Source: an optimization exercise on an open RTL-to-GDS flow (aim: small area). Production flows keep margins and buffers that such runs may drop. Function was checked by simulation only, so behaviour that the tests miss may differ from the original. Not every run is shown, and edits may drop behaviour that the tests do not exercise. Power and IR drop assume default switching activity.

[flow/design.v]
`timescale 1ps/1ps
module LUT6 #(parameter [63:0] INIT = 64'h0) (
  output O,
  input  I0, I1, I2, I3, I4, I5
);
  assign O = INIT[{I5, I4, I3, I2, I1, I0}];
endmodule
module LUT6_2 #(parameter [63:0] INIT = 64'h0) (
  output O6,
  output O5,
  input  I0, I1, I2, I3, I4, I5
);
  assign O6 = INIT[{I5, I4, I3, I2, I1, I0}];
  assign O5 = INIT[{1'b0, I4, I3, I2, I1, I0}];
endmodule
module FD #(parameter [0:0] INIT = 1'b0) (
  output reg Q,
  input  C, D
);
  always @(posedge C) Q <= D;
endmodule
module FDR #(parameter [0:0] INIT = 1'b0) (
  output reg Q,
  input  C, D, R
);
  always @(posedge C)
    if (R) Q <= 1'b0;
    else   Q <= D;
endmodule
module FDS #(parameter [0:0] INIT = 1'b1) (
  output reg Q,
  input  C, D, S
);
  always @(posedge C)
    if (S) Q <= 1'b1;
    else   Q <= D;
endmodule
module FDRE #(parameter [0:0] INIT = 1'b0) (
  output reg Q,
  input  C, CE, D, R
);
  always @(posedge C)
    if (R)       Q <= 1'b0;
    else if (CE) Q <= D;
endmodule
module MUXCY (
  output O,
  input  CI, DI, S
);
  assign O = S ? CI : DI;
endmodule
module XORCY (
  output O,
  input  CI, LI
);
  assign O = CI ^ LI;
endmodule
module RAM32M #(
  parameter [63:0] INIT_A = 64'h0,
  parameter [63:0] INIT_B = 64'h0,
  parameter [63:0] INIT_C = 64'h0,
  parameter [63:0] INIT_D = 64'h0
) (
  output [1:0] DOA, DOB, DOC, DOD,
  input  [4:0] ADDRA, ADDRB, ADDRC, ADDRD,
  input  [1:0] DIA, DIB, DIC, DID,
  input        WE, WCLK
);
  reg [1:0] mem_a [0:31];
  reg [1:0] mem_b [0:31];
  reg [1:0] mem_c [0:31];
  reg [1:0] mem_d [0:31];
  always @(posedge WCLK)
    if (WE) begin
      mem_a[ADDRD] <= DIA;
      mem_b[ADDRD] <= DIB;
      mem_c[ADDRD] <= DIC;
      mem_d[ADDRD] <= DID;
    end
  assign DOA = mem_a[ADDRA];
  assign DOB = mem_b[ADDRB];
  assign DOC = mem_c[ADDRC];
  assign DOD = mem_d[ADDRD];
endmodule
module RAM64M #(
  parameter [63:0] INIT_A = 64'h0,
  parameter [63:0] INIT_B = 64'h0,
  parameter [63:0] INIT_C = 64'h0,
  parameter [63:0] INIT_D = 64'h0
) (
  output       DOA, DOB, DOC, DOD,
  input  [5:0] ADDRA, ADDRB, ADDRC, ADDRD,
  input        DIA, DIB, DIC, DID,
  input        WE, WCLK
);
  reg mem_a [0:63];
  reg mem_b [0:63];
  reg mem_c [0:63];
  reg mem_d [0:63];
  always @(posedge WCLK)
    if (WE) begin
      mem_a[ADDRD] <= DIA;
      mem_b[ADDRD] <= DIB;
      mem_c[ADDRD] <= DIC;
      mem_d[ADDRD] <= DID;
    end
  assign DOA = mem_a[ADDRA];
  assign DOB = mem_b[ADDRB];
  assign DOC = mem_c[ADDRC];
  assign DOD = mem_d[ADDRD];
endmodule
module RAM128X1S #(parameter [127:0] INIT = 128'h0) (
  output O,
  input  A0, A1, A2, A3, A4, A5, A6,
  input  D, WE, WCLK
);
  reg mem [0:127];
  wire [6:0] a = {A6, A5, A4, A3, A2, A1, A0};
  always @(posedge WCLK)
    if (WE) mem[a] <= D;
  assign O = mem[a];
endmodule
module RAM256X1S #(parameter [255:0] INIT = 256'h0) (
  output       O,
  input  [7:0] A,
  input        D, WE, WCLK
);
  reg mem [0:255];
  always @(posedge WCLK)
    if (WE) mem[A] <= D;
  assign O = mem[A];
endmodule
`timescale 1ps/1ps
module kcpsm6 (address, instruction, bram_enable, in_port, out_port, port_id, write_strobe, k_write_strobe, read_strobe, interrupt, interrupt_ack, sleep, reset, clk) ;
parameter [7:0] 	hwbuild = 8'h00 ;
parameter [11:0] 	interrupt_vector = 12'h3FF ;
parameter integer scratch_pad_memory_size = 64 ;   
output [11:0]	address ;
input	 [17:0]    	instruction ;
output		bram_enable ;
input	 [7:0]	in_port ;
output [7:0]	out_port ;
output [7:0]	port_id ;
output		write_strobe ;
output		k_write_strobe ;
output		read_strobe ;
input			interrupt ;
output		interrupt_ack ;
input			sleep ;
input			reset ;
input			clk ;
wire	[2:1]		t_state_value ;
wire	[2:1]		t_state ;
wire 			run_value ;
wire              run ;
wire  		internal_reset_value ;
wire 			internal_reset ;
wire 			sync_sleep ;
wire 			int_enable_type ;
wire 			interrupt_enable_value ;
wire			interrupt_enable ;
wire			sync_interrupt ;
wire 			active_interrupt_value ;
wire 			active_interrupt ;
wire	[2:0]		arith_logical_sel ;
wire			arith_carry_in ;
wire			arith_carry_value ;
wire			arith_carry ;
wire 	[7:0]		half_arith_logical ;
wire 	[7:0]		logical_carry_mask ;
wire 	[7:0]		carry_arith_logical ;
wire 	[7:0]		arith_logical_value ;
wire 	[7:0]		arith_logical_result ;
wire 	[7:0]		shift_rotate_value ;
wire 	[7:0]		shift_rotate_result ;
wire			shift_in_bit ;
wire 	[7:0]		alu_result ;
wire 	[1:0]		alu_mux_sel_value ;
wire 	[1:0]		alu_mux_sel ;
wire			strobe_type ;
wire 			write_strobe_value ;
wire 			k_write_strobe_value ;
wire			read_strobe_value ;
wire			flag_enable_type ;
wire			flag_enable_value ;
wire			flag_enable ; 
wire			lower_parity ;
wire			lower_parity_sel ;
wire			carry_lower_parity ;
wire 			upper_parity ;
wire			parity ;
wire			shift_carry_value ;
wire			shift_carry ;
wire			carry_flag_value ;
wire			carry_flag ;
wire 			use_zero_flag_value ;
wire			use_zero_flag ;
wire 			drive_carry_in_zero ;
wire          	carry_in_zero ;
wire             	lower_zero ;
wire         	lower_zero_sel ;
wire       		carry_lower_zero ;
wire           	middle_zero ;
wire        	middle_zero_sel ;
wire      		carry_middle_zero ;
wire         	upper_zero_sel ;
wire        	zero_flag_value ;
wire              zero_flag ;
wire       		spm_enable_value ;
wire             	spm_enable ;
wire 	[7:0]		spm_ram_data ;
wire 	[7:0]		spm_data  ;
wire           	regbank_type ;
wire             	bank_value ;
wire              bank ;
wire          	loadstar_type ;
wire         	sx_addr4_value ;
wire   		register_enable_type ;
wire  		register_enable_value ;
wire        	register_enable ;
wire 	[4:0]		sx_addr ;
wire 	[4:0]		sy_addr ;
wire 	[7:0]		sx ;
wire 	[7:0]		sy ;
wire 	[7:0]		sy_or_kk ;
wire       		pc_move_is_valid ;
wire              move_type ;
wire           	returni_type ;
wire 	[2:0]		pc_mode ;
wire 	[11:0]	register_vector ;
wire 	[11:0]	half_pc ;
wire 	[10:0]	carry_pc ;
wire 	[11:0]	pc_value ;
wire 	[11:0]	pc ;
wire 	[11:0]	pc_vector ;
wire             	push_stack ;
wire              pop_stack ;
wire 	[11:0]	stack_memory ;
wire 	[11:0]	return_vector ;
wire       		stack_carry_flag ;
wire      		shadow_carry_flag ;
wire        	stack_zero_flag ;
wire      		shadow_zero_value ;
wire       		shadow_zero_flag ;
wire             	stack_bank ;
wire            	shadow_bank ;
wire              stack_bit ;
wire            	special_bit ;
wire 	[4:0]		half_pointer_value ;
wire 	[4:0]		feed_pointer_value ;
wire 	[4:0]		stack_pointer_carry ;
wire 	[4:0]		stack_pointer_value ;
wire 	[4:0]		stack_pointer ;
LUT6_2 #(
	.INIT	(64'hFFFFF55500000EEE))
reset_lut( 
	.I0 	(run),
	.I1 	(internal_reset),
	.I2 	(stack_pointer_carry[4]),
	.I3 	(t_state[2]),
	.I4 	(reset),
	.I5 	(1'b1),
	.O5 	(run_value),
	.O6 	(internal_reset_value));
FD run_flop (  
	.D 	(run_value),
	.Q 	(run),
	.C 	(clk));
FD internal_reset_flop(
	.D	(internal_reset_value),
	.Q	(internal_reset),
	.C	(clk));
FD sync_sleep_flop(
	.D 	(sleep),
	.Q 	(sync_sleep),
	.C 	(clk));
LUT6_2 #(
	.INIT    (64'h0083000B00C4004C))
t_state_lut( 
	.I0     (t_state[1]),
	.I1     (t_state[2]),
	.I2     (sync_sleep),
	.I3     (internal_reset),
	.I4     (special_bit),
	.I5     (1'b1),
	.O5     (t_state_value[1]),
	.O6     (t_state_value[2]));
FD t_state1_flop (  
	.D      (t_state_value[1]),
	.Q      (t_state[1]),
	.C      (clk));
FD t_state2_flop (  
	.D      (t_state_value[2]),
	.Q      (t_state[2]),
	.C      (clk));
LUT6_2 #(
	.INIT	(64'h0010000000000800))
int_enable_type_lut( 
	.I0     (instruction[13]),
	.I1     (instruction[14]),
	.I2     (instruction[15]),
	.I3     (instruction[16]),
	.I4     (instruction[17]),
	.I5     (1'b1),
	.O5     (loadstar_type),
	.O6     (int_enable_type)) ;
LUT6 #(
	.INIT    (64'h000000000000CAAA))
interrupt_enable_lut( 
	.I0     (interrupt_enable),
	.I1     (instruction[0]),
	.I2     (int_enable_type),
	.I3     (t_state[1]),
	.I4     (active_interrupt),
	.I5     (internal_reset),
	.O      (interrupt_enable_value));                     
FD interrupt_enable_flop (  
	.D      (interrupt_enable_value),
	.Q      (interrupt_enable),
	.C      (clk));
FD sync_interrupt_flop (  
	.D      (interrupt),
	.Q      (sync_interrupt),
	.C      (clk));
LUT6_2 # (
	.INIT    (64'hCC33FF0080808080))
active_interrupt_lut( 
	.I0     (interrupt_enable),
	.I1     (t_state[2]),
	.I2     (sync_interrupt),
	.I3     (bank),
	.I4     (loadstar_type),
	.I5     (1'b1),
	.O5     (active_interrupt_value), 
	.O6     (sx_addr4_value));
FD active_interrupt_flop (  
	.D      (active_interrupt_value),
	.Q      (active_interrupt),
	.C      (clk));
FD interrupt_ack_flop (  
	.D      (active_interrupt),
	.Q      (interrupt_ack),
	.C      (clk));
LUT6 #(
	.INIT    (64'h5A3CFFFF00000000))
pc_move_is_valid_lut( 
	.I0     (carry_flag),
	.I1     (zero_flag),
	.I2     (instruction[14]),
	.I3     (instruction[15]),
	.I4     (instruction[16]),
	.I5     (instruction[17]),
	.O      (pc_move_is_valid)) ;
LUT6_2 # (
	.INIT    (64'h7777027700000200))
move_type_lut( 
	.I0     (instruction[12]),
	.I1     (instruction[13]),
	.I2     (instruction[14]),
	.I3     (instruction[15]),
	.I4     (instruction[16]),
	.I5     (1'b1),
	.O5     (returni_type),
	.O6     (move_type)) ;
LUT6_2 # (
	.INIT    (64'h0000F000000023FF))
pc_mode1_lut( 
	.I0     (instruction[12]),
	.I1     (returni_type),
	.I2     (move_type),
	.I3     (pc_move_is_valid),
	.I4     (active_interrupt),
	.I5     (1'b1),
	.O5     (pc_mode[0]),
	.O6     (pc_mode[1])) ;
LUT6 # (
	.INIT    (64'hFFFFFFFF00040000))
pc_mode2_lut( 
	.I0     (instruction[12]),
	.I1     (instruction[14]),
	.I2     (instruction[15]),
	.I3     (instruction[16]),
	.I4     (instruction[17]),
	.I5     (active_interrupt),
	.O      (pc_mode[2])) ;
LUT6_2 # (
	.INIT    (64'hFFFF100000002000))
push_pop_lut( 
	.I0     (instruction[12]),
	.I1     (instruction[13]),
	.I2     (move_type),
	.I3     (pc_move_is_valid),
	.I4     (active_interrupt),
	.I5     (1'b1),
	.O5     (pop_stack),
	.O6     (push_stack)) ;
LUT6_2 #(
	.INIT    (64'h03CA000004200000))
alu_decode0_lut( 
	.I0     (instruction[13]),
	.I1     (instruction[14]),
	.I2     (instruction[15]),
	.I3     (instruction[16]),
	.I4     (1'b1),
	.I5     (1'b1),
	.O5     (alu_mux_sel_value[0]),
	.O6     (arith_logical_sel[0])) ;
FD alu_mux_sel0_flop(  
	.D      (alu_mux_sel_value[0]),
	.Q      (alu_mux_sel[0]),
	.C      (clk)) ;
LUT6_2 #(
	.INIT    (64'h7708000000000F00))
alu_decode1_lut( 
	.I0     (carry_flag),
	.I1     (instruction[13]),
	.I2     (instruction[14]),
	.I3     (instruction[15]),
	.I4     (instruction[16]),
	.I5     (1'b1),
	.O5     (alu_mux_sel_value[1]),
	.O6     (arith_carry_in)) ;                     
FD alu_mux_sel1_flop (  
	.D      (alu_mux_sel_value[1]),
	.Q      (alu_mux_sel[1]),
	.C      (clk)) ;
LUT6_2 # (
	.INIT    (64'hD000000002000000))
alu_decode2_lut( 
	.I0     (instruction[14]),
	.I1     (instruction[15]),
	.I2     (instruction[16]),
	.I3     (1'b1),
	.I4     (1'b1),
	.I5     (1'b1),
	.O5     (arith_logical_sel[1]),
	.O6     (arith_logical_sel[2])) ;
LUT6_2 # (
	.INIT    (64'h00013F3F0010F7CE))
register_enable_type_lut( 
	.I0     (instruction[13]),
	.I1     (instruction[14]),
	.I2     (instruction[15]),
	.I3     (instruction[16]),
	.I4     (instruction[17]),
	.I5     (1'b1),
	.O5     (flag_enable_type),
	.O6     (register_enable_type)) ;
LUT6_2 # (
	.INIT    (64'hC0CC0000A0AA0000))
register_enable_lut( 
	.I0     (flag_enable_type),
	.I1     (register_enable_type),
	.I2     (instruction[12]),
	.I3     (instruction[17]),
	.I4     (t_state[1]),
	.I5     (1'b1),
	.O5     (flag_enable_value),
	.O6     (register_enable_value)) ;
FDR flag_enable_flop (  
	.D      (flag_enable_value),
	.Q      (flag_enable),
	.R      (active_interrupt),
	.C      (clk)) ;
FDR register_enable_flop (  
	.D      (register_enable_value),
	.Q      (register_enable),
	.R      (active_interrupt),
	.C      (clk)) ;
LUT6_2 # (
	.INIT    (64'h8000000020000000))
spm_enable_lut( 
	.I0     (instruction[13]),
	.I1     (instruction[14]),
	.I2     (instruction[17]),
	.I3     (strobe_type),
	.I4     (t_state[1]),
	.I5     (1'b1),
	.O5     (k_write_strobe_value),
	.O6     (spm_enable_value)) ;
FDR k_write_strobe_flop (  
	.D      (k_write_strobe_value),
	.Q      (k_write_strobe),
	.R      (active_interrupt),
	.C      (clk)) ;
FDR spm_enable_flop (  
	.D      (spm_enable_value),
	.Q      (spm_enable),
	.R      (active_interrupt),
	.C      (clk)) ;
LUT6_2 # (
	.INIT    (64'h4000000001000000))
read_strobe_lut( 
	.I0     (instruction[13]),
	.I1     (instruction[14]),
	.I2     (instruction[17]),
	.I3     (strobe_type),
	.I4     (t_state[1]),
	.I5     (1'b1),
	.O5     (read_strobe_value),
	.O6     (write_strobe_value)) ;
FDR write_strobe_flop (  
	.D      (write_strobe_value),
	.Q      (write_strobe),
	.R      (active_interrupt),
	.C      (clk)) ;
FDR read_strobe_flop (  
	.D      (read_strobe_value),
	.Q      (read_strobe),
	.R      (active_interrupt),
	.C      (clk)) ;
LUT6 # (
	.INIT    (64'h0080020000000000))
regbank_type_lut( 
	.I0     (instruction[12]),
	.I1     (instruction[13]),
	.I2     (instruction[14]),
	.I3     (instruction[15]),
	.I4     (instruction[16]),
	.I5     (instruction[17]),
	.O      (regbank_type)) ;
LUT6 # (
	.INIT    (64'hACACFF00FF00FF00))
bank_lut( 
	.I0     (instruction[0]),
	.I1     (shadow_bank),
	.I2     (instruction[16]),
	.I3     (bank),
	.I4     (regbank_type),
	.I5     (t_state[1]),
	.O      (bank_value)) ;                     
FDR bank_flop (  
	.D      (bank_value),
	.Q      (bank),
	.R      (internal_reset),
	.C      (clk)) ;
FD sx_addr4_flop (  
	.D      (sx_addr4_value),
	.Q      (sx_addr[4]),
	.C      (clk)) ;
assign sx_addr[3:0] = instruction[11:8] ;
assign sy_addr = {bank, instruction[7:4]} ;
XORCY arith_carry_xorcy ( 
	.LI 	(1'b0),
	.CI 	(carry_arith_logical[7]),
	.O      (arith_carry_value)) ;
FD arith_carry_flop (  
	.D      (arith_carry_value),
	.Q      (arith_carry),
	.C      (clk)) ;
LUT6_2 # (
	.INIT    (64'h0000000087780000))
lower_parity_lut( 
	.I0     (instruction[13]),
	.I1     (carry_flag),
	.I2     (arith_logical_result[0]),
	.I3     (arith_logical_result[1]),
	.I4     (1'b1),
	.I5     (1'b1),
	.O5     (lower_parity),
	.O6     (lower_parity_sel)) ;  
MUXCY parity_muxcy ( 
	.DI	(lower_parity),
	.CI	(1'b0),                     
	.S	(lower_parity_sel),
	.O      (carry_lower_parity)) ;
LUT6 #(
	.INIT    (64'h6996966996696996))
upper_parity_lut( 
	.I0     (arith_logical_result[2]),
	.I1     (arith_logical_result[3]),
	.I2     (arith_logical_result[4]),
	.I3     (arith_logical_result[5]),
	.I4     (arith_logical_result[6]),
	.I5     (arith_logical_result[7]),
	.O      (upper_parity)) ;                     
XORCY parity_xorcy( 
	.LI	(upper_parity),
        .CI	(carry_lower_parity),
	.O      (parity)) ;
LUT6 #(
	.INIT    (64'hFFFFAACCF0F0F0F0))
shift_carry_lut( 
	.I0     (sx[0]),
	.I1     (sx[7]),
	.I2     (shadow_carry_flag),
	.I3     (instruction[3]),
	.I4     (instruction[7]),
	.I5     (instruction[16]),
	.O      (shift_carry_value)) ;                     
FD shift_carry_flop(  
	.D      (shift_carry_value),
	.Q      (shift_carry),
	.C      (clk)) ;
LUT6_2 #(
	.INIT    (64'h3333AACCF0AA0000))
carry_flag_lut( 
	.I0     (shift_carry),
	.I1     (arith_carry),
	.I2     (parity),
	.I3     (instruction[14]),
	.I4     (instruction[15]),
	.I5     (instruction[16]),
	.O5     (drive_carry_in_zero),
	.O6     (carry_flag_value)) ;  
FDRE carry_flag_flop(  
	.D      (carry_flag_value),
	.Q      (carry_flag),
       	.CE     (flag_enable),
	.R      (internal_reset),
	.C      (clk)) ;
MUXCY init_zero_muxcy( 
	.DI	(drive_carry_in_zero),
	.CI	(1'b0),
	.S	(carry_flag_value),
	.O      (carry_in_zero)) ;
LUT6_2 # (
	.INIT    (64'hA280000000F000F0))
use_zero_flag_lut( 
	.I0     (instruction[13]),
	.I1     (instruction[14]),
	.I2     (instruction[15]),
	.I3     (instruction[16]),
	.I4     (1'b1),
	.I5     (1'b1),
	.O5     (strobe_type),
	.O6     (use_zero_flag_value)) ;                     
FD use_zero_flag_flop(  
	.D      (use_zero_flag_value),
	.Q      (use_zero_flag),
	.C      (clk)) ;
LUT6_2 #(
	.INIT    (64'h0000000000000001))
lower_zero_lut( 
	.I0     (alu_result[0]),
	.I1     (alu_result[1]),
	.I2     (alu_result[2]),
	.I3     (alu_result[3]),
	.I4     (alu_result[4]),
	.I5     (1'b1),
	.O5     (lower_zero),
	.O6     (lower_zero_sel)) ;                     
MUXCY lower_zero_muxcy( 
	.DI	(lower_zero),
	.CI	(carry_in_zero),
	.S	(lower_zero_sel),
	.O      (carry_lower_zero)) ;
LUT6_2 # (
	.INIT    (64'h0000000D00000000))
middle_zero_lut( 
	.I0     (use_zero_flag),
	.I1     (zero_flag),
	.I2     (alu_result[5]),
	.I3     (alu_result[6]),
	.I4     (alu_result[7]),
	.I5     (1'b1),
	.O5     (middle_zero),
	.O6     (middle_zero_sel)) ;                     
MUXCY middle_zero_muxcy( 
	.DI	(middle_zero),
	.CI	(carry_lower_zero),                     
	.S 	(middle_zero_sel),
  	.O      (carry_middle_zero)) ;
LUT6 #(
	.INIT    (64'hFBFF000000000000))
upper_zero_lut( 
	.I0     (instruction[14]),
	.I1     (instruction[15]),
	.I2     (instruction[16]),
	.I3     (1'b1),
	.I4     (1'b1),
	.I5     (1'b1),
	.O      (upper_zero_sel)) ;                     
MUXCY upper_zero_muxcy( 
	.DI	(shadow_zero_flag),
	.CI	(carry_middle_zero),                    
	.S	(upper_zero_sel),
	.O      (zero_flag_value)) ;
FDRE zero_flag_flop(  
	.D      (zero_flag_value),
	.Q      (zero_flag),
	.CE     (flag_enable),
	.R      (internal_reset),
	.C      (clk)) ;
assign register_vector = {sx[3:0], sy} ;
genvar i ;
generate
for (i = 0 ; i <= 11 ; i = i+1)
begin : address_loop
FD return_vector_flop(  
	.D      (stack_memory[i]),
	.Q      (return_vector[i]),
	.C      (clk));
if (i % 2 == 0) begin: output_data
LUT6_2 #(
	.INIT   (64'hFF00F0F0CCCCAAAA))
pc_vector_mux_lut( 
	.I0     (instruction[i]),
	.I1     (return_vector[i]),
	.I2     (instruction[i+1]),
	.I3     (return_vector[i+1]),
	.I4     (instruction[12]),
	.I5     (1'b1),
	.O5     (pc_vector[i]),
	.O6     (pc_vector[i+1]));
end  
FDRE pc_flop(  
	.D      (pc_value[i]),
	.Q      (pc[i]),
	.R      (internal_reset),
	.CE     (t_state[1]),
	.C      (clk));
if (i == 0) begin: lsb_pc
if (interrupt_vector[i] == 1'b0) begin: low_int_vector
LUT6 #(
	.INIT    (64'h00AA000033CC0F00))
pc_lut( 
	.I0     (register_vector[i]),
	.I1     (pc_vector[i]),
	.I2     (pc[i]),
	.I3     (pc_mode[0]),
	.I4     (pc_mode[1]),
	.I5     (pc_mode[2]), 
	.O      (half_pc[i]));
end  
if (interrupt_vector[i] == 1'b1) begin: high_int_vector
LUT6 #(
	.INIT    (64'h00AA00FF33CC0F00))
pc_lut( 
	.I0     (register_vector[i]),
	.I1     (pc_vector[i]),
	.I2     (pc[i]),
	.I3     (pc_mode[0]),
	.I4     (pc_mode[1]),
	.I5     (pc_mode[2]), 
	.O      (half_pc[i]));
end  
XORCY pc_xorcy( 
	.LI	(half_pc[i]),
	.CI	(1'b0),
	.O      (pc_value[i]));
MUXCY pc_muxcy( 
	.DI 	(pc_mode[0]),
	.CI 	(1'b0),
	.S	(half_pc[i]),
        .O      (carry_pc[i]));
end  
if (i > 0) begin : upper_pc
if (interrupt_vector[i] == 1'b0) begin: low_int_vector
LUT6 #(
	.INIT    (64'h00AA0000CCCCF000))
pc_lut( 
	.I0     (register_vector[i]),
	.I1     (pc_vector[i]),
	.I2     (pc[i]),
	.I3     (pc_mode[0]),
	.I4     (pc_mode[1]),
	.I5     (pc_mode[2]), 
	.O      (half_pc[i]));
end  
if (interrupt_vector[i] == 1'b1) begin: high_int_vector
LUT6 #(
	.INIT    (64'h00AA00FFCCCCF000))
pc_lut( 
	.I0     (register_vector[i]),
	.I1     (pc_vector[i]),
	.I2     (pc[i]),
	.I3     (pc_mode[0]),
	.I4     (pc_mode[1]),
	.I5     (pc_mode[2]), 
	.O      (half_pc[i]));
end  
XORCY pc_xorcy( 
	.LI	(half_pc[i]),
	.CI	(carry_pc[i-1]),
	.O      (pc_value[i]));
if (i < 11) begin: mid_pc
MUXCY pc_muxcy( 
	.DI 	(1'b0),
	.CI 	(carry_pc[i-1]),
	.S 	(half_pc[i]),
	.O     	(carry_pc[i]));
end  
end  
end  
endgenerate
FD shadow_carry_flag_flop(  
	.D      (stack_carry_flag),
	.Q      (shadow_carry_flag),
	.C      (clk)) ;
FD stack_zero_flop(  
	.D      (stack_zero_flag),
	.Q      (shadow_zero_value),
	.C      (clk)) ;
FD shadow_zero_flag_flop(  
	.D      (shadow_zero_value),
	.Q      (shadow_zero_flag),
	.C      (clk)) ;
FD shadow_bank_flop(  
	.D      (stack_bank),
	.Q      (shadow_bank),
	.C      (clk)) ;
FD stack_bit_flop(  
	.D      (stack_bit),
	.Q      (special_bit),
	.C      (clk)) ;
RAM32M #(
	.INIT_A	(64'h0000000000000000), 
	.INIT_B	(64'h0000000000000000), 
	.INIT_C (64'h0000000000000000), 
	.INIT_D (64'h0000000000000000)) 
stack_ram_low ( 
	.DOA	({stack_zero_flag, stack_carry_flag}), 
	.DOB	({stack_bit, stack_bank}),
	.DOC    (stack_memory[1:0]), 
	.DOD    (stack_memory[3:2]),
	.ADDRA	(stack_pointer[4:0]), 
	.ADDRB	(stack_pointer[4:0]), 
	.ADDRC  (stack_pointer[4:0]), 
	.ADDRD  (stack_pointer[4:0]),
	.DIA	({zero_flag, carry_flag}), 
	.DIB	({run, bank}),
	.DIC    (pc[1:0]),
	.DID    (pc[3:2]),
	.WE 	(t_state[1]), 
	.WCLK	(clk));
RAM32M #(
	.INIT_A	(64'h0000000000000000), 
	.INIT_B	(64'h0000000000000000), 
	.INIT_C	(64'h0000000000000000), 
	.INIT_D	(64'h0000000000000000)) 
stack_ram_high(    
	.DOA	(stack_memory[5:4]), 
	.DOB	(stack_memory[7:6]),
	.DOC   	(stack_memory[9:8]),
	.DOD   	(stack_memory[11:10]),
	.ADDRA 	(stack_pointer[4:0]), 
	.ADDRB 	(stack_pointer[4:0]), 
	.ADDRC  (stack_pointer[4:0]), 
	.ADDRD  (stack_pointer[4:0]),
	.DIA    (pc[5:4]),
	.DIB    (pc[7:6]),
	.DIC    (pc[9:8]),
	.DID    (pc[11:10]),
	.WE 	(t_state[1]),  
	.WCLK 	(clk));
generate
for (i = 0 ; i <= 4 ; i = i+1)
begin : stack_loop
if (i == 0) begin: lsb_stack
FDR pointer_flop(  
	.D      (stack_pointer_value[i]),
	.Q      (stack_pointer[i]),
	.R      (internal_reset),
	.C      (clk)) ;
LUT6_2 #(
	.INIT    (64'h001529AAAAAAAAAA))
stack_pointer_lut( 
	.I0     (stack_pointer[i]),
	.I1     (pop_stack),
	.I2     (push_stack),
	.I3     (t_state[1]),
	.I4     (t_state[2]),
	.I5     (1'b1), 
	.O5     (feed_pointer_value[i]),
	.O6     (half_pointer_value[i]));
XORCY stack_xorcy( 
	.LI 	(half_pointer_value[i]),
	.CI 	(1'b0),
	.O      (stack_pointer_value[i]));
MUXCY stack_muxcy( 
	.DI	(feed_pointer_value[i]),
	.CI	(1'b0),
	.S 	(half_pointer_value[i]),
	.O      (stack_pointer_carry[i]));
end  
if (i > 0) begin: upper_stack
FDR pointer_flop(  
	.D      (stack_pointer_value[i]),
	.Q      (stack_pointer[i]),
	.R      (internal_reset),
	.C      (clk)) ;
LUT6_2 #(
	.INIT    (64'h002A252AAAAAAAAA))
stack_pointer_lut( 
	.I0     (stack_pointer[i]),
	.I1     (pop_stack),
	.I2     (push_stack),
	.I3     (t_state[1]),
	.I4     (t_state[2]),
	.I5     (1'b1), 
	.O5     (feed_pointer_value[i]),
	.O6     (half_pointer_value[i]));
XORCY stack_xorcy( 
	.LI 	(half_pointer_value[i]),
	.CI 	(stack_pointer_carry[i-1]),
	.O      (stack_pointer_value[i]));
MUXCY stack_muxcy( 
	.DI 	(feed_pointer_value[i]),
	.CI 	(stack_pointer_carry[i-1]),
	.S 	(half_pointer_value[i]),
	.O      (stack_pointer_carry[i]));
end  
end  
endgenerate
generate
for (i = 0 ; i <= 7 ; i = i+1)
begin : data_path_loop
if (i % 2 == 0) begin: output_data
LUT6_2 #(
	.INIT    (64'hFF00F0F0CCCCAAAA))
sy_kk_mux_lut( 
	.I0     (sy[i]),
	.I1     (instruction[i]),
	.I2     (sy[i+1]),
	.I3     (instruction[i+1]),
	.I4     (instruction[12]),
	.I5     (1'b1),
	.O5     (sy_or_kk[i]),
	.O6     (sy_or_kk[i+1]));
end  
if (i % 2 == 0) begin: second_operand
LUT6_2 #(
	.INIT    (64'hFF00F0F0CCCCAAAA))
out_port_lut( 
	.I0     (sx[i]),
	.I1     (instruction[i+4]),
	.I2     (sx[i+1]),
	.I3     (instruction[i+5]),
	.I4     (instruction[13]),
	.I5     (1'b1),
	.O5     (out_port[i]),
	.O6     (out_port[i+1]));
end  
LUT6_2 #(
	.INIT    (64'h69696E8ACCCC0000))
arith_logical_lut( 
	.I0     (sy_or_kk[i]),
	.I1     (sx[i]),
	.I2     (arith_logical_sel[0]),
	.I3     (arith_logical_sel[1]),
	.I4     (arith_logical_sel[2]),
	.I5     (1'b1),
	.O5     (logical_carry_mask[i]),
	.O6     (half_arith_logical[i]));
FD arith_logical_flop( 
	.D      (arith_logical_value[i]),
	.Q      (arith_logical_result[i]),
	.C      (clk)) ;
if (i == 0) begin: lsb_arith_logical
MUXCY arith_logical_muxcy( 
	.DI 	(logical_carry_mask[i]),
	.CI 	(arith_carry_in),
	.S 	(half_arith_logical[i]),
	.O      (carry_arith_logical[i]));
XORCY arith_logical_xorcy( 
	.LI 	(half_arith_logical[i]),
	.CI 	(arith_carry_in),
	.O      (arith_logical_value[i]));
end  
if (i > 0) begin: upper_arith_logical
MUXCY arith_logical_muxcy( 
	.DI 	(logical_carry_mask[i]),
	.CI 	(carry_arith_logical[i-1]),
	.S 	(half_arith_logical[i]),
	.O      (carry_arith_logical[i]));
XORCY arith_logical_xorcy( 
	.LI 	(half_arith_logical[i]),
	.CI 	(carry_arith_logical[i-1]),
	.O      (arith_logical_value[i]));
end  
if (hwbuild[i] == 1'b0) begin: low_hwbuild 
FDR shift_rotate_flop( 
	.D      (shift_rotate_value[i]),
	.Q      (shift_rotate_result[i]),
	.R      (instruction[7]),
	.C      (clk)) ;
end  
if (hwbuild[i] == 1'b1) begin: high_hwbuild 
FDS shift_rotate_flop( 
	.D      (shift_rotate_value[i]),
	.Q      (shift_rotate_result[i]),
	.S 	(instruction[7]),
	.C      (clk)) ;
end  
if (i == 0) begin: lsb_shift_rotate
LUT6 #(
	.INIT    (64'hBFBC8F8CB3B08380))
shift_bit_lut( 
	.I0     (instruction[0]),
	.I1     (instruction[1]),
	.I2     (instruction[2]),
	.I3     (carry_flag),
	.I4     (sx[0]),
	.I5     (sx[7]),
	.O      (shift_in_bit));
LUT6_2 #(
	.INIT    (64'hFF00F0F0CCCCAAAA))
shift_rotate_lut( 
	.I0     (shift_in_bit),
	.I1     (sx[i+1]),
	.I2     (sx[i]),
	.I3     (sx[i+2]),
	.I4     (instruction[3]),
	.I5     (1'b1),
	.O5     (shift_rotate_value[i]),
	.O6     (shift_rotate_value[i+1]));
end  
if (i == 2 || i == 4) begin: mid_shift_rotate
LUT6_2 #(
	.INIT    (64'hFF00F0F0CCCCAAAA))
shift_rotate_lut( 
	.I0     (sx[i-1]),
	.I1     (sx[i+1]),
	.I2     (sx[i]),
	.I3     (sx[i+2]),
	.I4     (instruction[3]),
	.I5     (1'b1),
	.O5     (shift_rotate_value[i]),
	.O6     (shift_rotate_value[i+1]));
end  
if (i == 6) begin: msb_shift_rotate
LUT6_2 #(
	.INIT    (64'hFF00F0F0CCCCAAAA))
shift_rotate_lut( 
	.I0     (sx[i-1]),
	.I1     (sx[i+1]),
	.I2     (sx[i]),
	.I3     (shift_in_bit),
	.I4     (instruction[3]),
	.I5     (1'b1),
	.O5     (shift_rotate_value[i]),
	.O6     (shift_rotate_value[i+1]));
end  
LUT6 #(
	.INIT    (64'hFF00F0F0CCCCAAAA))
alu_mux_lut( 
	.I0     (arith_logical_result[i]),
	.I1     (shift_rotate_result[i]),
	.I2     (in_port[i]),
	.I3     (spm_data[i]),
	.I4     (alu_mux_sel[0]),
	.I5     (alu_mux_sel[1]),
	.O      (alu_result[i]));
if (scratch_pad_memory_size == 64) begin : small_spm
FD spm_flop( 
	.D      (spm_ram_data[i]),
	.Q      (spm_data[i]),
	.C      (clk)) ;
if (i == 0 || i == 4) begin: small_spm_ram
RAM64M #( 
	.INIT_A	(64'h0000000000000000),
	.INIT_B	(64'h0000000000000000),
	.INIT_C	(64'h0000000000000000),
	.INIT_D	(64'h0000000000000000)) 
spm_ram(   
	.DOA 	(spm_ram_data[i]),
	.DOB 	(spm_ram_data[i+1]),
	.DOC    (spm_ram_data[i+2]),
	.DOD    (spm_ram_data[i+3]),
	.ADDRA 	(sy_or_kk[5:0]),
	.ADDRB 	(sy_or_kk[5:0]),
	.ADDRC  (sy_or_kk[5:0]),
	.ADDRD  (sy_or_kk[5:0]),
	.DIA 	(sx[i]),
	.DIB 	(sx[i+1]),
	.DIC    (sx[i+2]),
	.DID    (sx[i+3]),
	.WE 	(spm_enable),
	.WCLK 	(clk));
end  
end  
if (scratch_pad_memory_size == 128) begin : medium_spm
RAM128X1S  #(
	.INIT	(128'h00000000000000000000000000000000))
spm_ram(       
	.D      (sx[i]),
	.WE 	(spm_enable),
	.WCLK 	(clk),
	.A0 	(sy_or_kk[0]),
	.A1 	(sy_or_kk[1]),
	.A2 	(sy_or_kk[2]),
	.A3 	(sy_or_kk[3]),
	.A4 	(sy_or_kk[4]),
	.A5 	(sy_or_kk[5]),
	.A6 	(sy_or_kk[6]),
	.O      (spm_ram_data[i]));
FD spm_flop( 
	.D      (spm_ram_data[i]),
	.Q      (spm_data[i]),
	.C      (clk)) ;
end  
if (scratch_pad_memory_size == 256) begin : large_spm
RAM256X1S #(
	.INIT	(256'h0000000000000000000000000000000000000000000000000000000000000000))
spm_ram (       
	.D      (sx[i]),
	.WE 	(spm_enable),
	.WCLK 	(clk),
	.A 	(sy_or_kk),
	.O      (spm_ram_data[i]));
FD spm_flop( 
	.D      (spm_ram_data[i]),
	.Q      (spm_data[i]),
	.C      (clk)) ;
end  
end  
endgenerate
RAM32M #(
	.INIT_A	(64'h0000000000000000), 
	.INIT_B	(64'h0000000000000000), 
	.INIT_C (64'h0000000000000000), 
	.INIT_D (64'h0000000000000000)) 
lower_reg_banks(    
	.DOA 	(sy[1:0]), 
	.DOB 	(sx[1:0]),
	.DOC    (sy[3:2]),
	.DOD    (sx[3:2]),
	.ADDRA 	(sy_addr), 
	.ADDRB 	(sx_addr), 
	.ADDRC  (sy_addr), 
	.ADDRD  (sx_addr), 
	.DIA 	(alu_result[1:0]),
	.DIB 	(alu_result[1:0]),
	.DIC    (alu_result[3:2]),
	.DID    (alu_result[3:2]),
	.WE 	(register_enable), 
	.WCLK	(clk));
RAM32M #(
	.INIT_A	(64'h0000000000000000), 
	.INIT_B	(64'h0000000000000000), 
	.INIT_C (64'h0000000000000000),  
	.INIT_D (64'h0000000000000000)) 
upper_reg_banks(    
	.DOA 	(sy[5:4]), 
	.DOB 	(sx[5:4]),
	.DOC    (sy[7:6]),
	.DOD    (sx[7:6]),
	.ADDRA 	(sy_addr),
	.ADDRB 	(sx_addr),
	.ADDRC  (sy_addr), 
	.ADDRD  (sx_addr), 
	.DIA 	(alu_result[5:4]),
	.DIB 	(alu_result[5:4]),
	.DIC    (alu_result[7:6]),
	.DID    (alu_result[7:6]),
	.WE 	(register_enable), 
	.WCLK	(clk));
assign address = pc;
assign bram_enable = t_state[2];
assign port_id = sy_or_kk;
endmodule
[flow/run.sh]
#!/bin/bash
# synth_recipe.tcl (not shown) runs the flow's synth.tcl, then flattens the netlist and writes it again
# the make line also repeats each setting of config.mk as NAME=value (left out here)
make -C /OpenROAD-flow-scripts/flow DESIGN_CONFIG=/design/flow/config.mk WORK_HOME=/design/flow/orfs CLKGATE_MAP_FILE= SYNTH_SCRIPT=/design/flow/synth_recipe.tcl finish
[flow/config.mk]
export PLATFORM = sky130hd
export DESIGN_NAME = kcpsm6
export DESIGN_NICKNAME = kcpsm6
export VERILOG_FILES = /design/flow/design.v
export SDC_FILE = /design/flow/constraint.sdc
export NUM_CORES = 4
export LEC_CHECK = 0
export CAP_MARGIN = 20
export CORE_MARGIN = 2
export CORE_UTILIZATION = 45
export SLEW_MARGIN = 20
[flow/constraint.sdc]
create_clock -name core_clock -period 10.0 [get_ports {clk}]
set_input_delay 2.0000 -clock core_clock [delete_from_list [all_inputs] [get_ports {clk}]]
set_output_delay 2.0000 -clock core_clock [all_outputs]
set_load 0.01 [all_outputs]
**Run 1: metal layers overlaid**

The bar under the picture is 100 um long. Two of the layers only.
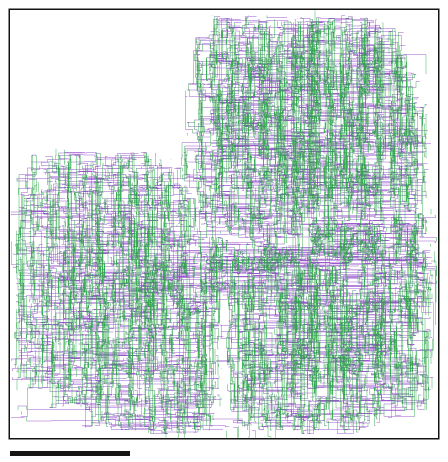
legend:
  green:
    layer: met2
    wire_length: 73.0 mm
  purple:
    layer: met1
    wire_length: 64.9 mm
vias: 31.7k
All-Layer GR Usage: 0.250

**Run 1: top view of the die**

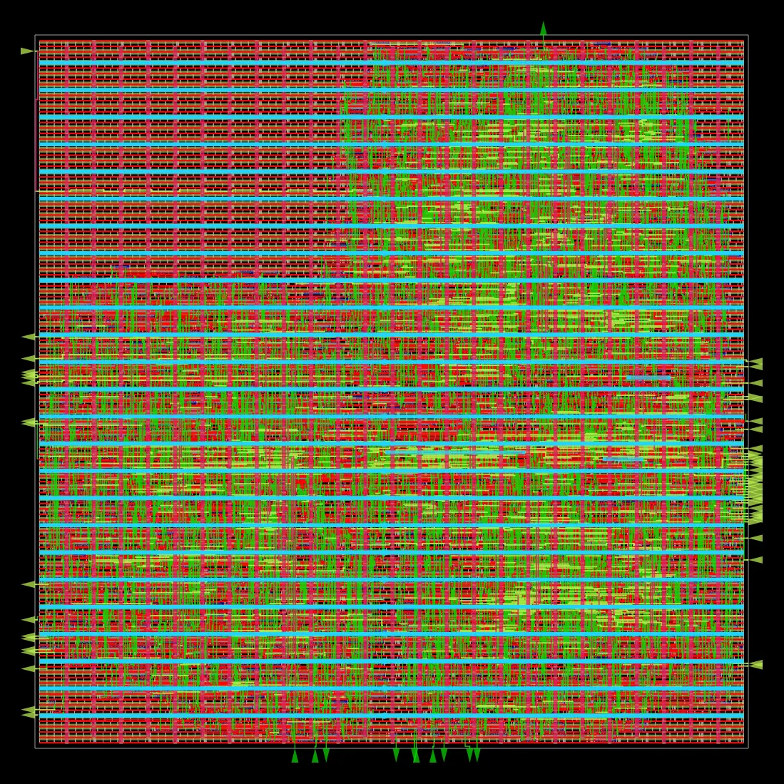
IO Pins: 63
Chip Width: 357 um
final core utilization: 0.509
Die H: 357 um
die area: 127000 um^2

**Run 1: M2 wires**

The bar under the picture is 100 um long.
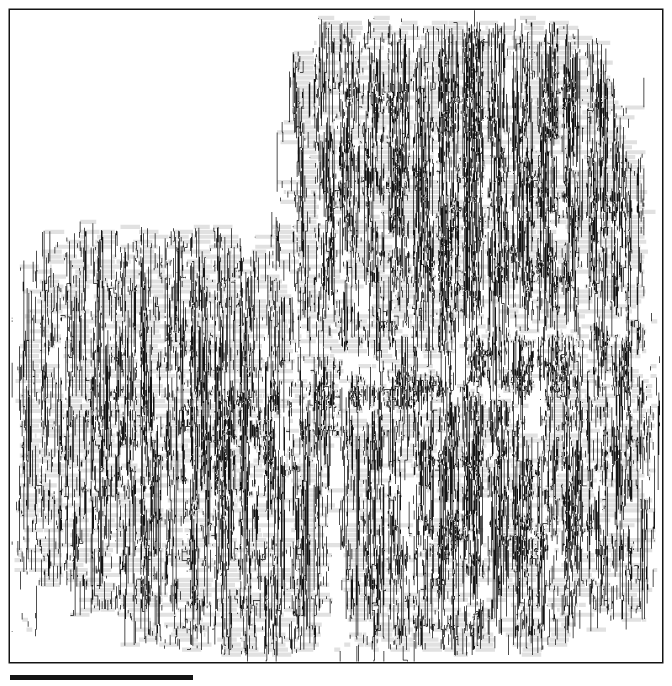
wire length on this layer: 73.0 mm
longest straight run: 122 um
main direction: vertical

**Run 1: selected gate families**

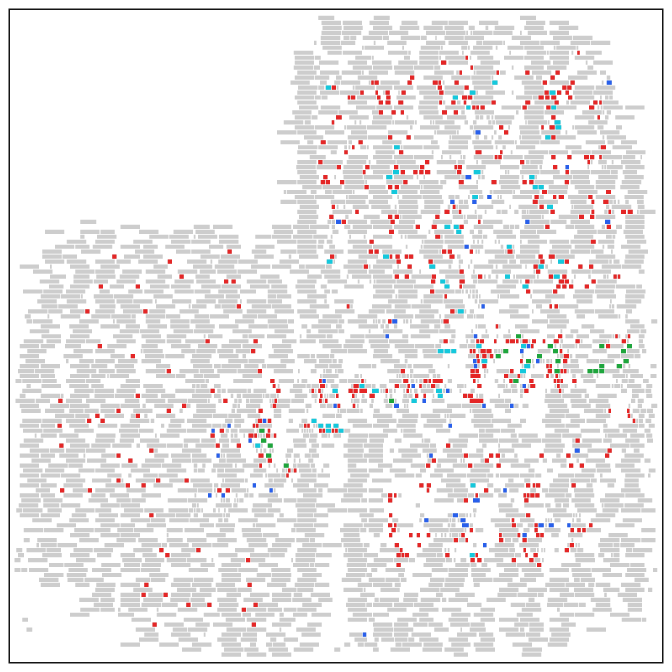
legend:
  cyan:
    family: AND-OR and OR-AND gates
    cells: 58
  blue:
    family: AND and OR gates
    cells: 53
  red:
    family: inverting AOI/OAI gates
    cells: 475
  green:
    family: XOR/XNOR gates
    cells: 25
commonest non-fill, non-tap cell in the layout: edfxtp_1
multi-input logic portion of the cell area: 0.235

==> run_results.csv, run 1 <==
group,metric,value,unit
status,status,"complete, no violations",
pwr,leakagePower,20.6,nW
worst_setup_path,arrival,5960,ps
timing,fin_setup_tns,0,ps
detailed_routing,drc,0,
placed_design,placed_cell_area,58200,um^2
worst_setup_path,crit_required,8000,ps
yosys,synth_commonest_cells,"1280 x edfxtp_1, 249 x mux4_2, 233 x nor2_1",
detailed_routing,wl,158000,um
pwr,power_frac_clock,0.413,
cells_and_area,nonClockInverterCount,24,
pwr,swShare,0.233,
global_route,met3_usage,0.0608,
timing,setup_viol,0,
yosys,synthCells,3206,
clocking,ctsRootBufferMaster,"clkbuf_16",
cells_and_area,multi_input_gates,1582,
detailed_routing,avgRoutedWirePerCell,31.5,um
yosys,synth_xor_area_frac,0.00391,
pwr,pwr_density_cell,201,nW/um^2
worst_setup_path,slowest_delay,860,ps
worst_setup_path,crit_buf_inv,3,
clocking,clkTransAtPathRegs,60,ps
worst_setup_path,path_cells,"buf_6 -> buf_4 -> mux2i_1 -> a22oi_1 -> a21oi_1 -> nor4_1 -> mux2_2 -> clkdlybuf4s50_1",
timing,post-route-period-util,0.796,
cells_and_area,design_area,62900,um^2
timing,relSlewSlack,0.258,
cells_and_area,nonClockBufferCount,147,
timing,hold_viol,0,
clocking,htreeDepth,4,
die,row_count,129,
die,design.core.area,123000,um^2
worst_setup_path,path_depth,8,
global_route,grt_overflow,0,
yosys,ys_seq_elements,1362,
yosys,yosys.area.top_type_share,0.687,
worst_setup_path,crit_slowest_cell,"mux2_2",
placed_design,place.port_buffers,62,
pwr,power.internal,9.69,mW
worst_setup_path,critPathLaunchType,"input port",
yosys,muxShareOfSynthArea,0.132,
clocking,ctsHoldBuffers,0,
pwr,total_power,12.6,mW
clocking,clk_latency,770,ps
clocking,ctsResizeCount,0,
placed_design,placedCellCount,4751,
global_route,grt_pass1_wl,228000,um
yosys,syn_area,55900,um^2
cells_and_area,final-clk-cell-share,0.0735,
yosys,syn-num-nets,3266,
worst_setup_path,crit_family,"buffers and inverters",
yosys,yosys.cell_count.top_type,"edfxtp_1",
hold_path,hold_end,"shadow_zero_flag_flop.Q",
yosys,synth_simple_gate_area_frac,0.0480,
detailed_routing,firstDrtPassIters,8,
cells_and_area,seq_cells,1362,
global_route,grtUsageMet1,0.356,
pwr,power_leader,"registers",
worst_setup_path,r2r_setup_slack,4220,ps
worst_setup_path,reg2reg_from,"bank_flop.Q",
pwr,powerComb,999,uW
timing,fin_ws,2040,ps
yosys,synthAdderAreaFrac,0.00671,
detailed_routing,drtIter0Drc,4255,
global_route,grt_pass1_vias,31500,
cells_and_area,finalNonFillerCells,5016,
detailed_routing,wl_met3,15600,um
die,nWellTaps,1637,
yosys,ys_seq_area_frac,0.716,
timing,rsz0062_at_grt,"false",
timing,fin_skew,26.7,ps
clocking,clock_sinks,1362,
placed_design,dp_slack,1830,ps
detailed_routing,viasPerCell,6.32,
worst_setup_path,setup.worst_path.class,"input port to primary output",
global_route,grt_max_degree,72,
## Run 2: files that changed since run 1, shown whole
==> flow/design.v <==
`timescale 1ps/1ps
module kcpsm6 (address, instruction, bram_enable, in_port, out_port, port_id,
               write_strobe, k_write_strobe, read_strobe, interrupt,
               interrupt_ack, sleep, reset, clk);
parameter [7:0]  hwbuild = 8'h00;
parameter [11:0] interrupt_vector = 12'h3FF;
parameter integer scratch_pad_memory_size = 64;
output [11:0] address;
input  [17:0] instruction;
output        bram_enable;
input  [7:0]  in_port;
output [7:0]  out_port;
output [7:0]  port_id;
output reg    write_strobe;
output reg    k_write_strobe;
output reg    read_strobe;
input         interrupt;
output reg    interrupt_ack;
input         sleep;
input         reset;
input         clk;
wire [17:0] in = instruction;
reg  [2:1] t_state;
reg        run, internal_reset, sync_sleep;
reg        interrupt_enable, sync_interrupt, active_interrupt;
reg  [1:0] alu_mux_sel;
reg        flag_enable, register_enable, spm_enable;
reg        bank, sx_addr4;
reg        arith_carry, shift_carry, use_zero_flag;
reg        carry_flag, zero_flag;
reg  [11:0] pc, return_vector;
reg        shadow_carry_flag, shadow_zero_value, shadow_zero_flag, shadow_bank;
reg  [4:0] stack_pointer;
reg  [7:0] arith_logical_result, shift_rotate_result, spm_data;
wire [7:0] sx, sy, sy_or_kk, alu_result;
function lut6(input [63:0] init, input [5:0] a);
  lut6 = init[a];
endfunction
wire [4:0] stack_pointer_carry;
wire run_value            = lut6(64'hFFFFF55500000EEE, {1'b0, reset, t_state[2], stack_pointer_carry[4], internal_reset, run});
wire internal_reset_value = lut6(64'hFFFFF55500000EEE, {1'b1, reset, t_state[2], stack_pointer_carry[4], internal_reset, run});
wire t1_value = lut6(64'h0083000B00C4004C, {1'b0, 1'b0, internal_reset, sync_sleep, t_state[2], t_state[1]});
wire t2_value = lut6(64'h0083000B00C4004C, {1'b1, 1'b0, internal_reset, sync_sleep, t_state[2], t_state[1]});
always @(posedge clk) begin
  run <= run_value;
  internal_reset <= internal_reset_value;
  sync_sleep <= sleep;
  t_state <= {t2_value, t1_value};
end
wire loadstar_type   = lut6(64'h0010000000000800, {1'b0, in[17:13]});
wire int_enable_type = lut6(64'h0010000000000800, {1'b1, in[17:13]});
wire interrupt_enable_value = lut6(64'h000000000000CAAA,
    {internal_reset, active_interrupt, t_state[1], int_enable_type, in[0], interrupt_enable});
wire active_interrupt_value = lut6(64'hCC33FF0080808080, {1'b0, loadstar_type, bank, sync_interrupt, t_state[2], interrupt_enable});
wire sx_addr4_value         = lut6(64'hCC33FF0080808080, {1'b1, loadstar_type, bank, sync_interrupt, t_state[2], interrupt_enable});
always @(posedge clk) begin
  interrupt_enable <= interrupt_enable_value;
  sync_interrupt <= interrupt;
  active_interrupt <= active_interrupt_value;
  interrupt_ack <= active_interrupt;
  sx_addr4 <= sx_addr4_value;
end
wire pc_move_is_valid = lut6(64'h5A3CFFFF00000000, {in[17:14], zero_flag, carry_flag});
wire returni_type = lut6(64'h7777027700000200, {1'b0, in[16:12]});
wire move_type    = lut6(64'h7777027700000200, {1'b1, in[16:12]});
wire [2:0] pc_mode;
assign pc_mode[0] = lut6(64'h0000F000000023FF, {1'b0, active_interrupt, pc_move_is_valid, move_type, returni_type, in[12]});
assign pc_mode[1] = lut6(64'h0000F000000023FF, {1'b1, active_interrupt, pc_move_is_valid, move_type, returni_type, in[12]});
assign pc_mode[2] = lut6(64'hFFFFFFFF00040000, {active_interrupt, in[17:14], in[12]});
wire pop_stack  = lut6(64'hFFFF100000002000, {1'b0, active_interrupt, pc_move_is_valid, move_type, in[13], in[12]});
wire push_stack = lut6(64'hFFFF100000002000, {1'b1, active_interrupt, pc_move_is_valid, move_type, in[13], in[12]});
wire [2:0] arith_logical_sel;
wire [1:0] alu_mux_sel_value;
assign alu_mux_sel_value[0] = lut6(64'h03CA000004200000, {2'b01, in[16:13]});
assign arith_logical_sel[0] = lut6(64'h03CA000004200000, {2'b11, in[16:13]});
assign alu_mux_sel_value[1] = lut6(64'h7708000000000F00, {1'b0, in[16:13], carry_flag});
wire arith_carry_in         = lut6(64'h7708000000000F00, {1'b1, in[16:13], carry_flag});
assign arith_logical_sel[1] = lut6(64'hD000000002000000, {3'b011, in[16:14]});
assign arith_logical_sel[2] = lut6(64'hD000000002000000, {3'b111, in[16:14]});
wire flag_enable_type     = lut6(64'h00013F3F0010F7CE, {1'b0, in[17:13]});
wire register_enable_type = lut6(64'h00013F3F0010F7CE, {1'b1, in[17:13]});
wire flag_enable_value     = lut6(64'hC0CC0000A0AA0000, {1'b0, t_state[1], in[17], in[12], register_enable_type, flag_enable_type});
wire register_enable_value = lut6(64'hC0CC0000A0AA0000, {1'b1, t_state[1], in[17], in[12], register_enable_type, flag_enable_type});
wire strobe_type        = lut6(64'hA280000000F000F0, {2'b01, in[16:13]});
wire use_zero_flag_value = lut6(64'hA280000000F000F0, {2'b11, in[16:13]});
wire k_write_strobe_value = lut6(64'h8000000020000000, {1'b0, t_state[1], strobe_type, in[17], in[14], in[13]});
wire spm_enable_value     = lut6(64'h8000000020000000, {1'b1, t_state[1], strobe_type, in[17], in[14], in[13]});
wire read_strobe_value    = lut6(64'h4000000001000000, {1'b0, t_state[1], strobe_type, in[17], in[14], in[13]});
wire write_strobe_value   = lut6(64'h4000000001000000, {1'b1, t_state[1], strobe_type, in[17], in[14], in[13]});
always @(posedge clk) begin
  alu_mux_sel <= alu_mux_sel_value;
  if (active_interrupt) begin
    flag_enable <= 1'b0;
    register_enable <= 1'b0;
    k_write_strobe <= 1'b0;
    spm_enable <= 1'b0;
    write_strobe <= 1'b0;
    read_strobe <= 1'b0;
  end else begin
    flag_enable <= flag_enable_value;
    register_enable <= register_enable_value;
    k_write_strobe <= k_write_strobe_value;
    spm_enable <= spm_enable_value;
    write_strobe <= write_strobe_value;
    read_strobe <= read_strobe_value;
  end
  use_zero_flag <= use_zero_flag_value;
end
wire regbank_type = lut6(64'h0080020000000000, in[17:12]);
wire bank_value = lut6(64'hACACFF00FF00FF00, {t_state[1], regbank_type, bank, in[16], shadow_bank, in[0]});
always @(posedge clk)
  if (internal_reset) bank <= 1'b0;
  else bank <= bank_value;
wire [4:0] sx_addr = {sx_addr4, in[11:8]};
wire [4:0] sy_addr = {bank, in[7:4]};
wire [7:0] half_arith_logical, logical_carry_mask, carry_arith_logical, arith_logical_value;
wire [7:0] shift_rotate_value;
genvar i;
generate for (i = 0; i < 8; i = i + 1) begin : dp
  assign sy_or_kk[i] = in[12] ? in[i] : sy[i];
  assign out_port[i] = in[13] ? in[i+4] : sx[i];
  assign logical_carry_mask[i] = lut6(64'h69696E8ACCCC0000, {1'b0, arith_logical_sel, sx[i], sy_or_kk[i]});
  assign half_arith_logical[i] = lut6(64'h69696E8ACCCC0000, {1'b1, arith_logical_sel, sx[i], sy_or_kk[i]});
  if (i == 0) begin : lsb
    assign carry_arith_logical[i] = half_arith_logical[i] ? arith_carry_in : logical_carry_mask[i];
    assign arith_logical_value[i] = half_arith_logical[i] ^ arith_carry_in;
  end else begin : msb
    assign carry_arith_logical[i] = half_arith_logical[i] ? carry_arith_logical[i-1] : logical_carry_mask[i];
    assign arith_logical_value[i] = half_arith_logical[i] ^ carry_arith_logical[i-1];
  end
  assign alu_result[i] = lut6(64'hFF00F0F0CCCCAAAA, {alu_mux_sel, spm_data[i], in_port[i], shift_rotate_result[i], arith_logical_result[i]});
end endgenerate
wire shift_in_bit = lut6(64'hBFBC8F8CB3B08380, {sx[7], sx[0], carry_flag, in[2:0]});
assign shift_rotate_value = in[3] ? {shift_in_bit, sx[7:1]} : {sx[6:0], shift_in_bit};
always @(posedge clk) begin
  arith_logical_result <= arith_logical_value;
  arith_carry <= carry_arith_logical[7];
  if (in[7]) shift_rotate_result <= hwbuild;
  else shift_rotate_result <= shift_rotate_value;
end
wire lower_parity     = lut6(64'h0000000087780000, {2'b01, arith_logical_result[1:0], carry_flag, in[13]});
wire lower_parity_sel = lut6(64'h0000000087780000, {2'b11, arith_logical_result[1:0], carry_flag, in[13]});
wire carry_lower_parity = lower_parity_sel ? 1'b0 : lower_parity;
wire upper_parity = ^arith_logical_result[7:2];
wire parity = upper_parity ^ carry_lower_parity;
wire shift_carry_value = lut6(64'hFFFFAACCF0F0F0F0, {in[16], in[7], in[3], shadow_carry_flag, sx[7], sx[0]});
wire drive_carry_in_zero = lut6(64'h3333AACCF0AA0000, {1'b0, in[15:14], parity, arith_carry, shift_carry});
wire carry_flag_value    = lut6(64'h3333AACCF0AA0000, {in[16:14], parity, arith_carry, shift_carry});
wire carry_in_zero = carry_flag_value ? 1'b0 : drive_carry_in_zero;
wire lower_zero     = lut6(64'h0000000000000001, {1'b0, alu_result[4:0]});
wire lower_zero_sel = lut6(64'h0000000000000001, {1'b1, alu_result[4:0]});
wire carry_lower_zero = lower_zero_sel ? carry_in_zero : lower_zero;
wire middle_zero     = lut6(64'h0000000D00000000, {1'b0, alu_result[7:5], zero_flag, use_zero_flag});
wire middle_zero_sel = lut6(64'h0000000D00000000, {1'b1, alu_result[7:5], zero_flag, use_zero_flag});
wire carry_middle_zero = middle_zero_sel ? carry_lower_zero : middle_zero;
wire upper_zero_sel = lut6(64'hFBFF000000000000, {3'b111, in[16:14]});
wire zero_flag_value = upper_zero_sel ? carry_middle_zero : shadow_zero_flag;
always @(posedge clk) begin
  shift_carry <= shift_carry_value;
  if (internal_reset) begin
    carry_flag <= 1'b0;
    zero_flag <= 1'b0;
  end else if (flag_enable) begin
    carry_flag <= carry_flag_value;
    zero_flag <= zero_flag_value;
  end
end
wire [11:0] register_vector = {sx[3:0], sy};
wire [11:0] pc_vector = in[12] ? return_vector : in[11:0];
wire [11:0] half_pc, pc_value;
wire [10:0] carry_pc;
generate for (i = 0; i < 12; i = i + 1) begin : pcl
  if (i == 0) begin : lsb
    assign half_pc[i] = lut6(interrupt_vector[i] ? 64'h00AA00FF33CC0F00 : 64'h00AA000033CC0F00,
                             {pc_mode, pc[i], pc_vector[i], register_vector[i]});
    assign pc_value[i] = half_pc[i];
    assign carry_pc[i] = half_pc[i] ? 1'b0 : pc_mode[0];
  end else begin : msb
    assign half_pc[i] = lut6(interrupt_vector[i] ? 64'h00AA00FFCCCCF000 : 64'h00AA0000CCCCF000,
                             {pc_mode, pc[i], pc_vector[i], register_vector[i]});
    assign pc_value[i] = half_pc[i] ^ carry_pc[i-1];
    if (i < 11) begin : mid
      assign carry_pc[i] = half_pc[i] ? carry_pc[i-1] : 1'b0;
    end
  end
end endgenerate
always @(posedge clk)
  if (internal_reset) pc <= 12'd0;
  else if (t_state[1]) pc <= pc_value;
wire [4:0] half_pointer_value, feed_pointer_value, stack_pointer_value;
generate for (i = 0; i < 5; i = i + 1) begin : spl
  assign feed_pointer_value[i] = stack_pointer[i];
  if (i == 0) begin : lsb
    assign half_pointer_value[i] = lut6(64'h001529AAAAAAAAAA, {1'b1, t_state, push_stack, pop_stack, stack_pointer[i]});
    assign stack_pointer_value[i] = half_pointer_value[i];
    assign stack_pointer_carry[i] = half_pointer_value[i] ? 1'b0 : feed_pointer_value[i];
  end else begin : msb
    assign half_pointer_value[i] = lut6(64'h002A252AAAAAAAAA, {1'b1, t_state, push_stack, pop_stack, stack_pointer[i]});
    assign stack_pointer_value[i] = half_pointer_value[i] ^ stack_pointer_carry[i-1];
    assign stack_pointer_carry[i] = half_pointer_value[i] ? stack_pointer_carry[i-1] : feed_pointer_value[i];
  end
end endgenerate
always @(posedge clk)
  if (internal_reset) stack_pointer <= 5'd0;
  else stack_pointer <= stack_pointer_value;
reg  [14:0] stack_ram [0:31];
always @(posedge clk)
  if (t_state[1]) stack_ram[stack_pointer] <= {zero_flag, carry_flag, bank, pc};
wire [14:0] stack_word = stack_ram[stack_pointer];
always @(posedge clk) begin
  return_vector <= stack_word[11:0];
  shadow_bank <= stack_word[12];
  shadow_carry_flag <= stack_word[13];
  shadow_zero_value <= stack_word[14];
  shadow_zero_flag <= shadow_zero_value;
end
reg [7:0] spm_ram [0:63];
always @(posedge clk) begin
  if (spm_enable) spm_ram[sy_or_kk[5:0]] <= sx;
  spm_data <= spm_ram[sy_or_kk[5:0]];
end
reg [7:0] reg_ram [0:31];
always @(posedge clk)
  if (register_enable) reg_ram[sx_addr] <= alu_result;
assign sx = reg_ram[sx_addr];
assign sy = reg_ram[sy_addr];
assign address = pc;
assign bram_enable = t_state[2];
assign port_id = sy_or_kk;
endmodule
==> flow/config.mk <==
export PLATFORM = sky130hd
export DESIGN_NAME = kcpsm6
export DESIGN_NICKNAME = kcpsm6
export VERILOG_FILES = /design/flow/design.v
export SDC_FILE = /design/flow/constraint.sdc
export NUM_CORES = 4
export LEC_CHECK = 0
export ABC_AREA = 1
export CAP_MARGIN = 20
export CORE_MARGIN = 2
export CORE_UTILIZATION = 70
export CTS_BUF_LIST = sky130_fd_sc_hd__clkbuf_4 sky130_fd_sc_hd__clkbuf_8
export SLEW_MARGIN = 20
**Run 2: metal layers overlaid**

The bar under the picture is 100 um long. Two of the layers only.
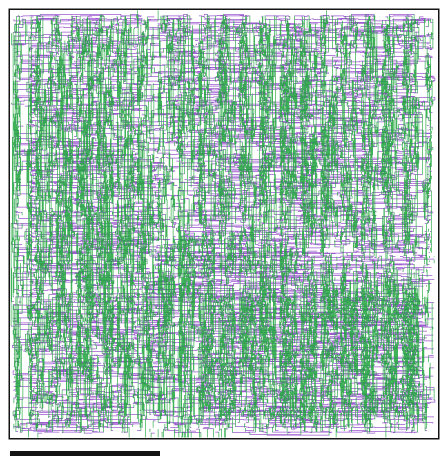
legend:
  green:
    layer: met2
    wire_length: 70.8 mm
  purple:
    layer: met1
    wire_length: 56.0 mm
All-Layer GR Usage: 0.374
vias: 38.8k

==> run 2 against run 1 <==
Net effect:
- synthesized cell count increased by 44%
- still clean
- non-clock buffer count increased by 22
- critical path type unchanged
- register-to-register slack improved by 570 ps
- final area decreased by 3.0%
- worst hold slack improved by 9.0 ps
- via count increased by 22%
- clock skew increased by 31 ps
- clock power decreased by 14%
==> run_results.csv, run 2 <==
group,metric,value,unit
pwr,power.internal,8.89,mW
timing,hold_viol,0,
worst_setup_path,crit_family,"buffers and inverters",
detailed_routing,dr_wl_met2,70800,um
timing,fin_ws,1970,ps
yosys,synthAdderAreaFrac,0.00655,
worst_setup_path,cp-startpoint,"instruction[4]",
timing,relSlewSlack,0.209,
detailed_routing,avgRoutedWirePerCell,25.8,um
timing,fin_setup_tns,0,ps
timing,rsz0062_at_grt,"false",
global_route,grt_pass1_wl,226000,um
placed_design,placedCellCount,5543,
yosys,synth_xor_area_frac,0.00253,
pwr,leakagePower,20.9,nW
yosys,synth_simple_gate_area_frac,0.119,
cells_and_area,finalNonFillerCells,5913,
global_route,grt_overflow,0,
clocking,ctsHoldBuffers,0,
cells_and_area,multi_input_area_share,0.236,
worst_setup_path,r2r_setup_slack,4790,ps
die,nWellTaps,1050,
die,design.core.area,78600,um^2
worst_setup_path,crit_buf_inv,5,
global_route,antenna_found_initial,6,
detailed_routing,drtIter0Drc,5524,
yosys,ys_seq_area_frac,0.706,
global_route,grtUsageMet1,0.514,
yosys,muxShareOfSynthArea,0,
timing,setup_viol,0,
global_route,met3_usage,0.0890,
cells_and_area,seq_cells,1329,
worst_setup_path,setup.worst_path.class,"input port to primary output",
die,ios,63,
hold_path,hold_end,"shadow_zero_flag",
timing,fin_skew,57.3,ps
cells_and_area,clock_buffers,279,
worst_setup_path,reg2regPathDepth,23,
cells_and_area,final_common_cell,"edfxtp_1",
clocking,ctsRootBufferMaster,"clkbuf_8",
pwr,comb_power_share,0.093,
cells_and_area,buffer_area_frac,0.0236,
cells_and_area,design_area,61000,um^2
yosys,syn_area,55400,um^2
pwr,powerComb,1.11,mW
pwr,power_leader,"registers",
worst_setup_path,crit_required,8000,ps
clocking,cts-buffers-inserted,201,
global_route,top_usage_layer,"met2",
global_route,grt_max_degree,105,
detailed_routing,ant_nets,0,
cells_and_area,largest_reg_flops,512,
pwr,total_power,11.9,mW
yosys,ys_seq_elements,1329,
worst_setup_path,arrival,6030,ps
cells_and_area,multi_input_gates,2817,
detailed_routing,firstDrtPassIters,13,
worst_setup_path,path_depth,14,
global_route,grt_pass1_vias,36800,
clocking,cts_tree,"built",
detailed_routing,drc,0,
die,die_y,285,um
pwr,swShare,0.251,
clocking,ctsResizeCount,0,
detailed_routing,wl_met3,18200,um
detailed_routing,viasPerCell,6.56,
worst_setup_path,critPathLaunchType,"input port",
detailed_routing,wl,152000,um
pwr,p_sw,2.98,mW
cells_and_area,nonClockInverterCount,179,
die,die-width,285,um
timing,post-route-period-util,0.803,
pwr,power_frac_clock,0.380,
worst_setup_path,reg2reg_from,"zero_flag",
cells_and_area,nonClockBufferCount,169,
yosys,yosysWarnings,1,
pwr,pwr_density_cell,195,nW/um^2
status,status,"complete, no violations",
clocking,clkTransAtPathRegs,60,ps
die,dieArea,81400,um^2
cells_and_area,final-clk-cell-share,0.0667,
yosys,syn-num-nets,4666,
worst_setup_path,slowest_delay,850,ps
die,start_util,0.704,
placed_design,dp_slack,2190,ps
yosys,synthCells,4607,
timing,slew_viol_final,0,
yosys,synth_commonest_cells,"1248 x edfxtp_1, 926 x nand2_1, 533 x a21oi_1",
yosys,yosys.area.top_type_share,0.677,
yosys,yosys.cell_count.top_type,"edfxtp_1",
die,row_count,103,
placed_design,place.port_buffers,62,
yosys,synth_top_family_by_area,"compound AO/OA/AOI/OAI gates",
clocking,clock_sinks,1329,
timing,hold_slack,328,ps
worst_setup_path,path_cells,"buf_4 -> inv_4 -> buf_12 -> nand2_1 -> nand3_1 -> nand3_1 -> nand2_1 -> nand2_1 -> nand3_1 -> nand2_1 -> nand2_1 -> nand2_4 -> inv_8 -> clkdlybuf4s50_1",
clocking,htreeDepth,4,
worst_setup_path,crit_slowest_cell,"inv_4",
clocking,clk_latency,900,ps
placed_design,placed_cell_area,56900,um^2
**Run 2: sequential cells colored by netlist name**

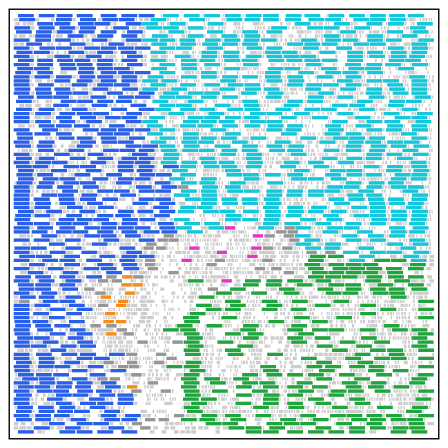
legend:
  orange:
    name_in_the_netlist: `pc`
    sequential_cells: 12
  green:
    name_in_the_netlist: `reg_ram`
    sequential_cells: 256
  blue:
    name_in_the_netlist: `stack_ram`
    sequential_cells: 480
  cyan:
    name_in_the_netlist: `spm_ram`
    sequential_cells: 512
  magenta:
    name_in_the_netlist: `arith_logical_result`
    sequential_cells: 8
    where: center
final core utilization: 0.776
Register Area: 39100 um^2
sequential cell area share: 0.641
Seq group: 6.26 mW

## Run 3: what changed since run 2
==> flow/config.mk (replaced) <==
export PLATFORM = sky130hd
export DESIGN_NAME = kcpsm6
export DESIGN_NICKNAME = kcpsm6
export VERILOG_FILES = /design/flow/design.v
export SDC_FILE = /design/flow/constraint.sdc
export NUM_CORES = 4
export LEC_CHECK = 0
export CAP_MARGIN = 20
export CORE_MARGIN = 2
export CORE_UTILIZATION = 45
export SLEW_MARGIN = 20
**Run 3: metal layers overlaid**

The bar under the picture is 100 um long. Two of the layers only.
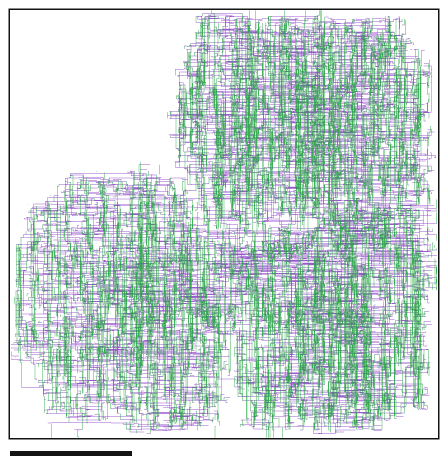
legend:
  green:
    layer: met2
    wire_length: 70.3 mm
  purple:
    layer: met1
    wire_length: 62.5 mm

==> run 3 against run 2 <==
Net effect:
- wire length down 0.32%
- synthesized area fell by 1.7%
- critical endpoint is now out_port[7]
- highest routed layer is now met4
- final area up 0.98%
- clock power is 16% higher
- critical path depth down 6
- worst hold slack improved by 36 ps
- total power is 4.6% higher
- maximum frequency up 2.8%
- largest power group unchanged
- clock skew shrank 24 ps
- register-to-register slack better by 80 ps
- synthesized cell count down 31%
==> run_results.csv, run 3 <==
group,metric,value,unit
yosys,yosysUniqueCellTypes,83,
pwr,total_power,12.4,mW
yosys,synth_xor_area_frac,0.00306,
status,status,"complete, no violations",
yosys,synthCells,3174,
global_route,grt_overflow,0,
placed_design,dp_slack,2200,ps
worst_setup_path,cp-startpoint,"instruction[10]",
global_route,grt_max_degree,70,
yosys,yosysWarnings,1,
cells_and_area,seq_share,0.635,
clocking,htreeDepth,4,
cells_and_area,buffer_area_frac,0.0229,
worst_setup_path,reg2reg_from,"bank",
pwr,power_leader,"registers",
pwr,pwr_density_cell,202,nW/um^2
detailed_routing,viasPerCell,6.27,
cells_and_area,seqCellArea,39100,um^2
die,dieArea,124000,um^2
die,start_util,0.454,
pwr,swShare,0.232,
worst_setup_path,path_cells,"clkdlybuf4s50_1 -> nand3b_1 -> o22ai_1 -> nor4_2 -> buf_4 -> inv_1 -> o21ai_0 -> clkdlybuf4s50_1",
pwr,power_frac_clock,0.420,
worst_setup_path,reg2regPathDepth,14,
cells_and_area,nonClockInverterCount,25,
global_route,grt_pass1_vias,30900,
die,row_count,127,
worst_setup_path,crit_buf_inv,4,
timing,relSlewSlack,0.222,
hold_path,hold_end,"shadow_zero_flag",
pwr,comb_power_share,0.078,
clocking,clkTransAtPathRegs,60,ps
timing,hold_slack,365,ps
cells_and_area,design_area,61600,um^2
global_route,top_usage_layer,"met2",
cells_and_area,final-clk-cell-share,0.0746,
die,design.core.area,120000,um^2
worst_setup_path,crit_family,"buffers and inverters",
clocking,ctsHoldBuffers,0,
timing,slew_viol_final,0,
yosys,synth_top_family_by_area,"multiplexers",
global_route,antenna_found_initial,6,
cells_and_area,nonClockBufferCount,167,
die,ios,63,
clocking,cts_tree,"built",
clocking,ctsRootBufferMaster,"clkbuf_16",
worst_setup_path,arrival,5810,ps
pwr,seq-power,6.24,mW
yosys,synthAdderAreaFrac,0.00667,
clocking,clk_latency,770,ps
worst_setup_path,crit_required,8000,ps
worst_setup_path,crit_slowest_cell,"clkdlybuf4s50_1",
pwr,vdd_drop_max,0.160,mV
worst_setup_path,timing.rr.end,"spm_data[3]",
yosys,ys_seq_area_frac,0.718,
detailed_routing,drtIter0Drc,4436,
timing,post-route-period-util,0.781,
pwr,p_sw,2.88,mW
worst_setup_path,worstSetupEndpoint,"out_port[7]",
die,nWellTaps,1612,
cells_and_area,clock_buffers,175,
yosys,syn-num-nets,3233,
yosys,syn_area,54400,um^2
detailed_routing,avgRoutedWirePerCell,30.3,um
global_route,grt_pass1_wl,219000,um
cells_and_area,multi_input_area_share,0.233,
detailed_routing,vias,31400,
yosys,muxShareOfSynthArea,0.133,
clocking,clock_sinks,1329,
timing,fin_skew,33.3,ps
global_route,met3_usage,0.0514,
global_route,grtUsageMet1,0.347,
cells_and_area,largest_reg_flops,512,
die,die-width,352,um
worst_setup_path,r2r_setup_slack,4870,ps
placed_design,place.port_buffers,62,
pwr,powerComb,970,uW
placed_design,placed_cell_area,57000,um^2
detailed_routing,firstDrtPassIters,6,
cells_and_area,fin_util,0.513,
yosys,yosys.cell_count.top_type,"edfxtp_1",
cells_and_area,seq_cells,1329,
clocking,cts-buffers-inserted,138,
timing,setup_viol,0,
die,die_y,352,um
yosys,synth_simple_gate_area_frac,0.0518,
pwr,power.internal,9.54,mW
detailed_routing,dr_wl_met2,70300,um
cells_and_area,multi_input_gates,1621,
worst_setup_path,critPathLaunchType,"input port",
yosys,yosys.area.top_type_share,0.689,
detailed_routing,wl_met3,13800,um
worst_setup_path,setup.worst_path.class,"input port to primary output",
cells_and_area,final_common_cell,"edfxtp_1",
yosys,synth_commonest_cells,"1248 x edfxtp_1, 248 x mux4_2, 227 x nor2_1",
detailed_routing,wl,152000,um
timing,rsz0062_at_grt,"false",
worst_setup_path,slowest_delay,740,ps
worst_setup_path,endpoint_kind,"primary output",
cells_and_area,finalNonFillerCells,5008,
pwr,leakagePower,18.9,nW
timing,hold_viol,0,
placed_design,placedCellCount,4754,
clocking,ctsResizeCount,0,
**Run 3: M2 wires**

The bar under the picture is 100 um long.
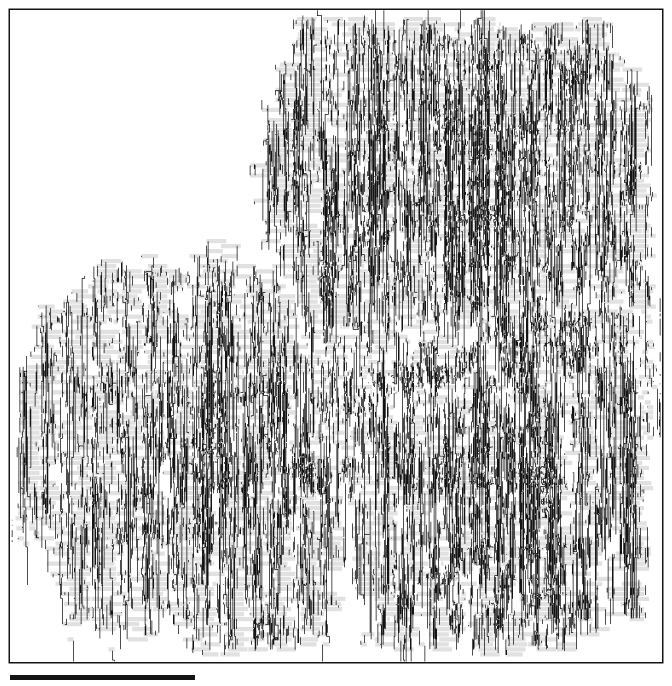
share of all routed wire: 46%
main direction: vertical
nets with wire on the layer: 2957
longest straight run: 105 um

==> run 4: a larger rewrite; changed files in full <==
==> flow/design.v <==
`timescale 1ps/1ps
module kcpsm6 (address, instruction, bram_enable, in_port, out_port, port_id,
               write_strobe, k_write_strobe, read_strobe, interrupt,
               interrupt_ack, sleep, reset, clk);
parameter [7:0]  hwbuild = 8'h00;
parameter [11:0] interrupt_vector = 12'h3FF;
parameter integer scratch_pad_memory_size = 64;
output [11:0] address;
input  [17:0] instruction;
output        bram_enable;
input  [7:0]  in_port;
output [7:0]  out_port;
output [7:0]  port_id;
output reg    write_strobe;
output reg    k_write_strobe;
output reg    read_strobe;
input         interrupt;
output reg    interrupt_ack;
input         sleep;
input         reset;
input         clk;
wire [17:0] in = instruction;
reg  [2:1] t_state;
reg        run, internal_reset, sync_sleep;
reg        interrupt_enable, sync_interrupt, active_interrupt;
reg        flag_enable, register_enable, spm_enable;
reg        bank, sx_addr4;
reg        shift_carry;
reg        carry_flag, zero_flag;
reg  [11:0] pc;
reg        shadow_zero_flag;
wire [11:0] return_vector;
wire       shadow_carry_flag, shadow_bank;
reg  [4:0] stack_pointer;
reg  [7:0] sx_t1;
reg        carry_t1;
reg  [4:0] sy_addr;
reg        pc_from_reg;
wire [7:0] rf_read, sx, sy, sy_or_kk, alu_result;
wire [7:0] arith_logical_result, shift_rotate_result, spm_data;
wire [1:0] alu_mux_sel;
wire       arith_carry, use_zero_flag;
function lut6(input [63:0] init, input [5:0] a);
  lut6 = init[a];
endfunction
wire [4:0] stack_pointer_carry;
wire run_value            = lut6(64'hFFFFF55500000EEE, {1'b0, reset, t_state[2], stack_pointer_carry[4], internal_reset, run});
wire internal_reset_value = lut6(64'hFFFFF55500000EEE, {1'b1, reset, t_state[2], stack_pointer_carry[4], internal_reset, run});
wire t1_value = lut6(64'h0083000B00C4004C, {1'b0, 1'b0, internal_reset, sync_sleep, t_state[2], t_state[1]});
wire t2_value = lut6(64'h0083000B00C4004C, {1'b1, 1'b0, internal_reset, sync_sleep, t_state[2], t_state[1]});
always @(posedge clk) begin
  run <= run_value;
  internal_reset <= internal_reset_value;
  sync_sleep <= sleep;
  t_state <= {t2_value, t1_value};
end
wire loadstar_type   = lut6(64'h0010000000000800, {1'b0, in[17:13]});
wire int_enable_type = lut6(64'h0010000000000800, {1'b1, in[17:13]});
wire interrupt_enable_value = lut6(64'h000000000000CAAA,
    {internal_reset, active_interrupt, t_state[1], int_enable_type, in[0], interrupt_enable});
wire active_interrupt_value = lut6(64'hCC33FF0080808080, {1'b0, loadstar_type, bank, sync_interrupt, t_state[2], interrupt_enable});
wire sx_addr4_value         = lut6(64'hCC33FF0080808080, {1'b1, loadstar_type, bank, sync_interrupt, t_state[2], interrupt_enable});
always @(posedge clk) begin
  interrupt_enable <= interrupt_enable_value;
  sync_interrupt <= interrupt;
  active_interrupt <= active_interrupt_value;
  interrupt_ack <= active_interrupt;
  sx_addr4 <= sx_addr4_value;
end
wire pc_move_is_valid = lut6(64'h5A3CFFFF00000000, {in[17:14], zero_flag, carry_flag});
wire returni_type = lut6(64'h7777027700000200, {1'b0, in[16:12]});
wire move_type    = lut6(64'h7777027700000200, {1'b1, in[16:12]});
wire [2:0] pc_mode;
assign pc_mode[0] = lut6(64'h0000F000000023FF, {1'b0, active_interrupt, pc_move_is_valid, move_type, returni_type, in[12]});
assign pc_mode[1] = lut6(64'h0000F000000023FF, {1'b1, active_interrupt, pc_move_is_valid, move_type, returni_type, in[12]});
assign pc_mode[2] = lut6(64'hFFFFFFFF00040000, {active_interrupt, in[17:14], in[12]});
wire pop_stack  = lut6(64'hFFFF100000002000, {1'b0, active_interrupt, pc_move_is_valid, move_type, in[13], in[12]});
wire push_stack = lut6(64'hFFFF100000002000, {1'b1, active_interrupt, pc_move_is_valid, move_type, in[13], in[12]});
wire [2:0] arith_logical_sel;
wire [1:0] alu_mux_sel_value;
assign alu_mux_sel_value[0] = lut6(64'h03CA000004200000, {2'b01, in[16:13]});
assign arith_logical_sel[0] = lut6(64'h03CA000004200000, {2'b11, in[16:13]});
assign alu_mux_sel_value[1] = lut6(64'h7708000000000F00, {1'b0, in[16:13], carry_t1});
wire arith_carry_in         = lut6(64'h7708000000000F00, {1'b1, in[16:13], carry_t1});
assign arith_logical_sel[1] = lut6(64'hD000000002000000, {3'b011, in[16:14]});
assign arith_logical_sel[2] = lut6(64'hD000000002000000, {3'b111, in[16:14]});
wire flag_enable_type     = lut6(64'h00013F3F0010F7CE, {1'b0, in[17:13]});
wire register_enable_type = lut6(64'h00013F3F0010F7CE, {1'b1, in[17:13]});
wire flag_enable_value     = lut6(64'hC0CC0000A0AA0000, {1'b0, t_state[1], in[17], in[12], register_enable_type, flag_enable_type});
wire register_enable_value = lut6(64'hC0CC0000A0AA0000, {1'b1, t_state[1], in[17], in[12], register_enable_type, flag_enable_type});
wire strobe_type        = lut6(64'hA280000000F000F0, {2'b01, in[16:13]});
wire use_zero_flag_value = lut6(64'hA280000000F000F0, {2'b11, in[16:13]});
wire k_write_strobe_value = lut6(64'h8000000020000000, {1'b0, t_state[1], strobe_type, in[17], in[14], in[13]});
wire spm_enable_value     = lut6(64'h8000000020000000, {1'b1, t_state[1], strobe_type, in[17], in[14], in[13]});
wire read_strobe_value    = lut6(64'h4000000001000000, {1'b0, t_state[1], strobe_type, in[17], in[14], in[13]});
wire write_strobe_value   = lut6(64'h4000000001000000, {1'b1, t_state[1], strobe_type, in[17], in[14], in[13]});
assign alu_mux_sel = alu_mux_sel_value;
assign use_zero_flag = use_zero_flag_value;
always @(posedge clk) begin
  if (active_interrupt) begin
    flag_enable <= 1'b0;
    register_enable <= 1'b0;
    k_write_strobe <= 1'b0;
    spm_enable <= 1'b0;
    write_strobe <= 1'b0;
    read_strobe <= 1'b0;
  end else begin
    flag_enable <= flag_enable_value;
    register_enable <= register_enable_value;
    k_write_strobe <= k_write_strobe_value;
    spm_enable <= spm_enable_value;
    write_strobe <= write_strobe_value;
    read_strobe <= read_strobe_value;
  end
end
wire regbank_type = lut6(64'h0080020000000000, in[17:12]);
wire bank_value = lut6(64'hACACFF00FF00FF00, {t_state[1], regbank_type, bank, in[16], shadow_bank, in[0]});
always @(posedge clk)
  bank <= bank_next;
wire [4:0] sx_addr = {sx_addr4, in[11:8]};
wire port_type = (in[17:13] == 5'b00100) | (in[17:14] == 4'b1011);
wire bank_next = internal_reset ? 1'b0 : bank_value;
wire [4:0] rf_read_addr = t_state[1] ? sx_addr : sy_addr;
assign sx = sx_t1;   
assign sy = rf_read;
always @(posedge clk)
  if (t_state[1]) begin
    sx_t1 <= rf_read;
    carry_t1 <= carry_flag;
    sy_addr <= {port_type ? bank_next : bank, in[7:4]};
  end
wire [7:0] half_arith_logical, logical_carry_mask, carry_arith_logical, arith_logical_value;
wire [7:0] shift_rotate_value;
genvar i;
generate for (i = 0; i < 8; i = i + 1) begin : dp
  assign sy_or_kk[i] = in[12] ? in[i] : sy[i];
  assign out_port[i] = in[13] ? in[i+4] : sx_t1[i];
  assign logical_carry_mask[i] = lut6(64'h69696E8ACCCC0000, {1'b0, arith_logical_sel, sx[i], sy_or_kk[i]});
  assign half_arith_logical[i] = lut6(64'h69696E8ACCCC0000, {1'b1, arith_logical_sel, sx[i], sy_or_kk[i]});
  if (i == 0) begin : lsb
    assign carry_arith_logical[i] = half_arith_logical[i] ? arith_carry_in : logical_carry_mask[i];
    assign arith_logical_value[i] = half_arith_logical[i] ^ arith_carry_in;
  end else begin : msb
    assign carry_arith_logical[i] = half_arith_logical[i] ? carry_arith_logical[i-1] : logical_carry_mask[i];
    assign arith_logical_value[i] = half_arith_logical[i] ^ carry_arith_logical[i-1];
  end
  assign alu_result[i] = lut6(64'hFF00F0F0CCCCAAAA, {alu_mux_sel, spm_data[i], in_port[i], shift_rotate_result[i], arith_logical_result[i]});
end endgenerate
wire shift_in_bit = lut6(64'hBFBC8F8CB3B08380, {sx[7], sx[0], carry_t1, in[2:0]});
assign shift_rotate_value = in[3] ? {shift_in_bit, sx[7:1]} : {sx[6:0], shift_in_bit};
assign arith_logical_result = arith_logical_value;
assign arith_carry = carry_arith_logical[7];
assign shift_rotate_result = in[7] ? hwbuild : shift_rotate_value;
wire lower_parity     = lut6(64'h0000000087780000, {2'b01, arith_logical_result[1:0], carry_flag, in[13]});
wire lower_parity_sel = lut6(64'h0000000087780000, {2'b11, arith_logical_result[1:0], carry_flag, in[13]});
wire carry_lower_parity = lower_parity_sel ? 1'b0 : lower_parity;
wire upper_parity = ^arith_logical_result[7:2];
wire parity = upper_parity ^ carry_lower_parity;
wire shift_carry_value = lut6(64'hFFFFAACCF0F0F0F0, {in[16], in[7], in[3], shadow_carry_flag, rf_read[7], rf_read[0]});
wire drive_carry_in_zero = lut6(64'h3333AACCF0AA0000, {1'b0, in[15:14], parity, arith_carry, shift_carry});
wire carry_flag_value    = lut6(64'h3333AACCF0AA0000, {in[16:14], parity, arith_carry, shift_carry});
wire carry_in_zero = carry_flag_value ? 1'b0 : drive_carry_in_zero;
wire lower_zero     = lut6(64'h0000000000000001, {1'b0, alu_result[4:0]});
wire lower_zero_sel = lut6(64'h0000000000000001, {1'b1, alu_result[4:0]});
wire carry_lower_zero = lower_zero_sel ? carry_in_zero : lower_zero;
wire middle_zero     = lut6(64'h0000000D00000000, {1'b0, alu_result[7:5], zero_flag, use_zero_flag});
wire middle_zero_sel = lut6(64'h0000000D00000000, {1'b1, alu_result[7:5], zero_flag, use_zero_flag});
wire carry_middle_zero = middle_zero_sel ? carry_lower_zero : middle_zero;
wire upper_zero_sel = lut6(64'hFBFF000000000000, {3'b111, in[16:14]});
wire zero_flag_value = upper_zero_sel ? carry_middle_zero : shadow_zero_flag;
always @(posedge clk) begin
  shift_carry <= shift_carry_value;
  if (internal_reset) begin
    carry_flag <= 1'b0;
    zero_flag <= 1'b0;
  end else if (flag_enable) begin
    carry_flag <= carry_flag_value;
    zero_flag <= zero_flag_value;
  end
end
wire [11:0] register_vector = 12'd0;   
wire [11:0] pc_vector = in[12] ? return_vector : in[11:0];
wire [11:0] half_pc, pc_value;
wire [10:0] carry_pc;
generate for (i = 0; i < 12; i = i + 1) begin : pcl
  if (i == 0) begin : lsb
    assign half_pc[i] = lut6(interrupt_vector[i] ? 64'h00AA00FF33CC0F00 : 64'h00AA000033CC0F00,
                             {pc_mode, pc[i], pc_vector[i], register_vector[i]});
    assign pc_value[i] = half_pc[i];
    assign carry_pc[i] = half_pc[i] ? 1'b0 : pc_mode[0];
  end else begin : msb
    assign half_pc[i] = lut6(interrupt_vector[i] ? 64'h00AA00FFCCCCF000 : 64'h00AA0000CCCCF000,
                             {pc_mode, pc[i], pc_vector[i], register_vector[i]});
    assign pc_value[i] = half_pc[i] ^ carry_pc[i-1];
    if (i < 11) begin : mid
      assign carry_pc[i] = half_pc[i] ? carry_pc[i-1] : 1'b0;
    end
  end
end endgenerate
always @(posedge clk)
  if (internal_reset) begin
    pc <= 12'd0;
    pc_from_reg <= 1'b0;
  end else if (t_state[1]) begin
    pc <= pc_value;
    pc_from_reg <= pc_mode == 3'b110;
  end else if (t_state[2]) begin
    if (pc_from_reg) pc <= {sx_t1[3:0], sy};
    pc_from_reg <= 1'b0;
  end
wire [4:0] half_pointer_value, feed_pointer_value, stack_pointer_value;
generate for (i = 0; i < 5; i = i + 1) begin : spl
  assign feed_pointer_value[i] = stack_pointer[i];
  if (i == 0) begin : lsb
    assign half_pointer_value[i] = lut6(64'h001529AAAAAAAAAA, {1'b1, t_state, push_stack, pop_stack, stack_pointer[i]});
    assign stack_pointer_value[i] = half_pointer_value[i];
    assign stack_pointer_carry[i] = half_pointer_value[i] ? 1'b0 : feed_pointer_value[i];
  end else begin : msb
    assign half_pointer_value[i] = lut6(64'h002A252AAAAAAAAA, {1'b1, t_state, push_stack, pop_stack, stack_pointer[i]});
    assign stack_pointer_value[i] = half_pointer_value[i] ^ stack_pointer_carry[i-1];
    assign stack_pointer_carry[i] = half_pointer_value[i] ? stack_pointer_carry[i-1] : feed_pointer_value[i];
  end
end endgenerate
always @(posedge clk)
  if (internal_reset) stack_pointer <= 5'd0;
  else stack_pointer <= stack_pointer_value;
wire [31:0] sp_sel = 32'd1 << stack_pointer;
reg  [14:0] stack_ram [0:30];
reg  [14:0] stack_word;
integer k;
always @(posedge clk)
  for (k = 0; k <= 30; k = k + 1)
    if (t_state[1] && sp_sel[k]) stack_ram[k] <= {zero_flag, carry_flag, bank, pc};
always @* begin
  stack_word = 15'd0;
  for (k = 0; k <= 30; k = k + 1)
    stack_word = stack_word | ({15{sp_sel[k+1]}} & stack_ram[k]);
end
assign return_vector = stack_word[11:0];
assign shadow_bank = stack_word[12];
assign shadow_carry_flag = stack_word[13];
always @(posedge clk)
  shadow_zero_flag <= stack_word[14];
wire [63:0] spm_sel = 64'd1 << sy_or_kk[5:0];
reg  [7:0] spm_ram [0:63];
reg  [7:0] spm_ram_data;
always @(posedge clk)
  for (k = 0; k < 64; k = k + 1)
    if (spm_enable && spm_sel[k]) spm_ram[k] <= sx;
always @* begin
  spm_ram_data = 8'd0;
  for (k = 0; k < 64; k = k + 1)
    spm_ram_data = spm_ram_data | ({8{spm_sel[k]}} & spm_ram[k]);
end
assign spm_data = spm_ram_data;
wire [31:0] sx_sel = 32'd1 << sx_addr;
wire [31:0] rd_sel = 32'd1 << rf_read_addr;
reg  [7:0] reg_ram [0:31];
reg  [7:0] rd_r;
always @(posedge clk)
  for (k = 0; k < 32; k = k + 1)
    if (register_enable && sx_sel[k]) reg_ram[k] <= alu_result;
always @* begin
  rd_r = 8'd0;
  for (k = 0; k < 32; k = k + 1)
    rd_r = rd_r | ({8{rd_sel[k]}} & reg_ram[k]);
end
assign rf_read = rd_r;
assign address = pc_from_reg ? {sx_t1[3:0], sy} : pc;
assign bram_enable = t_state[2];
assign port_id = sy_or_kk;
endmodule
==> flow/config.mk <==
export PLATFORM = sky130hd
export DESIGN_NAME = kcpsm6
export DESIGN_NICKNAME = kcpsm6
export VERILOG_FILES = /design/flow/design.v
export SDC_FILE = /design/flow/constraint.sdc
export NUM_CORES = 4
export LEC_CHECK = 0
export CAP_MARGIN = 20
export CORE_MARGIN = 2
export CORE_UTILIZATION = 45
export CTS_CLUSTER_DIAMETER = 80
export CTS_CLUSTER_SIZE = 20
export SLEW_MARGIN = 20
**Run 4: sequential cells colored by netlist name**

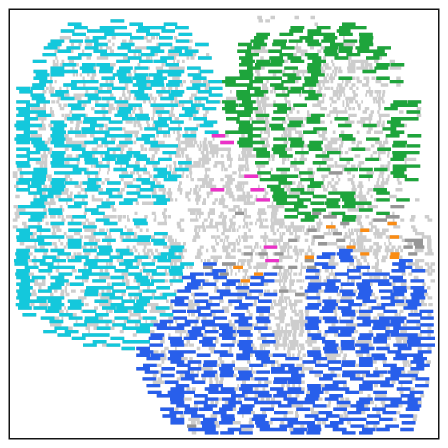
legend:
  magenta:
    name_in_the_netlist: `sx_t1`
    sequential_cells: 8
    where: center
  blue:
    name_in_the_netlist: `stack_ram`
    sequential_cells: 465
  orange:
    name_in_the_netlist: `pc`
    sequential_cells: 12
    where: middle right
  green:
    name_in_the_netlist: `reg_ram`
    sequential_cells: 256
  cyan:
    name_in_the_netlist: `spm_ram`
    sequential_cells: 512
not colored: 33
final core utilization: 0.506
Register Area: 38200 um^2
Seq group: 5.91 mW
sequential cell area share: 0.659

==> run 4 against run 3 <==
Net effect:
- utilization is 0.73 points lower
- critical path depth grew 1
- largest cell class unchanged
- wire length up 21%
- worst hold slack improved by 62 ps
- flip-flop and latch count decreased by 43
- register-to-register slack got worse by 2400 ps
- critical endpoint is now port_id[5]
- sequential power fell by 5.3%
- non-clock buffer count grew 92
- clock power is 36% lower
- die area fell by 4.0%
- maximum frequency down 15%
- synthesized cell count grew 9.4%
- highest routed layer is now met5
==> run_results.csv, run 4 <==
group,metric,value,unit
status,status,"complete, no violations",
die,die_y,345,um
yosys,synth_xor_area_frac,0.00352,
worst_setup_path,slowest_delay,940,ps
die,row_count,124,
yosys,syn-num-nets,3532,
worst_setup_path,cp-startpoint,"instruction[9]",
timing,rsz0062_at_grt,"false",
yosys,yosysWarnings,4,
die,die-width,345,um
clocking,clk_latency,700,ps
worst_setup_path,crit_buf_inv,3,
pwr,p_sw,2.21,mW
detailed_routing,wl,184000,um
pwr,vdd_drop_max,0.132,mV
yosys,synth_top_family_by_area,"compound AO/OA/AOI/OAI gates",
global_route,grt_overflow,0,
yosys,synth_simple_gate_area_frac,0.0885,
placed_design,dp_slack,806,ps
yosys,yosys.area.top_type_share,0.717,
yosys,syn_area,52200,um^2
die,design.core.area,115000,um^2
hold_path,hold_end,"internal_reset",
timing,fin_skew,35.1,ps
placed_design,placed_cell_area,55700,um^2
cells_and_area,seq_cells,1286,
worst_setup_path,path_cells,"clkdlybuf4s50_1 -> and3b_1 -> nor2_1 -> nor3b_1 -> nor4_1 -> nand4_1 -> o21ai_0 -> inv_1 -> clkdlybuf4s50_1",
worst_setup_path,crit_family,"simple AND/OR/NAND/NOR gates",
timing,relSlewSlack,0.210,
cells_and_area,nonClockBufferCount,259,
global_route,grt_pass1_vias,32300,
worst_setup_path,reg2regPathDepth,23,
global_route,grt_max_degree,73,
cells_and_area,largest_reg_flops,512,
yosys,synthCells,3472,
clocking,ctsHoldBuffers,0,
timing,hold_slack,427,ps
pwr,power_leader,"registers",
worst_setup_path,crit_required,8000,ps
clocking,ctsRootBufferMaster,"clkbuf_16",
global_route,antenna_found_initial,7,
**Run 4: M2 wires**

The bar under the picture is 100 um long.
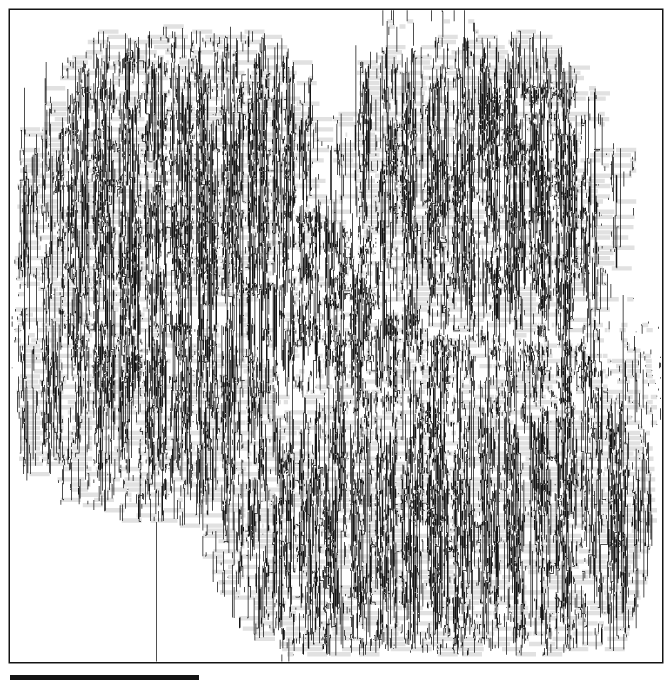
wire length on this layer: 80.7 mm
nets with wire on the layer: 3062
longest straight run: 119 um
share of all routed wire: 44%

## static timing again, ports no longer ideal
Ports are ideal in the flow. The routed layouts listed here were re-timed in OpenROAD.
Step 1: set_driving_cell puts a clkbuf_16 on clk and a buf_2 on each other input, an assumption about the parent block.
Step 2, shift: input delay + t, output delay - t, t = (earliest + latest rising clock arrival at the registers) / 2. This alone moves slack from input paths to output paths.
Slacks: ideal / step 1 / step 2; pairs: ideal / step 1.
| run | t, ns | setup slack, ns | slew at the worst register clock pin (ns) |
|---|---|---|---|
| run 1 | 0.828 | 2.043 / 2.004 / 1.658 | 0.07 / 0.07 |
| run 2 | 0.944 | 1.968 / 1.948 / 1.948 | 0.07 / 0.07 |
| run 3 | 0.822 | 2.189 / 2.112 / 2.112 | 0.06 / 0.06 |
| run 4 | 0.762 | 0.762 / 0.735 / 0.461 | 0.10 / 0.10 |
After both steps every run listed still meets setup and hold. The setup slack of run 1, which loses most, moves by -0.039 ns with the drivers and by -0.385 ns with both steps.
